What follows belongs to an exercise in optimizing a design on an open flow for small area; a production flow would make more cautious choices.
In this exercise RTL edits were held to simulation tests only and were not proved equivalent to the original.
The series may have gaps, and a smaller design here may also do less where the tests do not look.
Power and IR drop assume default switching activity.

Fig. 1: run 1, congestion heat map
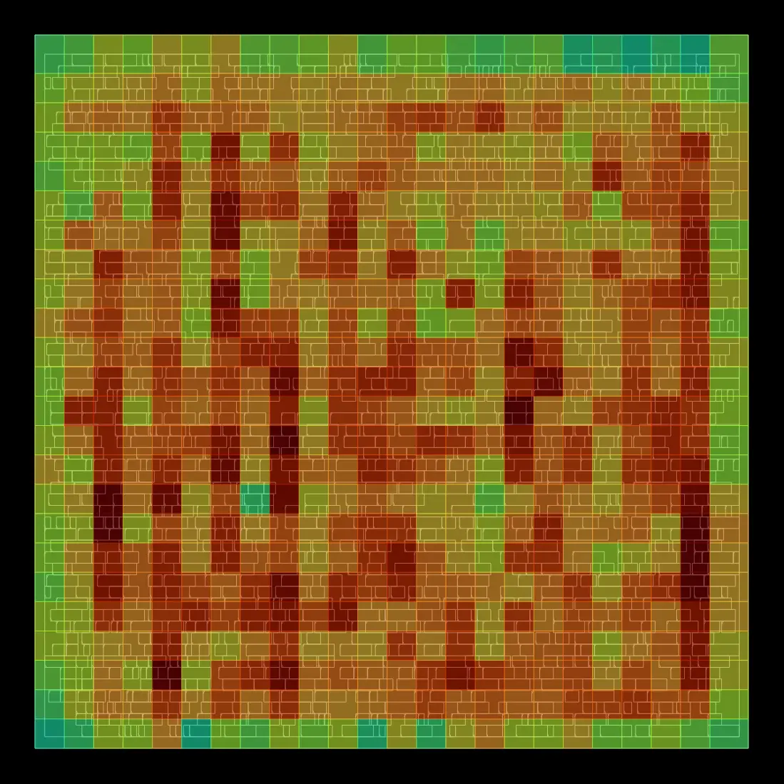
Fig. 2: run 1, the metal 3 layer
Scale bar: 50 um.
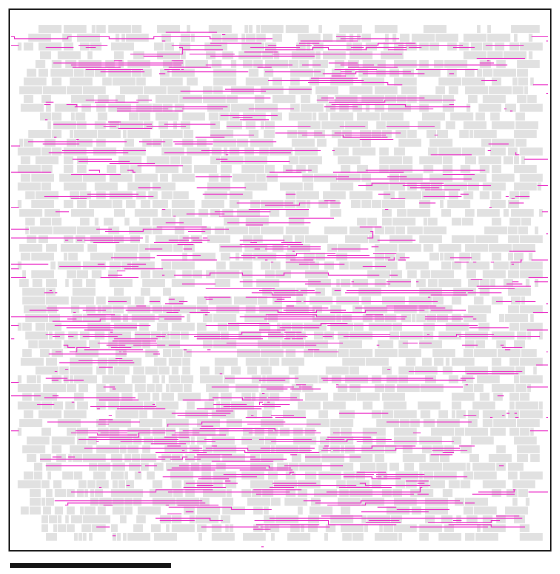
Fig. 3: run 1, clock distribution
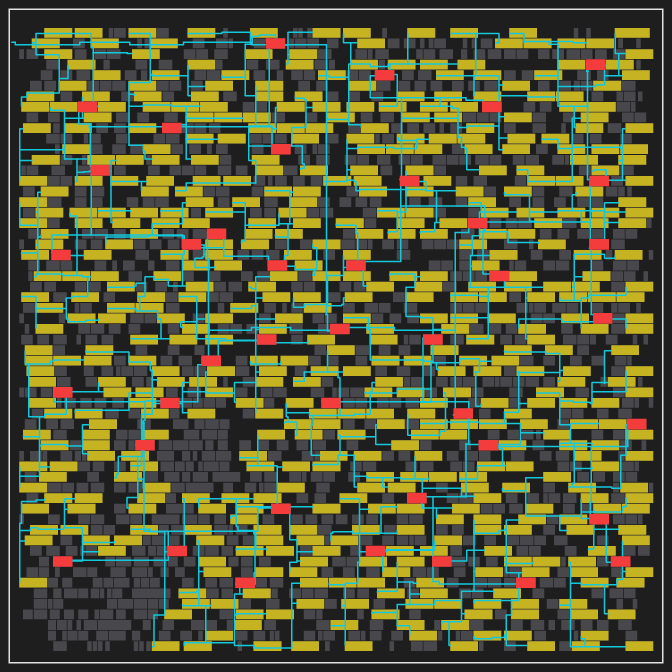
==> config.mk <==
export PLATFORM = sky130hd
export DESIGN_NAME = apb_slave
export DESIGN_NICKNAME = apb_slave
export VERILOG_FILES = /design/flow/design.v
export SDC_FILE = /design/flow/constraint.sdc
export NUM_CORES = 4
export LEC_CHECK = 0
export CAP_MARGIN = 20
export CORE_MARGIN = 2
export CORE_UTILIZATION = 65
export PLACE_DENSITY = 0.75
export SLEW_MARGIN = 20
export SYNTH_HIERARCHICAL = 1
export SYNTH_MINIMUM_KEEP_SIZE = 0
==> standard.sh <==
#!/bin/bash
# synth_recipe.tcl (not shown) runs the flow's synth.tcl, then flattens the netlist and writes it again
# the make line also repeats each setting of config.mk as NAME=value (left out here)
make -C /OpenROAD-flow-scripts/flow DESIGN_CONFIG=/design/flow/config.mk WORK_HOME=/design/flow/orfs CLKGATE_MAP_FILE= SYNTH_SCRIPT=/design/flow/synth_recipe.tcl "${@:-finish}"
==> flow/run.sh <==
#!/bin/bash
# Own layout flow: the standard synthesis and layout, with
#  - port buffers of the smallest buffer cell (every port still gets one),
#  - clock tree of clkbuf_8 leaf clusters without dummy balancing loads.
# Each step's full output goes to a log of its own in this folder.
set -euo pipefail
bash standard.sh synth > synth.log 2>&1
CTS="-sink_clustering_enable -repair_clock_nets -dont_use_dummy_load -buf_list sky130_fd_sc_hd__clkbuf_8 -sink_clustering_size 20 -sink_clustering_max_diameter 50"
bash standard.sh \
  "BUFFER_PORTS_ARGS=-buffer_cell sky130_fd_sc_hd__buf_1" \
  "CTS_ARGS=$CTS" \
  finish > layout.log 2>&1
==> constraint.sdc <==
create_clock -name core_clock -period 5.0 [get_ports {PCLK}]
set_input_delay 1.0000 -clock core_clock [delete_from_list [all_inputs] [get_ports {PCLK}]]
set_output_delay 1.0000 -clock core_clock [all_outputs]
set_load 0.01 [all_outputs]
==> design.v <==
`timescale 1ns / 1ps
module apb_bit (
    input wire clk,
    input wire we,
    input wire web,
    input wire d,
    output reg q
);
    always @(posedge clk)
        q <= (q & web) | (d & we);
endmodule
module apb_aoi3 (
    input wire a0, input wire s0,
    input wire a1, input wire s1,
    input wire a2, input wire s2,
    output wire y
);
    assign y = ~((a0 & s0) | (a1 & s1) | (a2 & s2));
endmodule
module apb_nand2 (
    input wire a, input wire s,
    output wire y
);
    assign y = ~(a & s);
endmodule
module apb_nand6 (
    input wire [5:0] x,
    output wire y
);
    assign y = ~&x;
endmodule
module apb_slave (
    input wire PCLK,
    input wire PRESETn,
    input wire PSEL,
    input wire PENABLE,
    input wire PWRITE,
    input wire [31:0] PADDR,
    input wire [31:0] PWDATA,
    output wire [31:0] PRDATA,
    output reg PREADY
);
    reg [3:0] raddr;
    wire [15:0] we;
    wire [15:0] web;
    wire [15:0] sel;
    wire [31:0] q [0:15];
    always @(posedge PCLK or negedge PRESETn) begin
        if (~PRESETn)
            PREADY <= 0;
        else
            PREADY <= 1;
    end
    always @(posedge PCLK)
        raddr <= PADDR[3:0];
    wire wr = PSEL & PENABLE & PWRITE;
    genvar w, b;
    generate
        for (w = 0; w < 16; w = w + 1) begin : word
            assign we[w] = wr & (PADDR[3:0] == w);
            assign web[w] = ~we[w];
            assign sel[w] = (raddr == w);
            for (b = 0; b < 32; b = b + 1) begin : bits
                apb_bit u (.clk(PCLK), .we(we[w]), .web(web[w]), .d(PWDATA[b]), .q(q[w][b]));
            end
        end
        for (b = 0; b < 32; b = b + 1) begin : rd
            wire [5:0] x;
            apb_aoi3 g0 (.a0(q[0][b]),  .s0(sel[0]),  .a1(q[1][b]),  .s1(sel[1]),  .a2(q[2][b]),  .s2(sel[2]),  .y(x[0]));
            apb_aoi3 g1 (.a0(q[3][b]),  .s0(sel[3]),  .a1(q[4][b]),  .s1(sel[4]),  .a2(q[5][b]),  .s2(sel[5]),  .y(x[1]));
            apb_aoi3 g2 (.a0(q[6][b]),  .s0(sel[6]),  .a1(q[7][b]),  .s1(sel[7]),  .a2(q[8][b]),  .s2(sel[8]),  .y(x[2]));
            apb_aoi3 g3 (.a0(q[9][b]),  .s0(sel[9]),  .a1(q[10][b]), .s1(sel[10]), .a2(q[11][b]), .s2(sel[11]), .y(x[3]));
            apb_aoi3 g4 (.a0(q[12][b]), .s0(sel[12]), .a1(q[13][b]), .s1(sel[13]), .a2(q[14][b]), .s2(sel[14]), .y(x[4]));
            apb_nand2 g5 (.a(q[15][b]), .s(sel[15]), .y(x[5]));
            apb_nand6 g6 (.x(x), .y(PRDATA[b]));
        end
    endgenerate
endmodule
==> impl_results.rst, run 1 <==
.. list-table::
   :header-rows: 1

   * - Metric
     - Value
   * - Total instance count after detailed placement
     - between 1,500 and 2,000
   * - Die W
     - about 170 um
   * - Worst max-slew margin expressed relative to the limit
     - 0.1362
   * - Crit-path leading delay family
     - simple AND/OR/NAND/NOR gates
   * - Worst reg2reg path startpoint
     - word[3].bits[0].u.q$_DFF_P_
   * - Area of placed instances
     - between 15,000 and 20,000 um^2
   * - Sequential fraction of design power
     - 0.635
   * - Main combinational cell family by area after synthesis
     - compound AO/OA/AOI/OAI gates
   * - Post-detailed-route wirelength per cell
     - 31.16 um
   * - Met2 layer wire length in the routed design
     - about 25,000 um
   * - Count of fill cells added during filler insertion
     - 1,934
   * - Met1 Track Usage GR
     - 0.5351
   * - Via count of the first global-routing pass
     - roughly 14,000
   * - Synth-to-Final Area Change
     - 10.49%
   * - Number of max-cap violations
     - 0
   * - Post-CTS Setup Inserts
     - 0
   * - Switching power share of the total
     - 0.2442
   * - Number of buffers and inverters on the critical path
     - 1
   * - Slew at the pin closest to its max-slew limit
     - around 1.3 ns
   * - Number of detailed-route iterations in the first pass
     - 7
   * - Cts bufs inserted
     - 40
   * - Sum of internal, switching and leakage power
     - 0.007874 W
   * - Total sequential power
     - roughly 0.0050 W
   * - Clock sink total
     - around 520
   * - Post-Synthesis Net Count
     - around 1,400
   * - Post-route clock period utilization
     - 0.8491
   * - RSZ-0062 raised after global routing
     - no
   * - Leakage Power
     - approximately 7 nW
   * - Worst-case clock buffer depth
     - 3
   * - Number of failing hold endpoints at the final stage
     - 0
   * - Detailed-route DRC error count
     - 0
   * - Worst setup path class
     - register to primary output
   * - DRC violation total after the first TritonRoute iteration
     - about 2,500
   * - Hpwl dp
     - 29,530 um
   * - Net switching power figure
     - ~0.0019 W
   * - VDD IR max
     - ~0.30 mV
   * - Critical path, cell by cell
     - nand2b_1, nor2_4, a222oi_1, and4_1, nand3_1, buf_1
   * - Length of routed met3 wiring
     - approximately 7700 um
   * - Simple-gate share of the synthesized area
     - 0.05457
   * - Cell area power density
     - approximately 410 nW/um^2
   * - Critical Path RT
     - around 4.0 ns
   * - Depth of the CTS H-tree
     - 2
   * - Number of antenna-violating nets in the routed design
     - 0
   * - Share of layout cells above drive strength 1
     - 0.08130
   * - GPL Wtd Cong
     - about 0.8
   * - Final instance count without filler cells
     - 1,849
   * - Total setup violations reported at the end of the flow
     - 0
   * - First-pass GRT wire length
     - approximately 86,000 um
   * - Mean area per synthesized cell
     - approximately 13 um^2
   * - Min cycle time layout
     - between 4 and 5 ns
   * - Count of distinct cell types in the synthesized netlist
     - 24
   * - Total of buffers placed on input and output ports
     - 73
   * - Sort of element at the start of the critical path
     - register
   * - Metal1 wirelength
     - between 20,000 and 25,000 um
   * - Crit path launch
     - raddr[1]$_DFF_P_
   * - Util after Layout
     - 0.7347
   * - Layout Cell Area excl Fill
     - roughly 19,000 um^2
   * - Count of pins on the block boundary
     - roughly 100
   * - Fraction of synthesized area in multiplexers
     - 0
   * - Outcome
     - timing/DRC/antenna clean
   * - Worst-path clk slew
     - 0.08 ns
   * - Sum of negative setup slack
     - 0 ns
   * - Commonest non-fill, non-tap cell in the layout
     - dfxtp_1
   * - Nets@finish
     - 1,584
   * - Seq/Total Area, Yosys
     - 0.5942
   * - Maximum fanout along the worst path
     - 32
   * - Internal power consumption
     - around 0.0060 W
   * - Dominant power group
     - registers
   * - Critical Path AT
     - about 3.3 ns
   * - Slowest CP cell
     - nor2_4
   * - Full die area
     - roughly 28,000 um^2
   * - Flip-flop and latch count after synthesis
     - approximately 520
   * - XOR/XNOR Fraction of Synth Area
     - 0
   * - Synth Area in Adders
     - 0
   * - Path type of the worst min-delay path
     - input port to asynchronous set/reset pin
   * - Minimum setup slack among reg-to-reg paths
     - 4.32 ns
   * - Initial standard-cell utilization of the core
     - 0.6649
   * - Maximum achievable frequency
     - 235.6 MHz
## Picture notes: Fig. 1
GR Util All Layers: 0.3979
Top Usage Layer GRT: met2
Global Route met2 Usage: 0.6157

## Picture notes: Fig. 2
wire length on this layer: 7,670 um
nets with wire on the layer: 198
longest straight run: 87.2 um
share of all routed wire: 13%
main direction: horizontal
total number of vias: 14,913
GR met3 Demand/Resource: 0.08910
final WL: 57,620 um

## Picture notes: Fig. 3
legend:
  flip-flops:
    color: yellow
    count: 517
  clock wires:
    color: cyan
    length: 4,900 um
  clock-net drivers:
    color: red
    count: 40
flops lie: spread over the die
routed clock nets: 41
Clk power: 0.00197 W
Clk pwr share: 0.250
clock latency at the later pin of the worst-skew pair: 0.57 ns
Final Skew: 0 ns

-- run 1: metrics by stage --
step                hold slack (ns)  worst slack (ns)
floorplan                    0.4553            0.8315
global placement             0.4651             1.518
detailed placement           0.4698             1.470
CTS                          0.1605            0.8813
global route                 0.1645            0.7359
finish                       0.1817            0.7546
-- run 1: modules after synthesis, one instance, submodules excluded --
module,flops+latches,copies in the design,area (um^2),cells
apb_slave,5,1,529.3,82
apb_aoi3,0,160,10.01,1
apb_nand6,0,32,13.76,2
apb_bit,1,512,28.78,2
apb_nand2,0,32,3.754,1
-- run 1: final timing paths --
path,to,depth (start not counted)
max,PRDATA[1],6
min,PREADY$_DFF_PN0_,1
max reg2reg,word[3].bits[0].u.q$_DFF_P_,1
min reg2reg,word[10].bits[19].u.q$_DFF_P_,1
max in group asynchronous,PREADY$_DFF_PN0_,1
min in group core_clock,word[10].bits[19].u.q$_DFF_P_,1
-- run 1: cell usage after synthesis --
| master | count | share of area |
|---|---|---|
| conb_1 | 1 | 0.00022 |
| or3_1 | 2 | 0.00072 |
| nand4_2 | 1 | 0.00072 |
| and4b_1 | 1 | 0.00057 |
| and3_1 | 2 | 0.00072 |
| nand4b_4 | 1 | 0.0014 |
| buf_2 | 6 | 0.0017 |
| nor4_1 | 1 | 0.00036 |
| and2_1 | 2 | 0.00072 |
| a22o_1 | 512 | 0.26 |
| nand2_1 | 41 | 0.0088 |
| dfxtp_1 | 516 | 0.59 |
| a222oi_1 | 160 | 0.092 |
| nor2_1 | 16 | 0.0034 |
| nand2b_1 | 6 | 0.0022 |
| nand3b_1 | 2 | 0.00086 |
| or2_1 | 2 | 0.00072 |
| and4_1 | 33 | 0.017 |
| nor3_1 | 12 | 0.0034 |
| dfrtp_1 | 1 | 0.0014 |
| nand3_1 | 39 | 0.011 |
| nor2b_1 | 2 | 0.00072 |
| nor3b_1 | 2 | 0.00086 |
| nor3_2 | 1 | 0.00057 |
-- run 1: state kept, by name, summed over array words and instances, names as in the netlist --
signal         flops
raddr              4
word.bits.u.q    512
PREADY             1
-- run 1: area by class of cell --
| type | count | area (um^2) | share of cell area |
|---|---|---|---|
| sequential | 517 | 10350 | 0.5378 |
| multi-input combinational | 839 | 7252 | 0.3767 |
| tap | 335 | 419.2 | 0.02177 |
| timing repair buffer | 117 | 674.4 | 0.03503 |
| clock buffer | 40 | 550.5 | 0.02859 |
| antenna | 1 | 2.502 | 0.0001300 |
Fig. 4: run 1, signal wires on met1
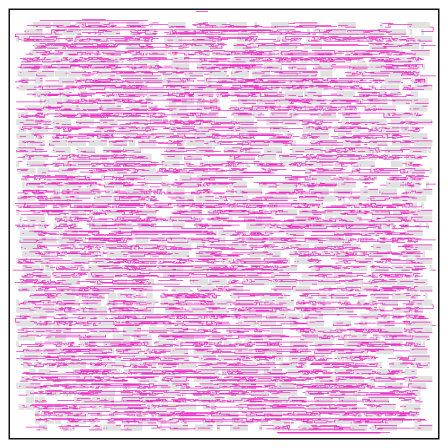

## Run 2: what changed since run 1
--- a/config.mk
+++ b/config.mk
@@ -8,6 +8,5 @@
 export CAP_MARGIN = 20
 export CORE_MARGIN = 2
-export CORE_UTILIZATION = 65
-export PLACE_DENSITY = 0.75
+export CORE_UTILIZATION = 40
 export SLEW_MARGIN = 20
 export SYNTH_HIERARCHICAL = 1
Fig. 5: run 2, signal wires on met1
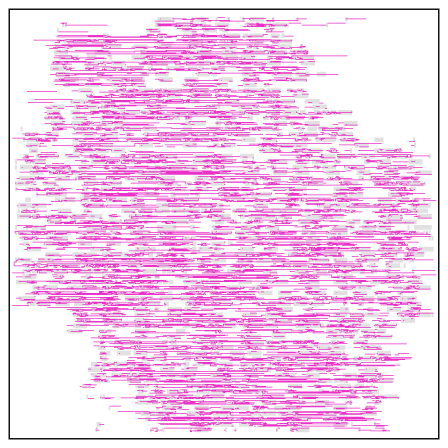
main direction: horizontal
nets with wire on the layer: 1,518
longest straight run: 90.6 um
share of all routed wire: 43%
total number of vias: 14,444
met1 Track Usage GR: 0.3597
final WL: 60,050 um

Fig. 6: run 2, selected gate families
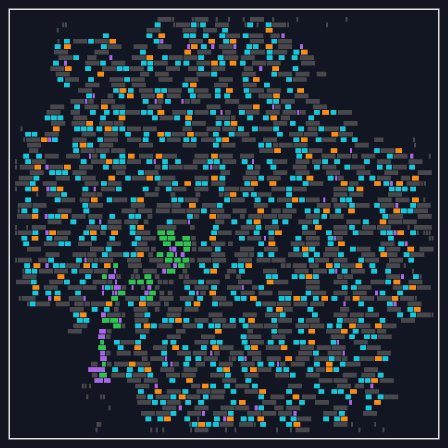
legend:
  nand cells:
    color: purple
    cells: 90
    where: spread over the die
  nor cells:
    color: green
    cells: 34
  aoi and oai cells:
    color: orange
    cells: 160
    where: spread over the die
  non-inverting ao/oa cells:
    color: cyan
    cells: 512
    where: spread over the die

Fig. 7: run 2, the metal 3 layer
Scale bar: 50 um.
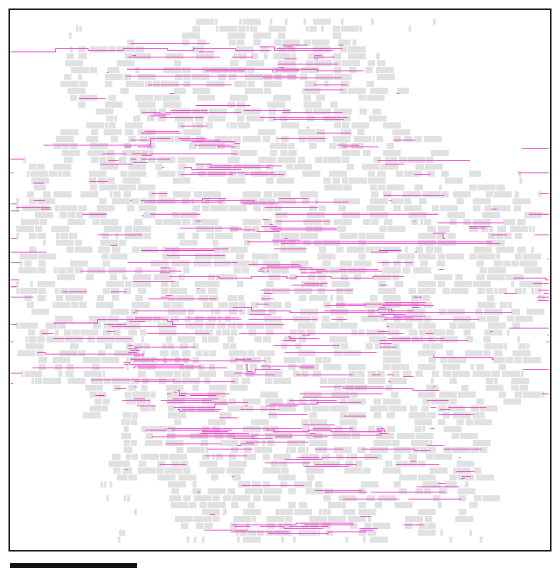
wire length on this layer: 5,560 um
nets with wire on the layer: 182
main direction: horizontal
GR met3 Demand/Resource: 0.04751

==> run 2 against run 1 <==
Still clean on timing, DRC and antenna. Hold slack worse by 0.087 ns. Global-route usage is 14 points lower. Clock skew stayed put. Synthesized cell count stayed put. Design area is 2.0% higher. Combinational power hardly changed. Non-clock buffer count is 5 higher. Area after synthesis stayed put. Largest power group unchanged. Highest routed layer unchanged.
==> impl_results.rst, run 2 <==
.. list-table::
   :header-rows: 1

   * - Metric
     - Value
   * - Outcome
     - timing/DRC/antenna clean
   * - Share of layout cells above drive strength 1
     - 0.08936
   * - Row count
     - 76
   * - Antenna violations before repair
     - 0
   * - First-pass GRT wire length
     - between 80,000 and 90,000 um
   * - Core region area
     - around 43,000 um^2
   * - Critical register-to-register path endpoint
     - word[0].bits[0].u.q$_DFF_P_
   * - Async S/R FF share, synth
     - 0.001934
   * - Clock tree root buffer cell
     - clkbuf_8
   * - Leading cell types by count after synthesis
     - dfxtp_1, a22o_1, a222oi_1, nand2_1, nand3_1
   * - Number of cells produced by synthesis
     - about 1,400
   * - Maximum achievable frequency
     - between 200 and 250 MHz
   * - VDD IR max
     - 0.2190 mV
   * - Post-cts hold buffer count
     - 0
   * - Flip-flop cell with the highest count after synthesis
     - dfxtp_1
   * - Post-CTS Setup Inserts
     - 0
   * - Number of warnings printed during yosys synthesis
     - 8
   * - Biggest register
     - word.bits.u.q
   * - Number of failing hold endpoints at the final stage
     - 0
   * - Total setup violations reported at the end of the flow
     - 0
   * - Post-detailed-route wirelength per cell
     - 28.50 um
   * - Worst setup path class
     - register to primary output
   * - Synth-to-Final Area Change
     - 12.67%
   * - Path type of the worst min-delay path
     - input port to asynchronous set/reset pin
   * - Total of buffers placed on input and output ports
     - 73
   * - Depth of the CTS H-tree
     - 2
   * - RSZ-0062 raised after global routing
     - no
   * - Number of max-cap violations
     - 0
   * - Clock latency at the later pin of the worst-skew pair
     - a little over 0.6 ns
   * - Flip-flop and latch count after synthesis
     - approximately 520
   * - Post-detailed-route via-to-cell ratio
     - 6.855
   * - Die Ht
     - roughly 210 um
   * - Count of distinct cell types in the synthesized netlist
     - 24
   * - Min cycle time layout
     - ~4.3 ns
   * - Final max-slew violation count
     - 0
   * - Sum of negative setup slack
     - 0 ns
   * - GPL Wtd Cong
     - 0.8156
   * - Count of pins on the block boundary
     - approximately 100
   * - Leakage Power
     - between 7 and 8 nW
   * - Global Route met2 Usage
     - 0.4225
   * - Number of enable-type register cells in the synthesized netlist
     - 0
   * - GR Util All Layers
     - 0.2616
   * - Max FFs per register
     - about 510
   * - Sum of internal, switching and leakage power
     - about 0.0080 W
   * - Number of antenna-violating nets in the routed design
     - 0
   * - Post-Synthesis Net Count
     - roughly 1,400
   * - Cts bufs inserted
     - 44
   * - Critical Path RT
     - 4.00 ns
   * - Via count of the first global-routing pass
     - 13,893
   * - Mean area per synthesized cell
     - 12.79 um^2
   * - Clock tree from TritonCTS
     - yes
   * - Post-route clock period utilization
     - 0.8538
   * - DRC violation total after the first TritonRoute iteration
     - ~2,000
   * - Seq/Total Area, Yosys
     - 0.5942
   * - Worst-path clk slew
     - 0.10 ns
   * - Worst max-slew margin expressed relative to the limit
     - 0.2178
   * - Post-cts sizing count
     - 0
   * - Cell types occupying the most area after synthesis
     - dfxtp_1, a22o_1, a222oi_1, and4_1, nand3_1
   * - Nets@finish
     - 1,593
   * - Endpoint of the worst setup timing path
     - PRDATA[7]
   * - Cell area after synthesis
     - between 15,000 and 20,000 um^2
   * - Cell taking the most area after synthesis
     - dfxtp_1
   * - Full die area
     - about 45,000 um^2
   * - Final Skew
     - 0 ns
   * - Commonest non-fill, non-tap cell in the layout
     - dfxtp_1
   * - Slew at the pin closest to its max-slew limit
     - between 1 and 1.5 ns
   * - Post-synth top area share
     - 0.5928
   * - Leading cell type by number of instances after synthesis
     - dfxtp_1
   * - Critical Path AT
     - 3.27 ns
   * - Hpwl dp
     - 33,590 um
   * - Crit path launch
     - raddr[2]$_DFF_P_
   * - Diode count
     - 0
   * - Top Usage Layer GRT
     - met2
   * - Number of detailed-route iterations in the first pass
     - 10
   * - Cell area power density
     - a little over 400 nW/um^2
   * - Clock sink total
     - about 520
   * - Registers with the most flip-flops
     - word.bits.u.q x512, raddr x4, PREADY x1
   * - Capturing element type of the critical path
     - primary output
   * - Worst reg2reg path startpoint
     - word[0].bits[0].u.q$_DFF_P_
   * - Detailed-route DRC error count
     - 0
   * - Worst-case clock buffer depth
     - 3
   * - Initial standard-cell utilization of the core
     - 0.4045
   * - Sort of element at the start of the critical path
     - register
   * - Maximum fanout along the worst path
     - 24
   * - Largest net degree at the start of global routing
     - 33
   * - Top library cells by usage in the layout, fill and taps aside
     - dfxtp_1, a22o_1, a222oi_1, buf_1, buf_4
   * - Leftover overflow at the end of global routing
     - 0
   * - Die W
     - roughly 210 um
   * - Minimum setup slack among reg-to-reg paths
     - 4.34 ns
   * - Number of cells on the worst reg-to-reg path
     - 1
[run 2: where the power goes]
group | switching, W | internal (W)
clock network | 0.00132 | 0.000788
registers | 0.000304 | 0.00469
logic | 0.000365 | 0.000545
total | 0.00198 | 0.00602
[run 2: area by class of cell]
| type | count | area, um^2 |
|---|---|---|
| timing repair buffer | 122 | 686.9 |
| tap | 585 | 732.0 |
| sequential | 517 | 10350 |
| clock buffer | 44 | 605.6 |
| fill | 3948 | 23440 |
| multi-input combinational | 839 | 7254 |
[run 2: metrics by stage]
stage / utilization / cell area [um^2] / hold WS, ns / worst slack (ns) / cells
floorplan: - / 17430 / 0.4553 / 0.8315 / 1362
global placement: 0.4411 / 19000 / 0.4650 / 1.439 / 2062
global route: 0.4558 / 19630 / 0.07642 / 0.6259 / 2107
detailed placement: 0.4411 / 19000 / 0.4701 / 1.432 / 2062
finish: 0.4558 / 19630 / 0.09425 / 0.7312 / 2107
CTS: 0.4552 / 19610 / 0.06533 / 0.6928 / 2106
[run 2: kinds of logic after synthesis]
group                  synth area share
AO/OA/AOI/OAI                    0.3492
flip-flops                       0.5942
AND/OR/NAND/NOR                 0.05457
buffers and inverters          0.001723
other                         0.0002152
[run 2: per-layer routing]
layer  routed length (um)  vias to the layer above
li1                     -                     6234
met5                    0                        -
met2                27310                      726
met3                 5558                       94
met4                 1296                        0
met1                25890                     7390
[run 2: modules after synthesis (local to each module, per instance)]
module | flip-flops and latches | cells
apb_aoi3 | 0 | 1
apb_nand2 | 0 | 1
apb_slave | 5 | 82
apb_bit | 1 | 2
apb_nand6 | 0 | 2
[run 2: worst min path at each step]
stage,depth (start not counted),slack [ns],end
finish,1,0.09,PREADY$_DFF_PN0_
global route,1,0.08,PREADY$_DFF_PN0_
CTS,1,0.07,PREADY$_DFF_PN0_
detailed placement,1,0.47,word[12].bits[7].u.q$_DFF_P_
global placement,1,0.46,word[6].bits[21].u.q$_DFF_P_
floorplan,1,0.46,word[0].bits[0].u.q$_DFF_P_
[run 2: worst max-delay path: stages, from the launching register on]
cell and delay, ns:
dfxtp_1 0.51, nand2_1 0.28, nor3_2 0.81, buf_12 0.29, a222oi_1 0.14, and4_1 0.33, nand3_1 0.11, buf_1 0.16
Fig. 8: run 2, congestion heat map
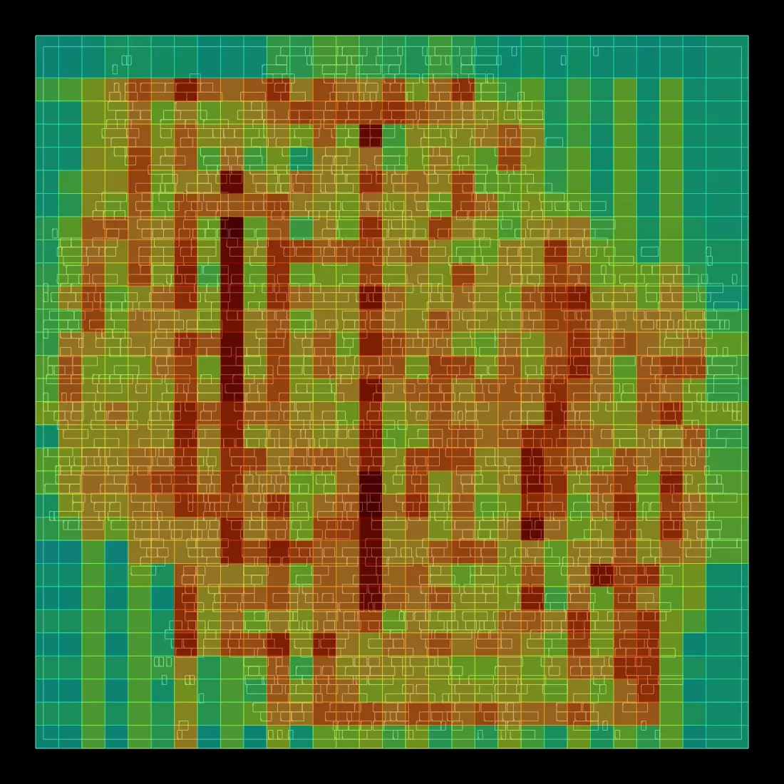

## Run 3: what changed since run 2
--- a/config.mk
+++ b/config.mk
@@ -9,4 +9,5 @@
 export CORE_MARGIN = 2
 export CORE_UTILIZATION = 40
+export GPL_TIMING_DRIVEN = 0
 export SLEW_MARGIN = 20
 export SYNTH_HIERARCHICAL = 1
Fig. 9: run 3, congestion heat map
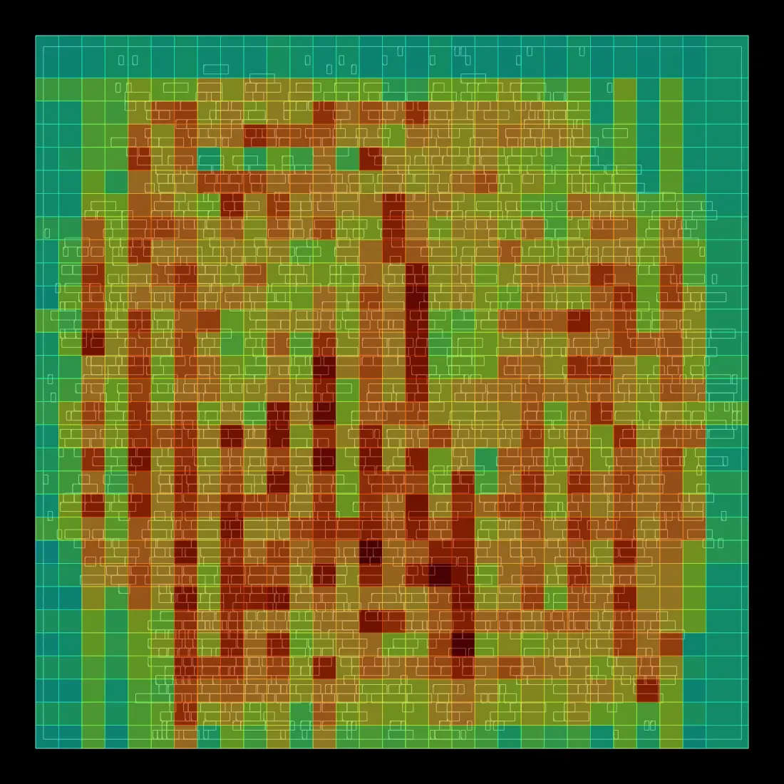
post-detailed-route wirelength per cell: 27.83 um
GR Util All Layers: 0.2631

Fig. 10: run 3, clock distribution
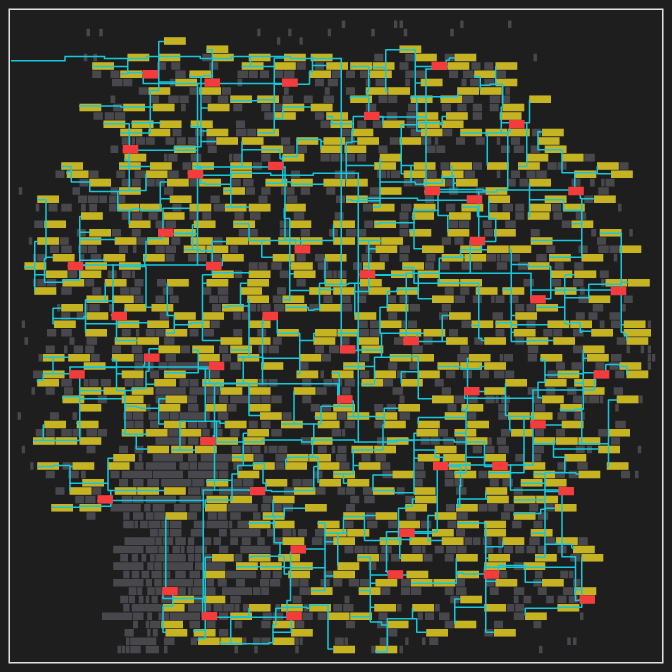
legend:
  clock-net drivers:
    color: red
    count: 45
  clock wires:
    color: cyan
    length: 5,870 um
  flip-flops:
    color: yellow
    count: 517
routed clock nets: 46

==> run 3 against run 2 <==
Still clean on timing, DRC and antenna. Critical path depth stayed put. Highest routed layer unchanged. Non-clock buffer count rose by 45. Sequential share of layout area down 2.5 points. Largest cell class unchanged. Design area increased by 5.0%. Count of clock-buffer cells in the layout increased by 1. Synthesized cell count did not move. Area after synthesis stayed put. Fmax up 3.9%. Sequential cell count stayed put.
==> impl_results.rst, run 3 <==
.. list-table::
   :header-rows: 1

   * - Metric
     - Value
   * - Leading cell type by number of instances after synthesis
     - dfxtp_1
   * - Layout Cell Area excl Fill
     - 20,620 um^2
   * - Biggest register
     - word.bits.u.q
   * - Seq/Total Area, Yosys
     - 0.5942
   * - Total of buffers placed on input and output ports
     - between 70 and 80
   * - Maximum achievable frequency
     - approximately 240 MHz
   * - Worst-case clock buffer depth
     - 3
   * - Top library cells by usage in the layout, fill and taps aside
     - dfxtp_1, a22o_1, a222oi_1, buf_1, buf_4
   * - Via count of the first global-routing pass
     - between 10,000 and 15,000
   * - Row count
     - 76
   * - Clock tree from TritonCTS
     - yes
   * - Hpwl dp
     - just over 40,000 um
   * - Worst setup path class
     - register to primary output
   * - DRC violation total after the first TritonRoute iteration
     - 1,904
   * - Worst-path clk slew
     - roughly 0.080 ns
   * - Leftover overflow at the end of global routing
     - 0
   * - Full die area
     - approximately 45,000 um^2
   * - Worst max-slew margin expressed relative to the limit
     - 0.4039
   * - Clock latency at the later pin of the worst-skew pair
     - 0.61 ns
   * - Total number of vias
     - between 10,000 and 15,000
   * - Sort of element at the start of the critical path
     - register
   * - Max FFs per register
     - a little over 500
   * - Async S/R FF share, synth
     - 0.001934
   * - Core region area
     - 43,080 um^2
   * - Post-detailed-route via-to-cell ratio
     - approximately 6.7
   * - Post-cts hold buffer count
     - 0
   * - Global Route met2 Usage
     - 0.4331
   * - Leakage Power
     - approximately 7.7 nW
   * - Number of antenna-violating nets in the routed design
     - 0
   * - Sum of internal, switching and leakage power
     - roughly 0.0081 W
   * - Number of enable-type register cells in the synthesized netlist
     - 0
   * - Initial standard-cell utilization of the core
     - 0.4045
   * - Number of failing hold endpoints at the final stage
     - 0
   * - Share of layout cells above drive strength 1
     - 0.1212
   * - Number of max-cap violations
     - 0
   * - Cell area power density
     - 391.0 nW/um^2
   * - Flip-flop cell with the highest count after synthesis
     - dfxtp_1
   * - Final Hold Slack
     - between 0.1 and 0.15 ns
   * - Number of detailed-route iterations in the first pass
     - 7
   * - Min cycle time layout
     - about 4.1 ns
   * - Total instance count after detailed placement
     - roughly 2,100
   * - Detailed-route DRC error count
     - 0
   * - Slew at the pin closest to its max-slew limit
     - 0.8894 ns
   * - RSZ-0062 raised after global routing
     - no
   * - Final Skew
     - 0 ns
   * - Flip-flop and latch count after synthesis
     - just over 500
   * - Number of warnings printed during yosys synthesis
     - 8
   * - Die Ht
     - about 210 um
   * - Sum of negative setup slack
     - 0 ns
   * - Post-Synthesis Net Count
     - between 1,000 and 1,500
   * - Capturing element type of the critical path
     - primary output
   * - Top Usage Layer GRT
     - met2
   * - Count of distinct cell types in the synthesized netlist
     - 24
   * - Maximum fanout along the worst path
     - 9
   * - Mean area per synthesized cell
     - between 10 and 15 um^2
   * - Registers with the most flip-flops
     - word.bits.u.q x512, raddr x4, PREADY x1
   * - Critical Path RT
     - approximately 4.0 ns
   * - Critical Path AT
     - 3.11 ns
   * - Outcome
     - timing/DRC/antenna clean
   * - Cell types occupying the most area after synthesis
     - dfxtp_1, a22o_1, a222oi_1, and4_1, nand3_1
   * - Antenna violations before repair
     - 1
   * - GR met3 Demand/Resource
     - 0.04883
   * - Post-synth top area share
     - 0.5928
   * - Path type of the worst min-delay path
     - input port to asynchronous set/reset pin
   * - Cts bufs inserted
     - between 40 and 50
   * - Nets@finish
     - between 1,500 and 2,000
   * - First-pass GRT wire length
     - between 90,000 and 100,000 um
   * - Post-cts sizing count
     - 0
   * - Synth-to-Final Area Change
     - 18.34%
   * - Met1 Track Usage GR
     - 0.3457
   * - Final max-slew violation count
     - 0
   * - VDD IR max
     - ~0.2 mV
   * - Post-CTS Setup Inserts
     - 0
   * - Clock sink total
     - roughly 520
   * - Cell area after synthesis
     - around 17,000 um^2
   * - Clock tree root buffer cell
     - clkbuf_8
   * - Final WL
     - roughly 60,000 um
   * - Depth of the CTS H-tree
     - 2
   * - Total setup violations reported at the end of the flow
     - 0
   * - Count of pins on the block boundary
     - approximately 100
   * - Number of cells produced by synthesis
     - around 1,400
   * - GPL Wtd Cong
     - between 0.7 and 0.8
   * - Cell taking the most area after synthesis
     - dfxtp_1
   * - Die W
     - 212.7 um
   * - Area of placed instances
     - approximately 20,000 um^2
   * - Largest net degree at the start of global routing
     - 23
   * - Leading cell types by count after synthesis
     - dfxtp_1, a22o_1, a222oi_1, nand2_1, nand3_1
   * - Post-route clock period utilization
     - 0.8219
Fig. 11: run 3, selected gate families
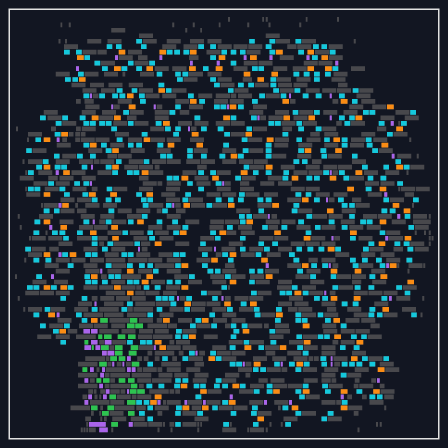
legend:
  nor cells:
    color: green
    cells: 34
    where: south-west
  non-inverting ao/oa cells:
    color: cyan
    cells: 512
    where: spread over the die
  nand cells:
    color: purple
    cells: 90
  aoi and oai cells:
    color: orange
    cells: 160
    where: spread over the die
share of the final layout cell area in multi-input gates: 0.3526
final instance count without filler cells: 2,154
commonest non-fill, non-tap cell in the layout: dfxtp_1

[run 3: cell type report]
cell class,instances,area (um^2)
Fill cell,3802,22460
Sequential cell,517,10350
Multi-Input combinational cell,839,7272
Timing Repair Buffer,161,1610
Tap cell,585,732.0
Clock buffer,45,619.3
Buffer,6,30.03
Antenna cell,1,2.502
[run 3: per-module statistics from Yosys, one instance, submodules excluded]
module / area (um^2) / cells inside
apb_nand6: 13.76 / 2
apb_nand2: 3.754 / 1
apb_bit: 28.78 / 2
apb_slave: 529.3 / 82
apb_aoi3: 10.01 / 1
[run 3: kinds of logic after synthesis]
group | share of synthesized area
AO/OA/AOI/OAI | 0.3492
flip-flops | 0.5942
AND/OR/NAND/NOR | 0.05457
buffers and inverters | 0.001723
other | 0.0002152
[run 3: routing by layer]
layer	vias up	wire length [um]
li1	6331	-
met1	7407	25380
met2	655	28200
met3	140	4436
met4	0	1938
met5	-	0
[run 3: worst max-delay path, cell delays in order (launching register included)]
cell	delay [ns]
dfxtp_1	0.49
nand2_1	0.31
nor3_2	0.75
buf_4	0.34
buf_4	0.22
a222oi_1	0.13
nand3_1	0.09
buf_1	0.15
[run 3: power breakdown]
part           switching [W]  leakage [nW]  total [W]  internal [W]
Combinational       0.000368          3.07   0.000930      0.000562
Sequential          0.000308          4.27    0.00499       0.00469
Clock                0.00133         0.324    0.00214      0.000805
[run 3: worst paths after layout]
path,start,to,slack [ns],depth (start not counted)
max,raddr[1]$_DFF_P_,PRDATA[29],0.89,7
min,PRESETn,PREADY$_DFF_PN0_,0.13,1
max reg2reg,word[7].bits[15].u.q$_DFF_P_,word[7].bits[15].u.q$_DFF_P_,4.32,1
min reg2reg,word[2].bits[26].u.q$_DFF_P_,word[2].bits[26].u.q$_DFF_P_,0.48,1
max in group asynchronous,PRESETn,PREADY$_DFF_PN0_,4.77,1
min in group core_clock,word[2].bits[26].u.q$_DFF_P_,word[2].bits[26].u.q$_DFF_P_,0.48,1
[run 3: metrics by stage]
| stage | utilization | worst slack [ns] |
|---|---|---|
| finish | 0.4787 | 0.8907 |
| global route | 0.4787 | 0.7615 |
| CTS | 0.4787 | 0.8955 |
| detailed placement | 0.4643 | 1.559 |
| global placement | 0.4279 | -3.437 |
| floorplan | - | 0.8315 |
Fig. 12: run 3, the metal 3 layer
Scale bar: 50 um.
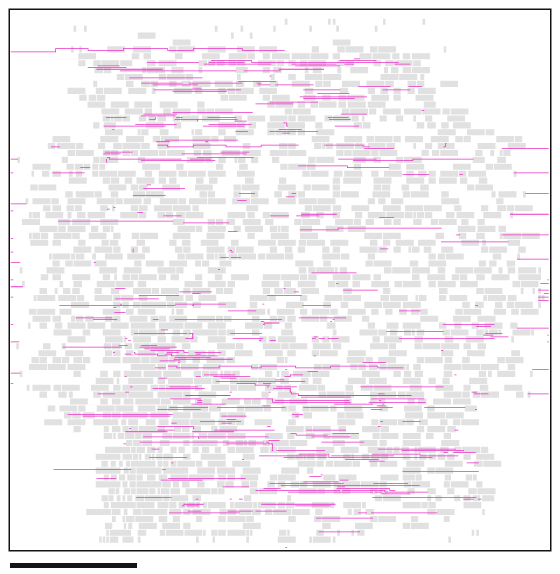

## Run 4: what changed since run 3
==> run.sh (new file) <==
#!/bin/bash
# synth_recipe.tcl (not shown) runs the flow's synth.tcl, then flattens the netlist and writes it again
# the make line also repeats each setting of config.mk as NAME=value (left out here)
make -C /OpenROAD-flow-scripts/flow DESIGN_CONFIG=/design/flow/config.mk WORK_HOME=/design/flow/orfs CLKGATE_MAP_FILE= SYNTH_SCRIPT=/design/flow/synth_recipe.tcl finish
--- a/config.mk
+++ b/config.mk
@@ -9,5 +9,4 @@
 export CORE_MARGIN = 2
 export CORE_UTILIZATION = 40
-export GPL_TIMING_DRIVEN = 0
 export SLEW_MARGIN = 20
 export SYNTH_HIERARCHICAL = 1
removed: flow/run.sh
removed: standard.sh
Fig. 13: run 4, the metal 3 layer
Scale bar: 50 um.
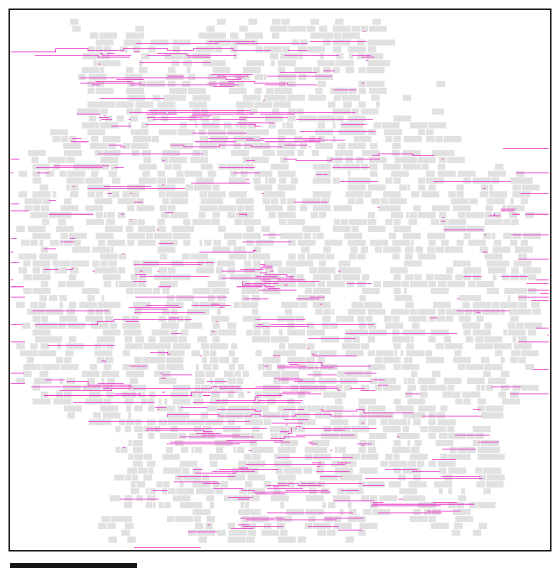
main direction: horizontal
nets with wire on the layer: 161

Fig. 14: run 4, clock distribution
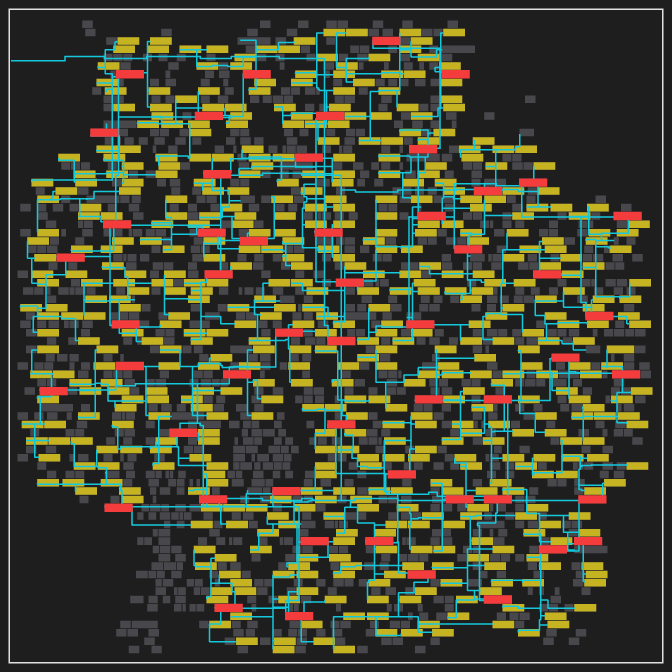
legend:
  flip-flops:
    color: yellow
    count: 517
  clock wires:
    color: cyan
    length: 6,030 um
  clock-net drivers:
    color: red
    count: 52
flops lie: spread over the die
Clk power: 0.00436 W
Clk pwr share: 0.421
clock latency at the later pin of the worst-skew pair: 0.60 ns

==> run 4 against run 3 <==
Register-to-register slack about the same. Routed wire length down 0.93%. Area after synthesis unchanged. First-iteration DRC count up 8.4%. Still clean.
==> impl_results.rst, run 4 <==
.. list-table::
   :header-rows: 1

   * - Metric
     - Value
   * - Outcome
     - timing/DRC/antenna clean
   * - Fraction of synthesized area in multiplexers
     - 0
   * - Hold Path Origin
     - word[14].bits[27].u.q$_DFF_P_
   * - Number of buffers and inverters on the critical path
     - 2
   * - Core region area
     - between 40,000 and 50,000 um^2
   * - Number of antenna-violating nets in the routed design
     - 0
   * - Total setup violations reported at the end of the flow
     - 0
   * - Minimum setup slack among reg-to-reg paths
     - 4.33 ns
   * - Critical Path RT
     - 4.00 ns
   * - Clock sink total
     - ~520
   * - Detailed-route DRC error count
     - 0
   * - DRC violation total after the first TritonRoute iteration
     - a little over 2,000
   * - GPL Wtd Cong
     - just under 0.8
   * - Final Skew
     - 0 ns
   * - Count of distinct cell types in the synthesized netlist
     - 24
   * - Post-cts sizing count
     - 0
   * - Critical register-to-register path endpoint
     - word[9].bits[5].u.q$_DFF_P_
   * - Cell area after synthesis
     - around 17,000 um^2
   * - Max FFs per register
     - just over 500
   * - Share of layout cells above drive strength 1
     - 0.1148
   * - Post-detailed-route via-to-cell ratio
     - around 6.7
   * - Number of cells on the critical path
     - 7
   * - Worst-case clock buffer depth
     - 3
   * - Number of enable-type register cells in the synthesized netlist
     - 0
   * - Die Ht
     - 212.7 um
   * - Setup slack at placement
     - approximately 1.2 ns
   * - Leakage Power
     - about 8.0 nW
   * - Count of fill cells added during filler insertion
     - 3,787
   * - Post-CTS Setup Inserts
     - 0
   * - Worst reg2reg path startpoint
     - word[9].bits[5].u.q$_DFF_P_
   * - Synth-to-Final Area Change
     - 22.87%
   * - Path type of the worst min-delay path
     - register to register
   * - Final WL
     - 59,400 um
   * - Post-cts hold buffer count
     - 0
   * - Simple-gate share of the synthesized area
     - 0.05457
   * - Total of buffers placed on input and output ports
     - between 70 and 80
   * - Main combinational cell family by area after synthesis
     - compound AO/OA/AOI/OAI gates
   * - Leftover overflow at the end of global routing
     - 0
   * - Worst-path clk slew
     - roughly 0.060 ns
   * - Cell area power density
     - just under 500 nW/um^2
   * - Layout Cell Area excl Fill
     - around 21,000 um^2
   * - Seq/Total Area, Yosys
     - 0.5942
   * - Area of placed instances
     - a little under 20,000 um^2
   * - Flip-flop cell with the highest count after synthesis
     - dfxtp_1
   * - Number of cells produced by synthesis
     - 1,362
   * - Synth Area in Adders
     - 0
   * - Mean area per synthesized cell
     - about 13 um^2
   * - Number of detailed-route iterations in the first pass
     - 11
   * - Min cycle time layout
     - 4.496 ns
   * - Cell taking the most area after synthesis
     - dfxtp_1
   * - Antenna violations before repair
     - 1
   * - Sum of negative setup slack
     - 0 ns
   * - Row count
     - 76
   * - Maximum fanout along the worst path
     - 18
   * - Final instance count without filler cells
     - roughly 2,200
   * - Maximum achievable frequency
     - roughly 220 MHz
   * - First-pass GRT wire length
     - around 89,000 um
   * - Hpwl dp
     - about 33,000 um
   * - Crit-path leading delay family
     - simple AND/OR/NAND/NOR gates
   * - Full die area
     - between 40,000 and 50,000 um^2
   * - VDD IR max
     - 0.2678 mV
   * - Leading cell types by count after synthesis
     - dfxtp_1, a22o_1, a222oi_1, nand2_1, nand3_1
Fig. 15: run 4, congestion heat map
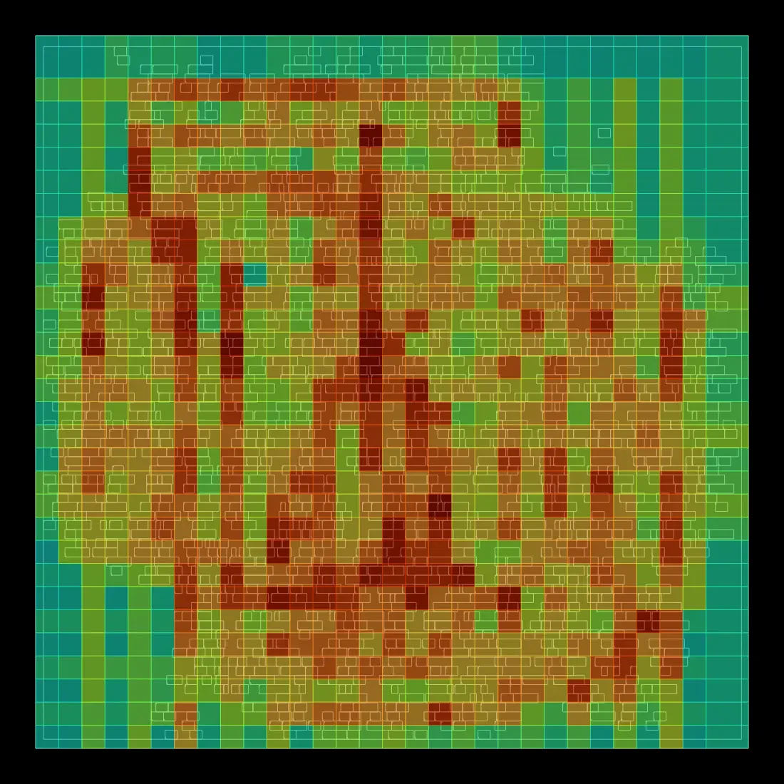
met1 Track Usage GR: 0.3449
post-detailed-route wirelength per cell: 27.47 um
Global Route met2 Usage: 0.4158
GR met3 Demand/Resource: 0.05089

==> run 4: cells by family after synthesis <==
family / count (synthesis)
AO/OA/AOI/OAI: 672
buffers and inverters: 6
flip-flops: 517
other: 1
AND/OR/NAND/NOR: 166
==> run 4: how the worst min path moves through the flow <==
stage,end,slack (ns)
global route,word[2].bits[6].u.q$_DFF_P_,0.50
CTS,word[15].bits[20].u.q$_DFF_P_,0.49
finish,word[14].bits[27].u.q$_DFF_P_,0.48
global placement,word[0].bits[14].u.q$_DFF_P_,0.46
detailed placement,word[9].bits[12].u.q$_DFF_P_,0.47
floorplan,word[0].bits[0].u.q$_DFF_P_,0.46
==> run 4: final cells by class <==
cell class                      count  area, um^2  area share
Clock buffer                       72        1538     0.07182
Clock inverter                     23       397.9     0.01858
Multi-Input combinational cell    839        7252      0.3387
Tap cell                          585       732.0     0.03419
Antenna cell                        1       2.502   0.0001169
Timing Repair Buffer              125        1134     0.05295
Sequential cell                   517       10350      0.4836
==> run 4: power breakdown <==
group / switching, W / total (W) / internal, W
combinational: 0.000362 / 0.000983 / 0.000620
sequential: 0.000307 / 0.00500 / 0.00469
clock: 0.00169 / 0.00436 / 0.00267
==> run 4: through the flow <==
step             util  total power, W
5_1_grt        0.4970         0.01067
2_1_floorplan       -        0.005654
6_report       0.4970         0.01034
4_1_cts        0.4970         0.01037
3_3_place_gp   0.4520        0.006003
3_5_place_dp   0.4520        0.006048
==> run 4: metal layers <==
| metal | wire [um] | GRT usage | vias up |
|---|---|---|---|
| li1 | - | - | 6304 |
| met1 | 25250 | 0.3449 | 7268 |
| met2 | 27250 | 0.4158 | 679 |
| met3 | 4934 | 0.05089 | 139 |
| met4 | 1966 | 0.09959 | 0 |
| met5 | 0 | 0 | - |
==> run 4: modules after synthesis (local to each module, per instance) <==
module	cells	flops+latches	copies in the design
apb_slave	82	5	1
apb_bit	2	1	512
apb_aoi3	1	0	160
apb_nand2	1	0	32
apb_nand6	2	0	32
Fig. 16: run 4, signal wires on met1
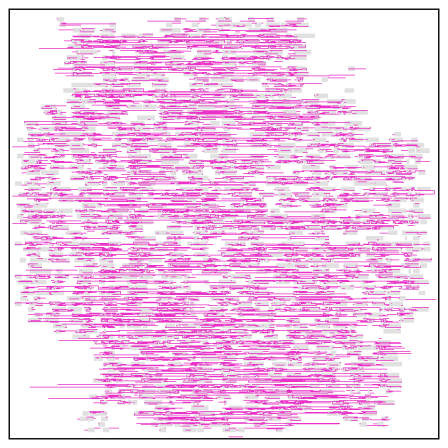

## Run 5: what changed since run 4
--- a/config.mk
+++ b/config.mk
@@ -9,4 +9,5 @@
 export CORE_MARGIN = 2
 export CORE_UTILIZATION = 40
+export CTS_BUF_LIST = sky130_fd_sc_hd__clkbuf_4
 export SLEW_MARGIN = 20
 export SYNTH_HIERARCHICAL = 1
Fig. 17: run 5, signal wires on met1
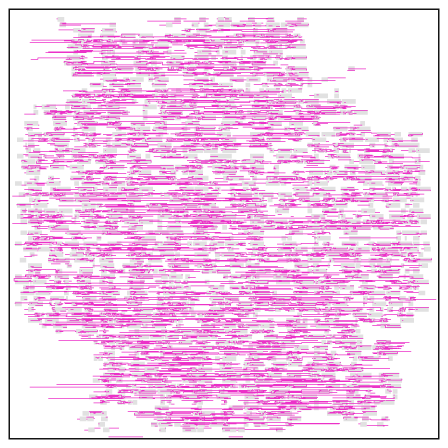
main direction: horizontal
wire length on this layer: 25.3 mm
longest straight run: 63.9 um

Fig. 18: run 5, the metal 3 layer
Scale bar: 50 um.
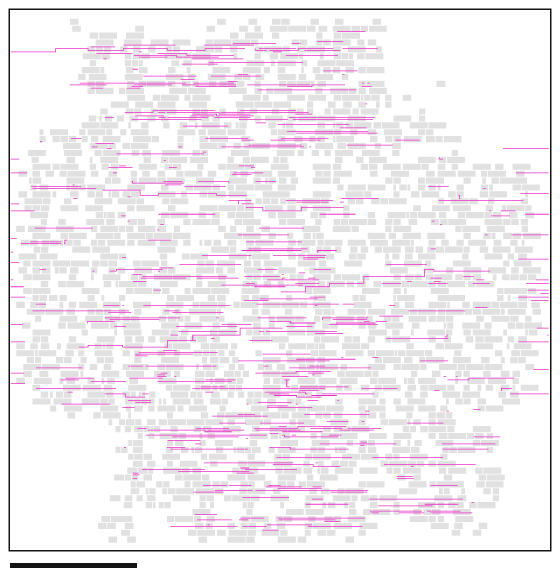
final WL: 60,150 um
total number of vias: 14,940

Fig. 19: run 5, clock distribution
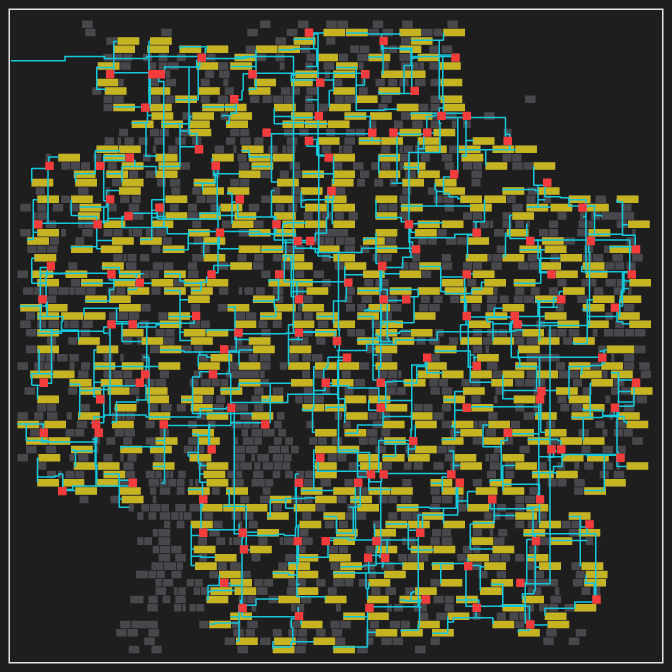
legend:
  clock wires:
    color: cyan
    length: 6,970 um
  clock-net drivers:
    color: red
    count: 136
  flip-flops:
    color: yellow
    count: 517
routed clock nets: 137
flops lie: spread over the die

==> run 5 against run 4 <==
Utilization is 0.46 points lower. Register-to-register slack hardly changed. Still clean. Global-route usage is 0.76 points higher. Hold slack worse by 0.29 ns. Clock skew stayed put. Critical endpoint unchanged. Combinational power hardly changed. Power is 5.8% lower. Sequential cell count stayed put. Critical path type unchanged. Sequential power hardly changed. Final cell count is 6.4% higher. Synthesized cell count stayed put.
==> impl_results.rst, run 5 <==
.. list-table::
   :header-rows: 1

   * - Metric
     - Value
   * - Die W
     - approximately 210 um
   * - Post-detailed-route wirelength per cell
     - 26.14 um
   * - Depth of the CTS H-tree
     - 4
   * - Registers with the most flip-flops
     - word.bits.u.q x512, raddr x4, PREADY x1
   * - Post-synth top area share
     - 0.5928
   * - Share of total power in combinational logic
     - 0.101
   * - Path type of the worst min-delay path
     - input port to asynchronous set/reset pin
   * - Slew at the pin closest to its max-slew limit
     - between 1 and 1.5 ns
   * - Post-route setup slack
     - 0.1747 ns
   * - Async S/R FF share, synth
     - 0.001934
   * - Sum of internal, switching and leakage power
     - between 0.009 and 0.01 W
   * - Sort of element at the start of the critical path
     - register
   * - Internal power consumption
     - 0.007327 W
   * - Biggest register
     - word.bits.u.q
   * - Layout Cell Area excl Fill
     - 21,210 um^2
   * - Clock sink total
     - about 520
   * - Switching power share of the total
     - 0.2477
   * - Clock latency at the later pin of the worst-skew pair
     - 0.96 ns
   * - Count of fill cells added during filler insertion
     - 3,906
   * - Number of cells on the worst reg-to-reg path
     - 1
   * - Highest Signal Layer
     - met4
   * - Final max-slew violation count
     - 0
   * - Total instance count after detailed placement
     - just over 2,000
   * - Post-cts hold buffer count
     - 0
   * - Seq/Total Area, Yosys
     - 0.5942
   * - Flip-flop cell with the highest count after synthesis
     - dfxtp_1
   * - Number of enable-type register cells in the synthesized netlist
     - 0
   * - Worst-path clk slew
     - roughly 0.060 ns
   * - GR Util All Layers
     - 0.2666
   * - Post-CTS Setup Inserts
     - 0
   * - Metal1 wirelength
     - approximately 25,000 um
   * - Clock tree from TritonCTS
     - yes
   * - Sequential fraction of design power
     - 0.513
   * - Leading cell types by count after synthesis
     - dfxtp_1, a22o_1, a222oi_1, nand2_1, nand3_1
   * - Clock tree root buffer cell
     - clkbuf_4
   * - Outcome
     - timing/DRC/antenna clean
   * - Count of distinct cell types in the synthesized netlist
     - 24
   * - Synth-to-Final Area Change
     - 21.73%
   * - Number of cells produced by synthesis
     - roughly 1,400
   * - Final instance count without filler cells
     - between 2,000 and 2,500
   * - DRC violation total after the first TritonRoute iteration
     - 2,115
   * - Area of placed instances
     - roughly 20,000 um^2
   * - Clk pwr share
     - 0.386
   * - Number of failing hold endpoints at the final stage
     - 0
   * - Initial standard-cell utilization of the core
     - 0.4045
   * - Cell area after synthesis
     - about 17,000 um^2
   * - Number of detailed-route iterations in the first pass
     - 9
   * - Critical register-to-register path endpoint
     - word[9].bits[5].u.q$_DFF_P_
   * - Max FFs per register
     - 512
   * - Cell area power density
     - between 400 and 500 nW/um^2
   * - Min cycle time layout
     - 4.825 ns
   * - Sum of negative setup slack
     - 0 ns
   * - Worst reg2reg path startpoint
     - word[9].bits[5].u.q$_DFF_P_
   * - Top library cells by usage in the layout, fill and taps aside
     - dfxtp_1, a22o_1, clkbuf_4, a222oi_1, clkdlybuf4s50_1
   * - Number of antenna-violating nets in the routed design
     - 0
   * - Nets@finish
     - about 1,700
   * - Final Skew
     - 0 ns
   * - Cts bufs inserted
     - approximately 140
   * - Leading cell type by number of instances after synthesis
     - dfxtp_1
   * - Final Hold Slack
     - approximately 0.19 ns
   * - Total setup violations reported at the end of the flow
     - 0
   * - Flip-flop and latch count after synthesis
     - ~520
   * - Leftover overflow at the end of global routing
     - 0
   * - Largest net degree at the start of global routing
     - 33
   * - Minimum setup slack among reg-to-reg paths
     - around 4.3 ns
   * - Detailed-route DRC error count
     - 0
   * - First-pass GRT wire length
     - about 90,000 um
   * - Core region area
     - ~43,000 um^2
   * - Worst-case clock buffer depth
     - 3
   * - GPL Wtd Cong
     - about 0.8
   * - Post-route clock period utilization
     - 0.9651
   * - Critical Path AT
     - 3.83 ns
   * - Worst max-slew margin expressed relative to the limit
     - 0.1813
   * - Row count
     - 76
   * - Hpwl dp
     - around 33,000 um
   * - VDD IR max
     - around 0.24 mV
   * - Total of buffers placed on input and output ports
     - 73
   * - Capturing element type of the critical path
     - primary output
   * - Post-Synthesis Net Count
     - 1,431
   * - Share of layout cells above drive strength 1
     - 0.1754
   * - Mean area per synthesized cell
     - 12.79 um^2
   * - Antenna violations before repair
     - 2
   * - Post-detailed-route via-to-cell ratio
     - between 6 and 7
   * - Maximum fanout along the worst path
     - 18
   * - Met2 layer wire length in the routed design
     - roughly 28,000 um
   * - Post-cts sizing count
     - 0
   * - Setup slack at placement
     - ~1.2 ns
   * - Via count of the first global-routing pass
     - 15,048
   * - Cell taking the most area after synthesis
     - dfxtp_1
   * - Maximum achievable frequency
     - between 200 and 250 MHz
   * - Crit path launch
     - raddr[0]$_DFF_P_
   * - Critical Path RT
     - 4.00 ns
   * - Length of routed met3 wiring
     - approximately 5300 um
   * - RSZ-0062 raised after global routing
     - no
   * - Cell types occupying the most area after synthesis
     - dfxtp_1, a22o_1, a222oi_1, and4_1, nand3_1
   * - Leakage Power
     - a little over 8 nW
   * - Number of warnings printed during yosys synthesis
     - 8
   * - Endpoint of the worst setup timing path
     - PRDATA[1]
   * - Net switching power figure
     - roughly 0.0024 W
   * - Full die area
     - ~45,000 um^2
   * - Die Ht
     - ~210 um
   * - Util after Layout
     - 0.4924
   * - Commonest non-fill, non-tap cell in the layout
     - dfxtp_1
   * - Number of max-cap violations
     - 0
   * - Worst setup path class
     - register to primary output
   * - Count of pins on the block boundary
     - 102
[run 5: cell counts after synthesis]
No cell type changed its count.
[run 5: how the worst min path moves through the flow]
stage / from / end / slack, ns / depth (start not counted)
2_1_floorplan: word[0].bits[0].u.q$_DFF_P_ / word[0].bits[0].u.q$_DFF_P_ / 0.46 / 1
3_3_place_gp: word[0].bits[14].u.q$_DFF_P_ / word[0].bits[14].u.q$_DFF_P_ / 0.46 / 1
3_5_place_dp: word[9].bits[12].u.q$_DFF_P_ / word[9].bits[12].u.q$_DFF_P_ / 0.47 / 1
4_1_cts: PRESETn / PREADY$_DFF_PN0_ / 0.11 / 1
5_1_grt: PRESETn / PREADY$_DFF_PN0_ / 0.12 / 1
6_report: PRESETn / PREADY$_DFF_PN0_ / 0.19 / 1
[run 5: logic make-up after synthesis]
kind of cell	Yosys count	synth area share
buffers and inverters	6	0.001723
DFF	517	0.5942
and+or+nand+nor	166	0.05457
other	1	0.0002152
AOI/OAI and AO/OA	672	0.3492
[run 5: final cells by class]
class                   instances  area, um^2  area share
diodes                          6       15.01   0.0007078
well taps                     585       732.0     0.03451
flip-flops and latches        517       10350      0.4881
repair buffers                125        1134     0.05344
clock inverters                38       291.5     0.01374
clock buffers                 191        1434     0.06760
multi-input cells             839        7252      0.3419
[run 5: Yosys stat by module (local to each module, per instance)]
module     times used  flip-flops and latches  area, um^2
apb_slave           1                       5       529.3
apb_bit           512                       1       28.78
apb_nand6          32                       0       13.76
apb_aoi3          160                       0       10.01
apb_nand2          32                       0       3.754
[run 5: power groups by stage]
stage | combinational [W] | sequential, W | clock [W]
after floorplan | 0.000663 | 0.00499 | 0
after global placement | 0.000956 | 0.00505 | 0
after detailed placement | 0.000981 | 0.00507 | 0
after CTS | 0.000984 | 0.00498 | 0.00384
after global routing | 0.00106 | 0.00505 | 0.00406
final | 0.000982 | 0.00500 | 0.00376
[run 5: layer usage]
metal,global-route usage,vias up
li1,-,6552
met1,0.3463,7471
met2,0.4228,798
met3,0.06192,119
met4,0.1203,0
met5,0,-
[run 5: worst max-delay path: stages (launching register included)]
cell	delay, ns
dfxtp_1	0.50
nand2b_1	0.29
nor2_4	0.61
buf_4	0.37
a222oi_1	0.10
and4_1	0.24
nand3_1	0.18
clkdlybuf4s50_1	0.58
Fig. 20: run 5, selected gate families
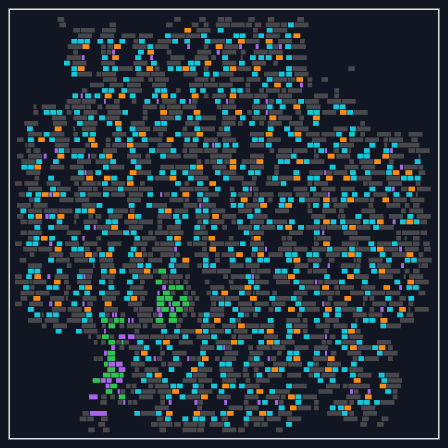

## Run 6: what changed since run 5
--- a/config.mk
+++ b/config.mk
@@ -10,4 +10,6 @@
 export CORE_UTILIZATION = 40
 export CTS_BUF_LIST = sky130_fd_sc_hd__clkbuf_4
+export CTS_CLUSTER_DIAMETER = 40
+export CTS_CLUSTER_SIZE = 10
 export SLEW_MARGIN = 20
 export SYNTH_HIERARCHICAL = 1
Fig. 21: run 6, selected gate families
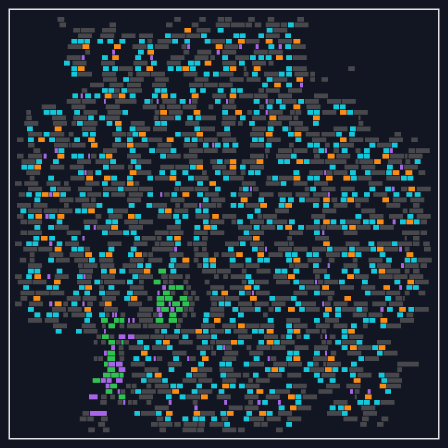
final instance count without filler cells: 2,181
share of the final layout cell area in multi-input gates: 0.3552

Fig. 22: run 6, the metal 3 layer
Scale bar: 50 um.
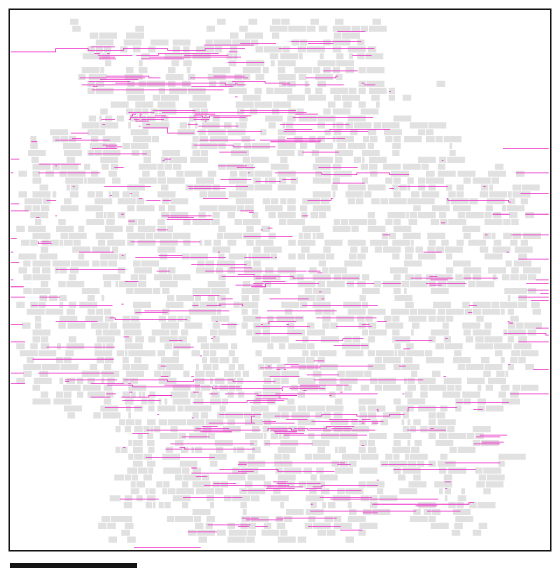
wire length on this layer: 4,840 um
nets with wire on the layer: 157
main direction: horizontal
share of all routed wire: 8.2%
longest straight run: 56.6 um

==> run 6 against run 5 <==
Clock skew unchanged. Largest cell class unchanged. Die area unchanged. First-iteration DRC count down 6.8%. Still clean.
==> impl_results.rst, run 6 <==
.. list-table::
   :header-rows: 1

   * - Metric
     - Value
   * - Flip-flop and latch count after synthesis
     - about 520
   * - Path type of the worst min-delay path
     - input port to asynchronous set/reset pin
   * - GR Util All Layers
     - 0.2589
   * - First-pass GRT wire length
     - 88,420 um
   * - Full die area
     - about 45,000 um^2
   * - Worst max-slew margin expressed relative to the limit
     - 0.1838
   * - Antenna violations before repair
     - 2
   * - Max stage delay on crit path
     - around 0.62 ns
   * - Leftover overflow at the end of global routing
     - 0
   * - RSZ-0062 raised after global routing
     - no
   * - Worst setup path class
     - register to primary output
   * - Row count
     - 76
   * - Outcome
     - timing/DRC/antenna clean
   * - Maximum achievable frequency
     - between 200 and 250 MHz
   * - VDD IR max
     - approximately 0.21 mV
   * - Crit-path leading delay family
     - simple AND/OR/NAND/NOR gates
   * - GPL Wtd Cong
     - around 0.8
   * - Number of buffers and inverters on the critical path
     - 2
   * - Post-CTS Setup Inserts
     - 0
   * - Mean area per synthesized cell
     - ~13 um^2
   * - Cell types occupying the most area after synthesis
     - dfxtp_1, a22o_1, a222oi_1, and4_1, nand3_1
   * - Clock latency at the later pin of the worst-skew pair
     - approximately 0.77 ns
   * - Sum of negative setup slack
     - 0 ns
   * - Count of distinct cell types in the synthesized netlist
     - 24
   * - Post-detailed-route wirelength per cell
     - between 20 and 30 um
   * - Via count of the first global-routing pass
     - 14,332
   * - Min cycle time layout
     - about 4.7 ns
   * - Synth-to-Final Area Change
     - 17.18%
   * - Number of warnings printed during yosys synthesis
     - 8
   * - DRC violation total after the first TritonRoute iteration
     - approximately 2,000
   * - Core region area
     - roughly 43,000 um^2
   * - Hpwl dp
     - 33,420 um
   * - Flip-flop cell with the highest count after synthesis
     - dfxtp_1
   * - Count of pins on the block boundary
     - around 100
   * - Die W
     - about 210 um
   * - Biggest register
     - word.bits.u.q
   * - Number of failing hold endpoints at the final stage
     - 0
   * - Sort of element at the start of the critical path
     - register
   * - Depth of the CTS H-tree
     - 3
   * - Slowest CP cell
     - nor2_4
   * - Critical path, cell by cell
     - nand2b_1, nor2_4, buf_4, a222oi_1, and4_1, nand3_1, clkdlybuf4s50_1
   * - Cell area after synthesis
     - 17,430 um^2
   * - Cell taking the most area after synthesis
     - dfxtp_1
   * - Leakage Power
     - 7.573 nW
   * - Final Hold Slack
     - roughly 0.34 ns
   * - Commonest non-fill, non-tap cell in the layout
     - dfxtp_1
   * - Share of layout cells above drive strength 1
     - 0.1236
   * - Post-cts sizing count
     - 0
   * - Max FFs per register
     - about 510
   * - Clock tree root buffer cell
     - clkbuf_4
   * - Critical Path RT
     - ~4.0 ns
   * - Post-detailed-route via-to-cell ratio
     - 6.641
   * - Leading cell type by number of instances after synthesis
     - dfxtp_1
   * - Worst-case clock buffer depth
     - 3
   * - Post-synth top area share
     - 0.5928
   * - Post-Synthesis Net Count
     - between 1,000 and 1,500
   * - Nets@finish
     - roughly 1,600
   * - Total of buffers placed on input and output ports
     - between 70 and 80
   * - Capturing element type of the critical path
     - primary output
   * - Slew at the pin closest to its max-slew limit
     - between 1 and 1.5 ns
   * - Number of max-cap violations
     - 0
   * - Clock tree from TritonCTS
     - yes
   * - Number of cells produced by synthesis
     - about 1,400
   * - Cts bufs inserted
     - 71
   * - Post-route clock period utilization
     - 0.9373
   * - Final max-slew violation count
     - 0
   * - Post-cts hold buffer count
     - 0
   * - Largest net degree at the start of global routing
     - 33
   * - Leading cell types by count after synthesis
     - dfxtp_1, a22o_1, a222oi_1, nand2_1, nand3_1
   * - Final Skew
     - 0 ns
   * - Detailed-route DRC error count
     - 0
   * - Clock sink total
     - approximately 520
   * - Worst-path clk slew
     - around 0.11 ns
   * - Maximum fanout along the worst path
     - 18
   * - Total setup violations reported at the end of the flow
     - 0
   * - Number of enable-type register cells in the synthesized netlist
     - 0
   * - Seq/Total Area, Yosys
     - 0.5942
   * - Critical Path AT
     - ~3.7 ns
   * - Async S/R FF share, synth
     - 0.001934
   * - Die Ht
     - about 210 um
   * - Registers with the most flip-flops
     - word.bits.u.q x512, raddr x4, PREADY x1
   * - Initial standard-cell utilization of the core
     - 0.4045
   * - Number of antenna-violating nets in the routed design
     - 0
   * - Number of detailed-route iterations in the first pass
     - 9
   * - Cell area power density
     - 421.0 nW/um^2
   * - Top library cells by usage in the layout, fill and taps aside
     - dfxtp_1, a22o_1, a222oi_1, clkbuf_4, clkdlybuf4s50_1
Fig. 23: run 6, signal wires on met1
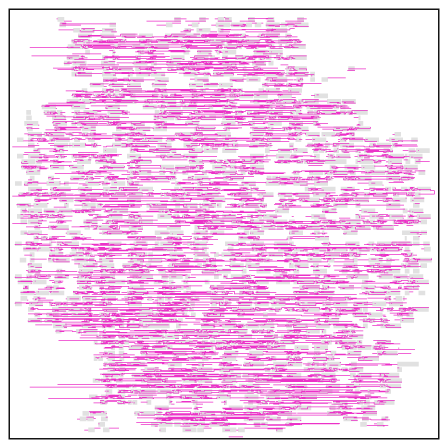
final WL: 59,160 um
total number of vias: 14,484
met1 Track Usage GR: 0.3462

run 6: cell counts after synthesis:
Identical to the previous run, type by type.
run 6: cell families after synthesis:
| kind of cell | count (synthesis) | share of synthesized area |
|---|---|---|
| other | 1 | 0.0002152 |
| AOI/OAI and AO/OA | 672 | 0.3492 |
| DFF | 517 | 0.5942 |
| and+or+nand+nor | 166 | 0.05457 |
| buffers and inverters | 6 | 0.001723 |
run 6: cell type report:
type                    count  area, um^2
repair buffers            125        1134
clock inverters            30       317.8
flip-flops and latches    517       10350
clock buffers              83       623.1
multi-input cells         839        7252
fillers                  3894       22660
diodes                      2       5.005
well taps                 585       732.0
run 6: Yosys stat by module, one instance, submodules excluded:
module	cells	flops+latches	area, um^2
apb_slave	82	5	529.3
apb_nand2	1	0	3.754
apb_nand6	2	0	13.76
apb_aoi3	1	0	10.01
apb_bit	2	1	28.78
run 6: final timing paths:
| check | startpoint | cells past startpoint | slack [ns] | end |
|---|---|---|---|---|
| min reg2reg | word[5].bits[5].u.q$_DFF_P_ | 1 | 0.49 | word[5].bits[5].u.q$_DFF_P_ |
| max in group asynchronous | PRESETn | 1 | 4.57 | PREADY$_DFF_PN0_ |
| max reg2reg | word[9].bits[5].u.q$_DFF_P_ | 1 | 4.32 | word[9].bits[5].u.q$_DFF_P_ |
| min | PRESETn | 1 | 0.34 | PREADY$_DFF_PN0_ |
| max | raddr[0]$_DFF_P_ | 7 | 0.31 | PRDATA[1] |
| min in group core_clock | word[5].bits[5].u.q$_DFF_P_ | 1 | 0.49 | word[5].bits[5].u.q$_DFF_P_ |
run 6: where the power goes:
group	internal, W	switching [W]	leakage (nW)	total, W
combinational	0.000620	0.000361	2.77	0.000981
clock	0.00112	0.00150	0.536	0.00263
sequential	0.00469	0.000304	4.27	0.00499
total	0.00643	0.00217	7.57	0.00860
run 6: layer usage:
metal  routed length, um  GRT usage  vias up
li1                    -          -     6362
met1               25160     0.3462     7271
met2               27070     0.4123      693
met3                4837    0.05133      158
met4                2087     0.1020        0
met5                   0          0        -
run 6: through the flow:
stage	util	instances	worst slack (ns)	cell area, um^2	total power [W]
after floorplan	-	1362	0.8315	17430	0.005654
after global placement	0.4520	2066	1.234	19470	0.006003
after detailed placement	0.4520	2066	1.202	19470	0.006048
after CTS	0.4739	2179	0.3341	20410	0.008646
after global routing	0.4740	2181	0.2241	20420	0.008956
final	0.4740	2181	0.3134	20420	0.008596
Fig. 24: run 6, congestion heat map
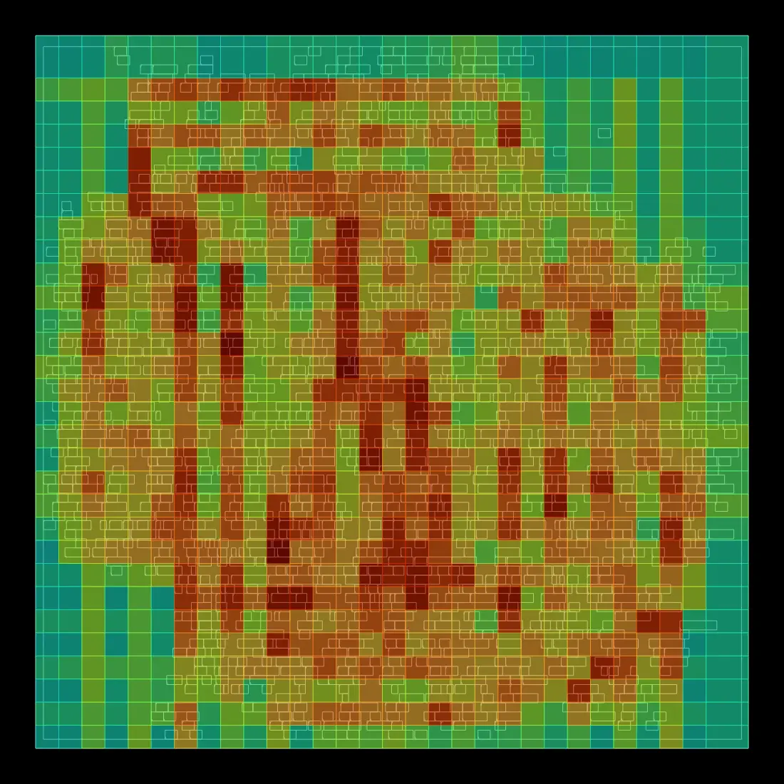

## Run 7: what changed since run 6
--- a/config.mk
+++ b/config.mk
@@ -9,7 +9,6 @@
 export CORE_MARGIN = 2
 export CORE_UTILIZATION = 40
-export CTS_BUF_LIST = sky130_fd_sc_hd__clkbuf_4
-export CTS_CLUSTER_DIAMETER = 40
-export CTS_CLUSTER_SIZE = 10
+export CTS_BUF_LIST = sky130_fd_sc_hd__clkbuf_8
+export CTS_CLUSTER_SIZE = 30
 export SLEW_MARGIN = 20
 export SYNTH_HIERARCHICAL = 1
Fig. 25: run 7, congestion heat map
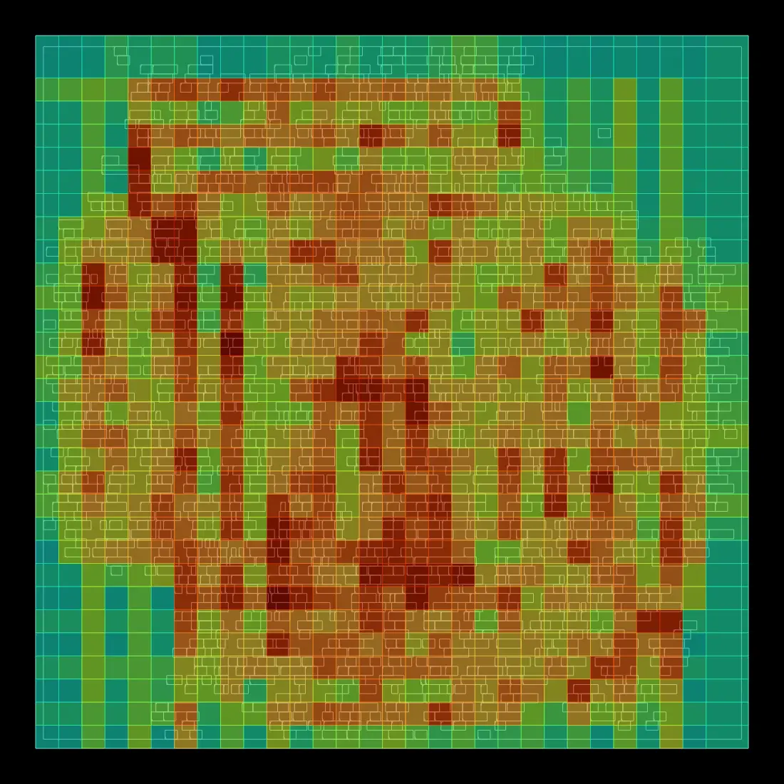
GR Util All Layers: 0.2619
Util after Layout: 0.4939
Global Route met2 Usage: 0.4183

Fig. 26: run 7, signal wires on met1
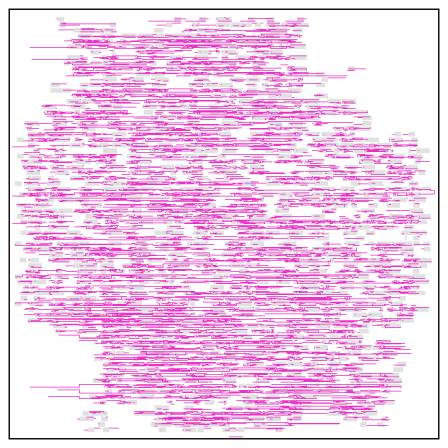
wire length on this layer: 25.0 mm
longest straight run: 63.9 um
met1 Track Usage GR: 0.3477
final WL: 59,620 um
total number of vias: 14,604

Fig. 27: run 7, clock distribution
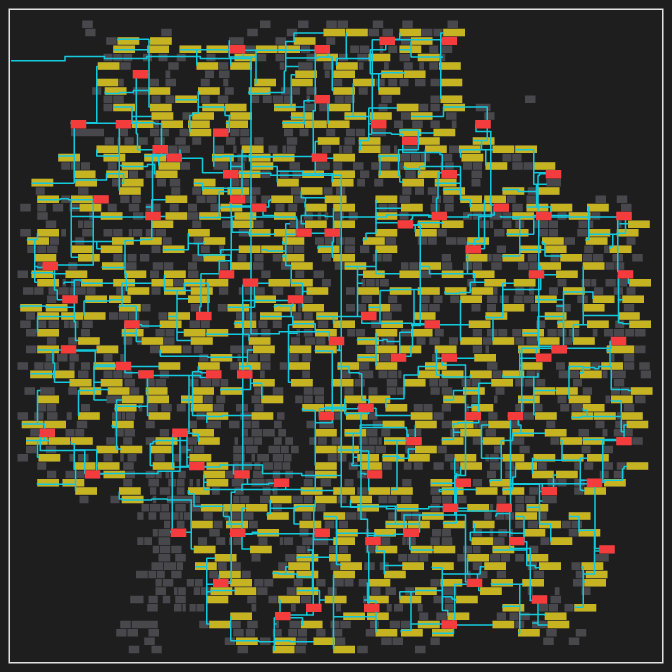
legend:
  clock-net drivers:
    color: red
    count: 84
  flip-flops:
    color: yellow
    count: 517
  clock wires:
    color: cyan
    length: 6,500 um
routed clock nets: 85
flops lie: spread over the die
clock latency at the later pin of the worst-skew pair: 0.64 ns
Clk pwr share: 0.392
Clk power: 0.00385 W

==> run 7 against run 6 <==
Sequential cell count stayed put. Sequential share of layout area down 2.0 points. Die area is the same. Clock skew stayed put. Non-clock buffer count stayed put. Critical path type unchanged. Critical endpoint unchanged.
==> impl_results.rst, run 7 <==
.. list-table::
   :header-rows: 1

   * - Metric
     - Value
   * - Critical path, cell by cell
     - nand2b_1, nor2_4, buf_4, a222oi_1, and4_1, nand3_1, clkdlybuf4s50_1
   * - Number of cells produced by synthesis
     - 1,362
   * - Setup slack at placement
     - 1.202 ns
   * - Capturing element type of the critical path
     - primary output
   * - Mean area per synthesized cell
     - 12.79 um^2
   * - Detailed-route DRC error count
     - 0
   * - Worst-path clk slew
     - roughly 0.060 ns
   * - Depth of the CTS H-tree
     - 3
   * - Nets@finish
     - about 1,600
   * - Number of enable-type register cells in the synthesized netlist
     - 0
   * - Top Usage Layer GRT
     - met2
   * - GR met3 Demand/Resource
     - 0.05251
   * - Share of layout cells above drive strength 1
     - 0.1340
   * - Slowest CP cell
     - nor2_4
   * - Worst max-slew margin expressed relative to the limit
     - 0.1734
   * - Cell types occupying the most area after synthesis
     - dfxtp_1, a22o_1, a222oi_1, and4_1, nand3_1
   * - Clock tree from TritonCTS
     - yes
   * - Total instance count after detailed placement
     - between 2,000 and 2,500
   * - Number of max-cap violations
     - 0
   * - Max stage delay on crit path
     - about 0.6 ns
   * - Antenna violations before repair
     - 1
   * - Number of detailed-route iterations in the first pass
     - 11
   * - Worst setup path class
     - register to primary output
   * - First-pass GRT wire length
     - 89,470 um
   * - Sequential cell area
     - slightly above 10,000 um^2
   * - Total area of multi-input combinational cells
     - approximately 7300 um^2
   * - Min cycle time layout
     - between 4 and 5 ns
   * - Async S/R FF share, synth
     - 0.001934
   * - Number of failing hold endpoints at the final stage
     - 0
   * - Post-detailed-route wirelength per cell
     - approximately 27 um
   * - VDD IR max
     - about 0.22 mV
   * - RSZ-0062 raised after global routing
     - no
   * - Cell area after synthesis
     - roughly 17,000 um^2
   * - Final instance count without filler cells
     - between 2,000 and 2,500
   * - Critical Path AT
     - roughly 3.5 ns
   * - Cell taking the most area after synthesis
     - dfxtp_1
   * - Largest net degree at the start of global routing
     - 33
   * - Max FFs per register
     - ~510
   * - Flip-flop and latch count after synthesis
     - a little over 500
   * - Number of warnings printed during yosys synthesis
     - 8
   * - Post-route setup slack
     - 0.4802 ns
   * - Count of fill cells added during filler insertion
     - between 3,000 and 4,000
   * - Count of pins on the block boundary
     - just over 100
   * - Full die area
     - approximately 45,000 um^2
   * - Post-route clock period utilization
     - 0.9040
   * - Worst-case clock buffer depth
     - 3
   * - Biggest register
     - word.bits.u.q
   * - Hpwl dp
     - 33,420 um
   * - Sort of element at the start of the critical path
     - register
   * - Cts bufs inserted
     - 84
   * - Path type of the worst min-delay path
     - register to register
   * - Leftover overflow at the end of global routing
     - 0
   * - Flip-flop cell with the highest count after synthesis
     - dfxtp_1
   * - Slew at the pin closest to its max-slew limit
     - ~1.2 ns
   * - DRC violation total after the first TritonRoute iteration
     - between 2,000 and 2,500
   * - Total setup violations reported at the end of the flow
     - 0
   * - Synth-to-Final Area Change
     - 22.10%
   * - Crit-path leading delay family
     - simple AND/OR/NAND/NOR gates
   * - Minimum setup slack among reg-to-reg paths
     - roughly 4.3 ns
   * - Critical Path RT
     - approximately 4 ns
   * - Post-synth top area share
     - 0.5928
   * - Final max-slew violation count
     - 0
   * - Number of buffers and inverters on the critical path
     - 2
   * - Die W
     - around 210 um
   * - Seq/Total Area, Yosys
     - 0.5942
   * - Leading cell type by number of instances after synthesis
     - dfxtp_1
   * - Row count
     - between 70 and 80
   * - Commonest non-fill, non-tap cell in the layout
     - dfxtp_1
   * - Registers with the most flip-flops
     - word.bits.u.q x512, raddr x4, PREADY x1
   * - Count of distinct cell types in the synthesized netlist
     - 24
   * - Maximum achievable frequency
     - ~220 MHz
   * - Clock sink total
     - around 520
   * - Post-detailed-route via-to-cell ratio
     - around 6.6
   * - Initial standard-cell utilization of the core
     - 0.4045
   * - Clock tree root buffer cell
     - clkbuf_8
   * - Total of buffers placed on input and output ports
     - 73
   * - Post-cts hold buffer count
     - 0
   * - Top library cells by usage in the layout, fill and taps aside
     - dfxtp_1, a22o_1, a222oi_1, clkbuf_8, clkdlybuf4s50_1
   * - Cell area power density
     - approximately 460 nW/um^2
   * - Post-cts sizing count
     - 0
   * - Number of antenna-violating nets in the routed design
     - 0
   * - Core region area
     - roughly 43,000 um^2
   * - Post-CTS Setup Inserts
     - 0
   * - Final Skew
     - 0 ns
   * - Leakage Power
     - between 8 and 9 nW
   * - GPL Wtd Cong
     - between 0.7 and 0.8
   * - Via count of the first global-routing pass
     - around 15,000
   * - Die Ht
     - 212.7 um
   * - Leading cell types by count after synthesis
     - dfxtp_1, a22o_1, a222oi_1, nand2_1, nand3_1
   * - Sum of negative setup slack
     - 0 ns
   * - Post-Synthesis Net Count
     - between 1,000 and 1,500
   * - Maximum fanout along the worst path
     - 18
   * - Outcome
     - timing/DRC/antenna clean
## run 7: path summary, 6_finish.rpt
kind,from,endpoint,depth (start not counted)
worst max-delay path,raddr[0]$_DFF_P_,PRDATA[1],7
worst min-delay path,word[15].bits[12].u.q$_DFF_P_,word[15].bits[12].u.q$_DFF_P_,1
worst max register to register,word[9].bits[5].u.q$_DFF_P_,word[9].bits[5].u.q$_DFF_P_,1
worst min register to register,word[15].bits[12].u.q$_DFF_P_,word[15].bits[12].u.q$_DFF_P_,1
max in group asynchronous,PRESETn,PREADY$_DFF_PN0_,1
min in group asynchronous,PRESETn,PREADY$_DFF_PN0_,1
## run 7: report_power, final
part,leakage [nW],internal (W),switching (W)
Sequential,4.27,0.00469,0.000305
Combinational,2.77,0.000620,0.000361
Clock,1.03,0.00213,0.00172
Total,8.07,0.00745,0.00238
## run 7: routing by layer
metal / vias up / wire length (um) / part of all wire
li1: 6394 / - / -
met1: 7306 / 25050 / 0.42
met2: 756 / 27390 / 0.46
met3: 148 / 5173 / 0.087
met4: 0 / 2011 / 0.034
met5: - / 0 / 0
## run 7: cell families (layout without fill, tap and decap cells)
kind of cell | count (synthesis) | in the layout | synth area share
other | 1 | 2 | 0.0002152
buffers and inverters | 6 | 278 | 0.001723
and+or+nand+nor | 166 | 166 | 0.05457
DFF | 517 | 517 | 0.5942
AOI/OAI and AO/OA | 672 | 672 | 0.3492
## run 7: per-stage QoR
stage	area [um^2]	hold WS (ns)	total power, W	util
after floorplan	17430	0.4553	0.005654	-
after global placement	19470	0.4650	0.006003	0.4520
after detailed placement	19470	0.4698	0.006048	0.4520
after CTS	21270	0.4580	0.009876	0.4939
after global routing	21280	0.4668	0.01021	0.4939
final	21280	0.4832	0.009829	0.4939
## run 7: cell type report
type	count	area share
Clock buffer	113	0.07310
Sequential cell	517	0.4867
Clock inverter	40	0.01158
Timing Repair Buffer	125	0.05328
Antenna cell	1	0.0001176
Tap cell	585	0.03440
Multi-Input combinational cell	839	0.3408
## run 7: Yosys stat by module, one instance, submodules excluded
module	cell area (um^2)	cells inside	times used
apb_bit	28.78	2	512
apb_aoi3	10.01	1	160
apb_nand2	3.754	1	32
apb_nand6	13.76	2	32
apb_slave	529.3	82	1
Fig. 28: run 7, the metal 3 layer
Scale bar: 50 um.
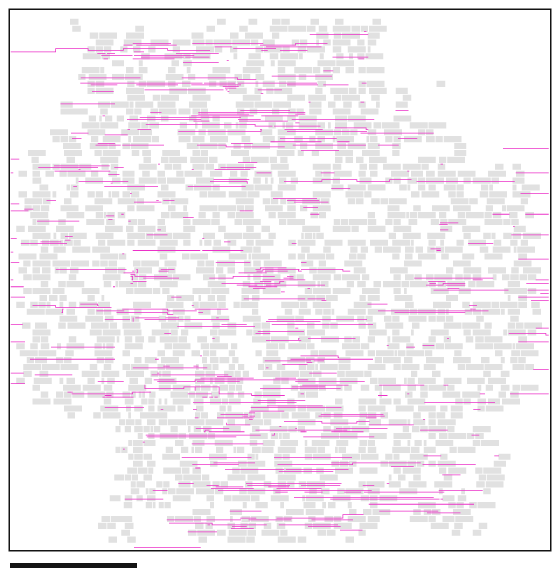

## Run 8: what changed since run 7
--- a/config.mk
+++ b/config.mk
@@ -10,5 +10,6 @@
 export CORE_UTILIZATION = 40
 export CTS_BUF_LIST = sky130_fd_sc_hd__clkbuf_8
-export CTS_CLUSTER_SIZE = 30
+export CTS_CLUSTER_DIAMETER = 50
+export CTS_CLUSTER_SIZE = 20
 export SLEW_MARGIN = 20
 export SYNTH_HIERARCHICAL = 1
Fig. 29: run 8, the metal 3 layer
Scale bar: 50 um.
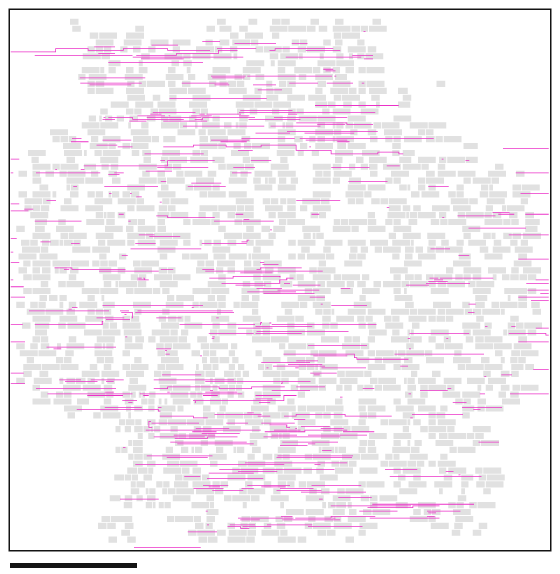
longest straight run: 58.4 um
nets with wire on the layer: 162
main direction: horizontal
share of all routed wire: 8.7%
wire length on this layer: 5,120 um

Fig. 30: run 8, signal wires on met1
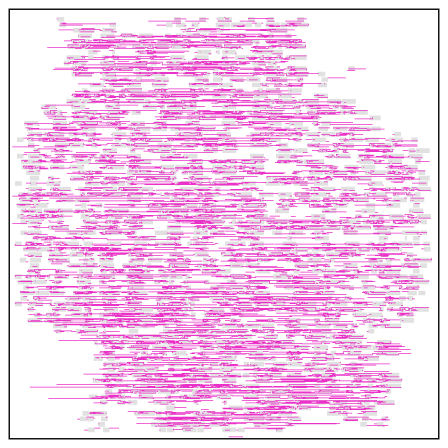
met1 Track Usage GR: 0.3450
final WL: 58,820 um
total number of vias: 14,309

Fig. 31: run 8, congestion heat map
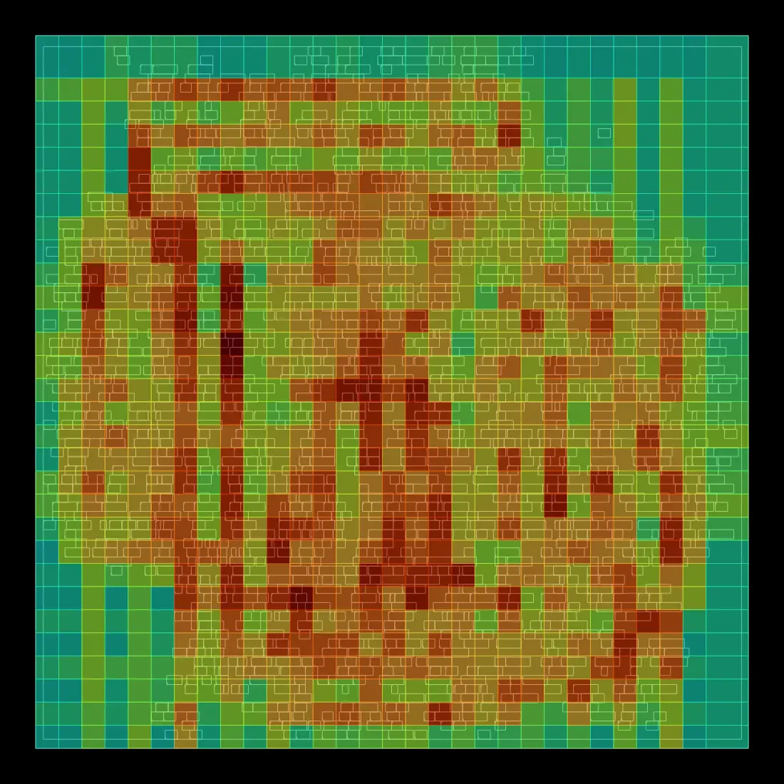
Util after Layout: 0.4735
GR Util All Layers: 0.2578

==> run 8 against run 7 <==
Utilization decreased by 2.0 points. Sequential cell count did not move. Die area unchanged. Power decreased by 13%. Critical path depth is the same. Non-clock buffer count did not move. Clock skew did not move. Largest cell class unchanged. Highest routed layer unchanged. Fmax decreased by 0.40%. Synthesized cell count is the same. Sequential power about the same.
==> impl_results.rst, run 8 <==
.. list-table::
   :header-rows: 1

   * - Metric
     - Value
   * - Number of detailed-route iterations in the first pass
     - 8
   * - Cell area after synthesis
     - roughly 17,000 um^2
   * - Worst-path clk slew
     - 0.11 ns
   * - Leftover overflow at the end of global routing
     - 0
   * - Initial standard-cell utilization of the core
     - 0.4045
   * - Capturing element type of the critical path
     - primary output
   * - Full die area
     - about 45,000 um^2
   * - Share of total power in combinational logic
     - 0.115
   * - Final Skew
     - 0 ns
   * - First-pass GRT wire length
     - roughly 88,000 um
   * - Max FFs per register
     - ~510
   * - Critical Path RT
     - around 4 ns
   * - Flip-flop cell with the highest count after synthesis
     - dfxtp_1
   * - Sum of negative setup slack
     - 0 ns
   * - Post-Synthesis Net Count
     - ~1,400
   * - VDD IR max
     - 0.2380 mV
   * - Seq/Total Area, Yosys
     - 0.5942
   * - Post-route clock period utilization
     - 0.9076
   * - Die W
     - between 200 and 250 um
   * - Cts bufs inserted
     - 43
   * - Crit path launch
     - raddr[0]$_DFF_P_
   * - Number of max-cap violations
     - 0
   * - Count of pins on the block boundary
     - between 100 and 150
   * - Number of cells on the worst reg-to-reg path
     - 1
   * - Total setup violations reported at the end of the flow
     - 0
   * - Detailed-route DRC error count
     - 0
   * - Number of cells produced by synthesis
     - 1,362
   * - Critical register-to-register path endpoint
     - word[9].bits[5].u.q$_DFF_P_
   * - Net switching power figure
     - approximately 0.0023 W
   * - Path type of the worst min-delay path
     - input port to asynchronous set/reset pin
   * - Mean area per synthesized cell
     - around 13 um^2
   * - Critical Path AT
     - 3.54 ns
   * - Layout Cell Area excl Fill
     - roughly 20,000 um^2
   * - Worst-case clock buffer depth
     - 3
   * - Post-detailed-route wirelength per cell
     - roughly 27 um
   * - Row count
     - 76
   * - Clock sink total
     - 517
   * - Worst max-slew margin expressed relative to the limit
     - 0.1750
   * - Biggest register
     - word.bits.u.q
   * - Post-cts sizing count
     - 0
   * - Clock latency at the later pin of the worst-skew pair
     - around 0.65 ns
   * - Number of warnings printed during yosys synthesis
     - 8
   * - Outcome
     - timing/DRC/antenna clean
   * - Top library cells by usage in the layout, fill and taps aside
     - dfxtp_1, a22o_1, a222oi_1, clkdlybuf4s50_1, buf_4
   * - Switching power share of the total
     - 0.2673
   * - Min cycle time layout
     - roughly 4.5 ns
   * - Slew at the pin closest to its max-slew limit
     - roughly 1.2 ns
   * - Post-detailed-route via-to-cell ratio
     - approximately 6.7
   * - Setup slack at placement
     - 1.202 ns
   * - Antenna violations before repair
     - 1
   * - GPL Wtd Cong
     - ~0.78
   * - Via count of the first global-routing pass
     - about 14,000
   * - Maximum achievable frequency
     - ~220 MHz
   * - RSZ-0062 raised after global routing
     - no
   * - Sum of internal, switching and leakage power
     - around 0.0085 W
   * - Total instance count after detailed placement
     - between 2,000 and 2,500
   * - Async S/R FF share, synth
     - 0.001934
   * - Worst setup path class
     - register to primary output
   * - DRC violation total after the first TritonRoute iteration
     - roughly 2,100
   * - Share of layout cells above drive strength 1
     - 0.1053
   * - Post-cts hold buffer count
     - 0
   * - Hpwl dp
     - between 30,000 and 40,000 um
   * - Leading cell type by number of instances after synthesis
     - dfxtp_1
   * - Endpoint of the worst setup timing path
     - PRDATA[24]
   * - Post-route setup slack
     - between 0.4 and 0.5 ns
   * - Leakage Power
     - ~7.5 nW
-- run 8: cell counts after synthesis --
No cell type changed its count.
-- run 8: Yosys stat by module, one instance, submodules excluded --
| module | copies in the design | flip-flops and latches |
|---|---|---|
| apb_aoi3 | 160 | 0 |
| apb_bit | 512 | 1 |
| apb_nand6 | 32 | 0 |
| apb_nand2 | 32 | 0 |
| apb_slave | 1 | 5 |
-- run 8: stage by stage --
step                hold slack [ns]    util
floorplan                    0.4553       -
global placement             0.4650  0.4520
detailed placement           0.4698  0.4520
CTS                          0.4444  0.4734
global route                 0.4568  0.4735
finish                       0.4755  0.4735
-- run 8: routing by layer --
layer,global-route usage,part of all wire,vias up,wire length (um)
met5,0,0,-,0
met4,0.09332,0.032,0,1857
met3,0.05221,0.087,126,5120
met2,0.4131,0.46,703,27080
met1,0.3450,0.42,7200,24770
li1,-,-,6280,-
-- run 8: logic make-up (layout without fill, tap and decap cells) --
| family | Yosys count | in the layout | share of synthesized area |
|---|---|---|---|
| AOI/OAI and AO/OA | 672 | 672 | 0.3492 |
| buffers and inverters | 6 | 201 | 0.001723 |
| DFF | 517 | 517 | 0.5942 |
| other | 1 | 2 | 0.0002152 |
| and+or+nand+nor | 166 | 166 | 0.05457 |
-- run 8: power groups by stage --
stage | Sequential, W | Clock, W | Combinational, W
final | 0.00499 | 0.00256 | 0.000981
after global routing | 0.00505 | 0.00278 | 0.00106
after CTS | 0.00498 | 0.00262 | 0.000983
after detailed placement | 0.00507 | 0 | 0.000981
after global placement | 0.00505 | 0 | 0.000956
after floorplan | 0.00499 | 0 | 0.000663
-- run 8: area by class of cell --
cell class,count,area [um^2]
diodes,1,2.502
clock buffers,45,619.3
clock inverters,31,301.5
fillers,3904,22680
multi-input cells,839,7252
flip-flops and latches,517,10350
well taps,585,732.0
repair buffers,125,1134
-- run 8: worst max-delay path, cell delays in order, from the launching register on --
cell             delay [ns]
dfxtp_1                0.52
nand2b_1               0.28
nor2_4                 0.76
buf_4                  0.32
a222oi_1               0.14
and4_1                 0.22
nand3_1                0.10
clkdlybuf4s50_1        0.54
Fig. 32: run 8, selected gate families
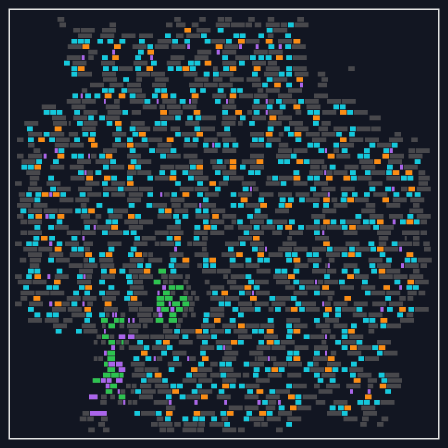

## Run 9: what changed since run 8
--- a/config.mk
+++ b/config.mk
@@ -12,4 +12,5 @@
 export CTS_CLUSTER_DIAMETER = 50
 export CTS_CLUSTER_SIZE = 20
+export GPL_TIMING_DRIVEN = 0
 export SLEW_MARGIN = 20
 export SYNTH_HIERARCHICAL = 1
Fig. 33: run 9, selected gate families
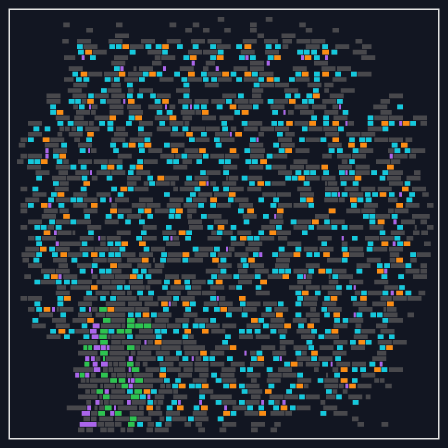
legend:
  nor cells:
    color: green
    cells: 34
    where: south-west
  non-inverting ao/oa cells:
    color: cyan
    cells: 512
    where: spread over the die
  aoi and oai cells:
    color: orange
    cells: 160
    where: spread over the die
  nand cells:
    color: purple
    cells: 90
    where: spread over the die

Fig. 34: run 9, the metal 3 layer
Scale bar: 50 um.
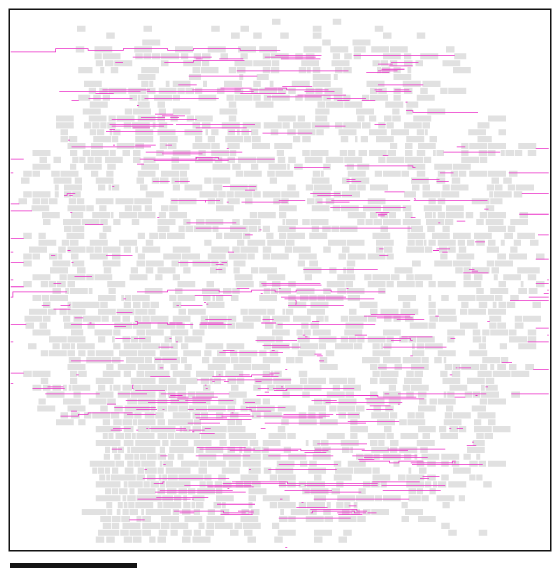
longest straight run: 47.8 um
wire length on this layer: 4,620 um
main direction: horizontal

Fig. 35: run 9, signal wires on met1
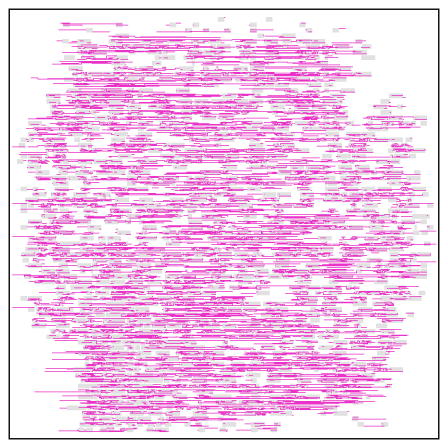
share of all routed wire: 42%
wire length on this layer: 25.5 mm
longest straight run: 60.7 um
nets with wire on the layer: 1,560
total number of vias: 14,694
met1 Track Usage GR: 0.3552
final WL: 60,330 um

==> run 9 against run 8 <==
Combinational power hardly changed. Highest routed layer unchanged. Clock power rose by 8%. Largest cell class unchanged. Still clean on timing, DRC and antenna. Count of clock-buffer cells in the layout grew 3. Critical endpoint is now PRDATA[28]. Die area unchanged.
==> impl_results.rst, run 9 <==
.. list-table::
   :header-rows: 1

   * - Metric
     - Value
   * - Number of failing hold endpoints at the final stage
     - 0
   * - Die Ht
     - approximately 210 um
   * - Cell area power density
     - between 400 and 500 nW/um^2
   * - Total of buffers placed on input and output ports
     - between 70 and 80
   * - Leakage Power
     - between 8 and 9 nW
   * - Critical Path AT
     - between 3 and 4 ns
   * - Leading cell type by number of instances after synthesis
     - dfxtp_1
   * - Number of max-cap violations
     - 0
   * - Worst-case clock buffer depth
     - 3
   * - Initial standard-cell utilization of the core
     - 0.4045
   * - Leftover overflow at the end of global routing
     - 0
   * - Core region area
     - 43,080 um^2
   * - VDD IR max
     - between 0.15 and 0.2 mV
   * - Max stage delay on crit path
     - about 0.59 ns
   * - Cell area after synthesis
     - approximately 17,000 um^2
   * - Detailed-route DRC error count
     - 0
   * - Critical Path RT
     - approximately 4 ns
   * - Flip-flop and latch count after synthesis
     - approximately 520
   * - Post-CTS Setup Inserts
     - 0
   * - Area of placed instances
     - ~20,000 um^2
   * - Largest net degree at the start of global routing
     - 24
   * - Crit path launch
     - raddr[3]$_DFF_P_
   * - Count of distinct cell types in the synthesized netlist
     - 24
   * - Post-route clock period utilization
     - 0.9586
   * - Post-detailed-route wirelength per cell
     - around 28 um
   * - Util after Layout
     - 0.4979
   * - Via count of the first global-routing pass
     - 14,580
   * - Post-cts sizing count
     - 0
   * - Post-cts hold buffer count
     - 0
   * - Cell taking the most area after synthesis
     - dfxtp_1
   * - Worst-path clk slew
     - around 0.11 ns
   * - Commonest non-fill, non-tap cell in the layout
     - dfxtp_1
   * - Capturing element type of the critical path
     - primary output
   * - Worst max-slew margin expressed relative to the limit
     - 0.3739
   * - Row count
     - 76
   * - Post-Synthesis Net Count
     - between 1,000 and 1,500
   * - Slew at the pin closest to its max-slew limit
     - 0.9341 ns
   * - Layout Cell Area excl Fill
     - 21,450 um^2
   * - Antenna violations before repair
     - 1
   * - Die W
     - 212.7 um
   * - Clock latency at the later pin of the worst-skew pair
     - 0.66 ns
   * - Number of buffers and inverters on the critical path
     - 4
   * - Leading cell types by count after synthesis
     - dfxtp_1, a22o_1, a222oi_1, nand2_1, nand3_1
   * - Maximum fanout along the worst path
     - 8
   * - Count of pins on the block boundary
     - 102
   * - First-pass GRT wire length
     - approximately 92,000 um
   * - Worst reg2reg path startpoint
     - word[9].bits[15].u.q$_DFF_P_
   * - GPL Wtd Cong
     - 0.7968
   * - Clock tree from TritonCTS
     - yes
   * - Sum of internal, switching and leakage power
     - 0.008753 W
   * - Hpwl dp
     - around 40,000 um
   * - Number of antenna-violating nets in the routed design
     - 0
   * - Path type of the worst min-delay path
     - input port to asynchronous set/reset pin
   * - Sum of negative setup slack
     - 0 ns
   * - Total setup violations reported at the end of the flow
     - 0
   * - Async S/R FF share, synth
     - 0.001934
   * - Mean area per synthesized cell
     - around 13 um^2
   * - Biggest register
     - word.bits.u.q
   * - Cell types occupying the most area after synthesis
     - dfxtp_1, a22o_1, a222oi_1, and4_1, nand3_1
   * - Maximum achievable frequency
     - between 200 and 250 MHz
   * - Number of cells produced by synthesis
     - 1,362
   * - DRC violation total after the first TritonRoute iteration
     - 1,978
   * - Post-synth top area share
     - 0.5928
   * - Clock sink total
     - between 500 and 600
   * - CP dominant cell by count
     - buf_4
   * - Min cycle time layout
     - ~4.8 ns
   * - Top library cells by usage in the layout, fill and taps aside
     - dfxtp_1, a22o_1, a222oi_1, clkdlybuf4s50_1, clkbuf_8
   * - Synth-to-Final Area Change
     - 23.08%
   * - Slowest CP cell
     - nor3_2
   * - Nets@finish
     - 1,638
   * - Share of layout cells above drive strength 1
     - 0.1365
   * - Final Skew
     - 0 ns
   * - Number of enable-type register cells in the synthesized netlist
     - 0
   * - Sort of element at the start of the critical path
     - register
   * - Number of warnings printed during yosys synthesis
     - 8
   * - Full die area
     - between 40,000 and 50,000 um^2
   * - Crit-path leading delay family
     - simple AND/OR/NAND/NOR gates
   * - RSZ-0062 raised after global routing
     - no
   * - Depth of the CTS H-tree
     - 2
   * - Final max-slew violation count
     - 0
   * - GR Util All Layers
     - 0.2659
   * - Outcome
     - timing/DRC/antenna clean
   * - Clock tree root buffer cell
     - clkbuf_8
   * - Post-detailed-route via-to-cell ratio
     - between 6 and 7
   * - Worst setup path class
     - register to primary output
   * - Seq/Total Area, Yosys
     - 0.5942
   * - Number of detailed-route iterations in the first pass
     - 8
   * - Critical path, cell by cell
     - nand2b_1, nor3_2, buf_4, buf_4, buf_4, a222oi_1, and4_1, nand3_1, clkdlybuf4s50_1
   * - Flip-flop cell with the highest count after synthesis
     - dfxtp_1
   * - Cts bufs inserted
     - 45
   * - Max FFs per register
     - between 500 and 600
   * - Registers with the most flip-flops
     - word.bits.u.q x512, raddr x4, PREADY x1
## run 9: per-stage QoR
stage	worst slack, ns	instances	hold WS (ns)
2_1_floorplan	0.8315	1362	0.4553
3_3_place_gp	-3.845	2020	0.4649
3_5_place_dp	1.005	2107	0.4698
4_1_cts	0.2774	2189	0.4214
5_1_grt	0.1145	2190	0.4437
6_report	0.2070	2190	0.4628
## run 9: final cells by class
cell class | count | area [um^2]
Clock buffer | 48 | 660.6
Antenna cell | 1 | 2.502
Sequential cell | 517 | 10350
Buffer | 6 | 30.03
Multi-Input combinational cell | 839 | 7272
Tap cell | 585 | 732.0
Clock inverter | 34 | 385.4
Fill cell | 3737 | 21630
Timing Repair Buffer | 160 | 2011
## run 9: final timing paths
path	cells past startpoint	slack [ns]	endpoint
worst max-delay path	9	0.21	PRDATA[28]
worst min register to register	1	0.49	word[1].bits[18].u.q$_DFF_P_
worst max register to register	1	4.31	word[9].bits[15].u.q$_DFF_P_
max in group asynchronous	1	4.44	PREADY$_DFF_PN0_
worst min-delay path	1	0.46	PREADY$_DFF_PN0_
min in group core_clock	1	0.49	word[1].bits[18].u.q$_DFF_P_
## run 9: cell families after synthesis
family	Yosys count	share of synthesized area
other	1	0.0002152
buffers and inverters	6	0.001723
AOI/OAI and AO/OA	672	0.3492
and+or+nand+nor	166	0.05457
DFF	517	0.5942
## run 9: power breakdown
group / switching (W) / total, W / internal, W
registers: 0.000305 / 0.00499 / 0.00469
clock network: 0.00162 / 0.00276 / 0.00114
logic: 0.000368 / 0.00100 / 0.000635
## run 9: metal layers
metal  track usage  share of wire  vias up
met1        0.3552           0.42     7469
met5             0              0        -
met3       0.03692          0.076      126
li1              -              -     6375
met4        0.1034          0.031        0
met2        0.4366           0.47      724
## run 9: per-module statistics from Yosys (local to each module, per instance)
module / area, um^2 / times used / flip-flops and latches / cells
apb_aoi3: 10.01 / 160 / 0 / 1
apb_nand2: 3.754 / 32 / 0 / 1
apb_bit: 28.78 / 512 / 1 / 2
apb_nand6: 13.76 / 32 / 0 / 2
apb_slave: 529.3 / 1 / 5 / 82
Fig. 36: run 9, clock distribution
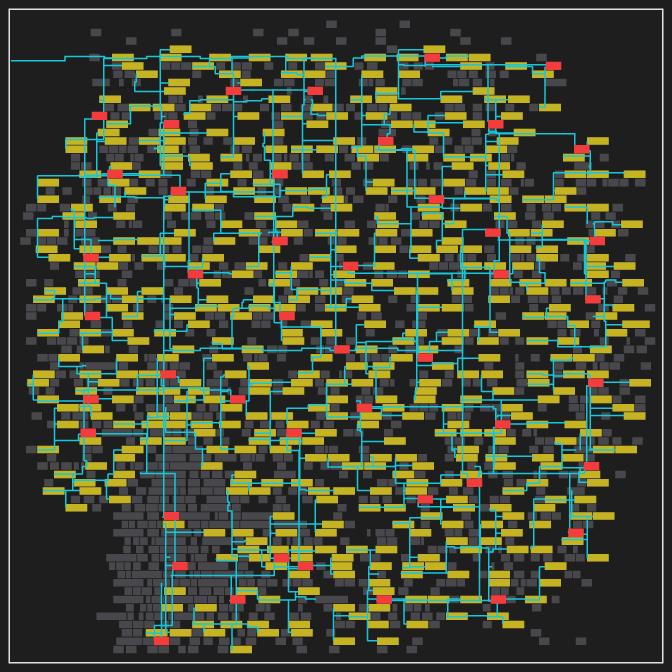

## Run 10: what changed since run 9
--- a/config.mk
+++ b/config.mk
@@ -9,8 +9,7 @@
 export CORE_MARGIN = 2
 export CORE_UTILIZATION = 40
-export CTS_BUF_LIST = sky130_fd_sc_hd__clkbuf_8
-export CTS_CLUSTER_DIAMETER = 50
-export CTS_CLUSTER_SIZE = 20
-export GPL_TIMING_DRIVEN = 0
+export CTS_BUF_LIST = sky130_fd_sc_hd__clkbuf_16
+export CTS_CLUSTER_DIAMETER = 80
+export CTS_CLUSTER_SIZE = 40
 export SLEW_MARGIN = 20
 export SYNTH_HIERARCHICAL = 1
Fig. 37: run 10, clock distribution
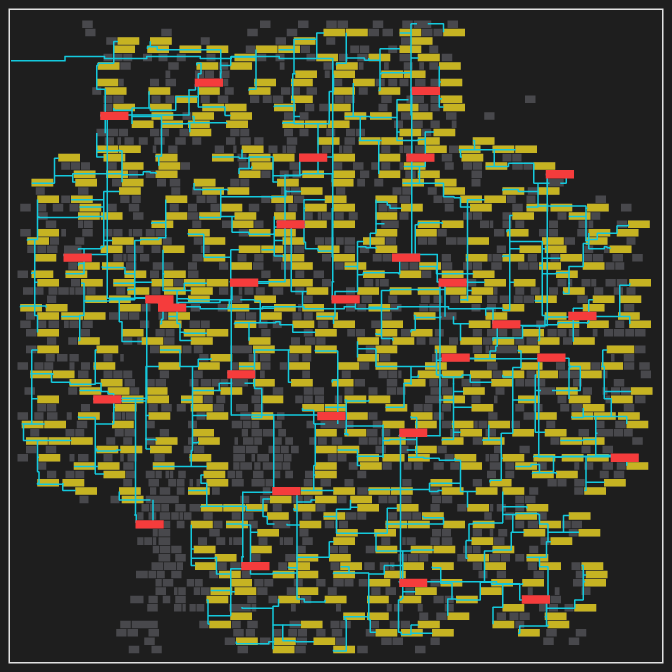
Clk pwr share: 0.322
clock latency at the later pin of the worst-skew pair: 0.60 ns
Clk power: 0.00284 W

Fig. 38: run 10, selected gate families
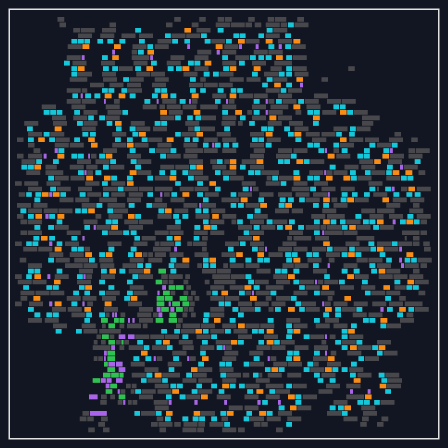
legend:
  non-inverting ao/oa cells:
    color: cyan
    cells: 512
    where: spread over the die
  nor cells:
    color: green
    cells: 34
    where: south-west
  nand cells:
    color: purple
    cells: 90
    where: spread over the die
  aoi and oai cells:
    color: orange
    cells: 160
    where: spread over the die

==> run 10 against run 9 <==
Critical path depth shrank 2. Clock power grew 3%. Register-to-register slack improved by 0.02 ns. Final cell count is 3.3% lower. Power up 0.67%. Die area stayed put. Sequential power about the same. Count of clock-buffer cells in the layout fell by 19. Area after synthesis stayed put. Highest routed layer unchanged.
==> impl_results.rst, run 10 <==
.. list-table::
   :header-rows: 1

   * - Metric
     - Value
   * - Largest net degree at the start of global routing
     - 35
   * - Final Skew
     - 0 ns
   * - Share of layout cells above drive strength 1
     - 0.09263
   * - Flip-flop and latch count after synthesis
     - 517
   * - Number of cells on the critical path
     - 7
   * - Leftover overflow at the end of global routing
     - 0
   * - Cts bufs inserted
     - 28
   * - Maximum fanout along the worst path
     - 18
   * - Number of antenna-violating nets in the routed design
     - 0
   * - Worst-path clk slew
     - 0.11 ns
   * - Post-synth top area share
     - 0.5928
   * - Number of max-cap violations
     - 0
   * - Depth of the CTS H-tree
     - 1
   * - Path type of the worst min-delay path
     - register to register
   * - Seq/Total Area, Yosys
     - 0.5942
   * - Total number of vias
     - about 14,000
   * - Post-detailed-route via-to-cell ratio
     - 6.712
   * - Initial standard-cell utilization of the core
     - 0.4045
   * - Final max-slew violation count
     - 0
   * - Number of failing hold endpoints at the final stage
     - 0
   * - Critical path, cell by cell
     - nand2b_1, nor2_4, buf_4, a222oi_1, and4_1, nand3_1, clkdlybuf4s50_1
   * - Total of buffers placed on input and output ports
     - 73
   * - Count of distinct cell types in the synthesized netlist
     - 24
   * - Post-cts hold buffer count
     - 0
   * - Detailed-route DRC error count
     - 0
   * - Core region area
     - 43,080 um^2
   * - Mean area per synthesized cell
     - 12.79 um^2
   * - Async S/R FF share, synth
     - 0.001934
   * - Cell taking the most area after synthesis
     - dfxtp_1
   * - Post-Synthesis Net Count
     - approximately 1,400
   * - Total instance count after detailed placement
     - roughly 2,100
   * - Slowest CP cell
     - nor2_4
   * - Min cycle time layout
     - about 4.5 ns
   * - Number of detailed-route iterations in the first pass
     - 9
   * - Registers with the most flip-flops
     - word.bits.u.q x512, raddr x4, PREADY x1
   * - Flip-flop cell with the highest count after synthesis
     - dfxtp_1
   * - Post-route clock period utilization
     - 0.9026
   * - Top library cells by usage in the layout, fill and taps aside
     - dfxtp_1, a22o_1, a222oi_1, clkdlybuf4s50_1, buf_4
   * - Full die area
     - approximately 45,000 um^2
   * - Worst max-slew margin expressed relative to the limit
     - 0.1696
   * - Slew at the pin closest to its max-slew limit
     - 1.243 ns
   * - Leading cell type by number of instances after synthesis
     - dfxtp_1
   * - Clock tree root buffer cell
     - clkbuf_16
   * - Cell types occupying the most area after synthesis
     - dfxtp_1, a22o_1, a222oi_1, and4_1, nand3_1
   * - Commonest non-fill, non-tap cell in the layout
     - dfxtp_1
   * - Number of warnings printed during yosys synthesis
     - 8
   * - Final WL
     - roughly 58,000 um
   * - Diode count
     - 0
   * - Die W
     - between 200 and 250 um
   * - GPL Wtd Cong
     - 0.7834
   * - Maximum achievable frequency
     - about 220 MHz
   * - DRC violation total after the first TritonRoute iteration
     - between 2,000 and 2,500
   * - Worst-case clock buffer depth
     - 3
   * - Biggest register
     - word.bits.u.q
   * - Worst setup path class
     - register to primary output
   * - Cell area after synthesis
     - ~17,000 um^2
   * - Number of buffers and inverters on the critical path
     - 2
   * - Post-CTS Setup Inserts
     - 0
   * - Post-cts sizing count
     - 0
   * - Antenna violations before repair
     - 0
   * - Row count
     - 76
   * - Hold path depth
     - 1
   * - Number of cells on the worst reg-to-reg path
     - 1
   * - Critical Path AT
     - 3.51 ns
   * - Die Ht
     - between 200 and 250 um
   * - Nets@finish
     - between 1,500 and 2,000
   * - Number of enable-type register cells in the synthesized netlist
     - 0
   * - Cell area power density
     - 428.8 nW/um^2
   * - Hpwl dp
     - 33,420 um
   * - GR Util All Layers
     - 0.2536
   * - Sum of negative setup slack
     - 0 ns
   * - Clock sink total
     - about 520
   * - Synth-to-Final Area Change
     - 17.92%
   * - Number of cells produced by synthesis
     - 1,362
   * - VDD IR max
     - roughly 0.27 mV
   * - First-pass GRT wire length
     - around 87,000 um
   * - Final instance count without filler cells
     - between 2,000 and 2,500
   * - Max stage delay on crit path
     - 0.61 ns
   * - Outcome
     - timing/DRC/antenna clean
   * - Leading cell types by count after synthesis
     - dfxtp_1, a22o_1, a222oi_1, nand2_1, nand3_1
   * - Total setup violations reported at the end of the flow
     - 0
   * - Clock tree from TritonCTS
     - yes
   * - Via count of the first global-routing pass
     - between 10,000 and 15,000
   * - Leakage Power
     - ~7.6 nW
   * - Sort of element at the start of the critical path
     - register
   * - Crit-path leading delay family
     - simple AND/OR/NAND/NOR gates
   * - Util after Layout
     - 0.4770
   * - Capturing element type of the critical path
     - primary output
   * - Max FFs per register
     - about 510
   * - RSZ-0062 raised after global routing
     - no
   * - Count of pins on the block boundary
     - 102
   * - Critical Path RT
     - about 4.0 ns
   * - Post-detailed-route wirelength per cell
     - approximately 28 um
Fig. 39: run 10, signal wires on met1
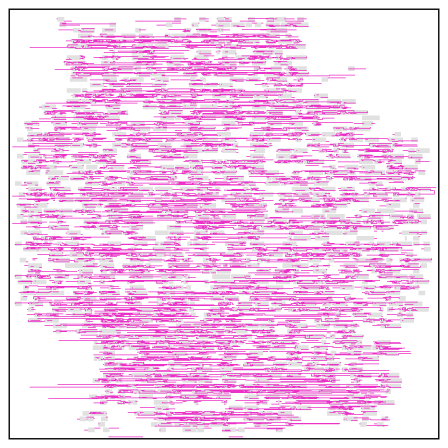
main direction: horizontal
nets with wire on the layer: 1,511
share of all routed wire: 42%
longest straight run: 65.8 um

-- run 10: per-module statistics from Yosys, one instance, submodules excluded --
module	area [um^2]	cells	flops+latches	times used
apb_slave	529.3	82	5	1
apb_nand6	13.76	2	0	32
apb_aoi3	10.01	1	0	160
apb_bit	28.78	2	1	512
apb_nand2	3.754	1	0	32
-- run 10: where the power goes --
part	total, W	internal, W	switching (W)	leakage, nW
clock network	0.00284	0.00120	0.00164	0.518
registers	0.00499	0.00469	0.000303	4.27
logic	0.000982	0.000620	0.000361	2.77
total	0.00881	0.00651	0.00230	7.55
-- run 10: layer usage --
metal | track usage | vias up | share of wire
met1 | 0.3467 | 7163 | 0.42
li1 | - | 6248 | -
met2 | 0.4158 | 698 | 0.47
met5 | 0 | - | 0
met4 | 0.07451 | 0 | 0.027
met3 | 0.03824 | 106 | 0.083
-- run 10: cell families after synthesis --
logic type	count (synthesis)	share of synthesized area
buf+inv	6	0.001723
compound gates	672	0.3492
other cells	1	0.0002152
flops	517	0.5942
simple gates	166	0.05457
-- run 10: final timing paths --
check,startpoint,endpoint,slack [ns]
hold / removal,word[11].bits[31].u.q$_DFF_P_,word[11].bits[31].u.q$_DFF_P_,0.49
min in group asynchronous,PRESETn,PREADY$_DFF_PN0_,0.53
setup / recovery,raddr[0]$_DFF_P_,PRDATA[1],0.49
max in group asynchronous,PRESETn,PREADY$_DFF_PN0_,4.38
hold reg to reg,word[11].bits[31].u.q$_DFF_P_,word[11].bits[31].u.q$_DFF_P_,0.49
setup reg to reg,word[9].bits[5].u.q$_DFF_P_,word[9].bits[5].u.q$_DFF_P_,4.33
-- run 10: through the flow --
step	hold WS, ns	area, um^2	setup slack [ns]	total power, W
2_1_floorplan	0.4553	17430	0.8315	0.005654
3_3_place_gp	0.4650	19470	1.234	0.006003
3_5_place_dp	0.4698	19470	1.202	0.006048
4_1_cts	0.4953	20550	0.5254	0.008850
5_1_grt	0.5061	20550	0.4231	0.009138
6_report	0.4938	20550	0.4870	0.008811
-- run 10: cell type report --
class,count,area [um^2]
fillers,3855,22530
repair buffers,125,1134
well taps,585,732.0
flip-flops and latches,517,10350
clock inverters,23,350.3
clock buffers,29,725.7
multi-input cells,839,7252

what the ideal ports hide:
The flow's constraints put no driver on any port. The routed layouts listed below were extracted and timed again, unchanged, in two steps. Step 1: set_driving_cell puts a clkbuf_16 on PCLK and a buf_2 on each other input, an assumption about the parent block. Step 2 adds t to the input delays and takes it off the output delays; t is the mean of the earliest and latest rising clock arrival at the registers after step 1. Input paths then give back, and output paths get back, about the clock's delay inside the block. Three values: no drivers, after step 1, after step 2; two values: the first two.
run | shift t [ns] | setup slack, ns | hold slack, ns
run 1 | 0.610 | 0.755 / 0.705 / 1.315 | 0.182 / 0.157 / 0.483
run 2 | 0.682 | 0.731 / 0.675 / 1.357 | 0.094 / 0.064 / 0.485
run 3 | 0.679 | 0.891 / 0.838 / 1.517 | 0.128 / 0.097 / 0.484
run 4 | 0.659 | 0.504 / 0.446 / 1.105 | 0.483 / 0.483 / 0.483
run 5 | 1.008 | 0.175 / 0.116 / 1.124 | 0.189 / 0.161 / 0.482
run 6 | 0.809 | 0.313 / 0.259 / 1.068 | 0.339 / 0.315 / 0.490
run 7 | 0.687 | 0.480 / 0.427 / 1.114 | 0.483 / 0.471 / 0.483
run 8 | 0.699 | 0.462 / 0.406 / 1.105 | 0.476 / 0.450 / 0.494
run 9 | 0.701 | 0.207 / 0.153 / 0.854 | 0.463 / 0.436 / 0.492
run 10 | 0.650 | 0.487 / 0.431 / 1.081 | 0.494 / 0.494 / 0.494
After both steps every run listed still meets setup and hold.
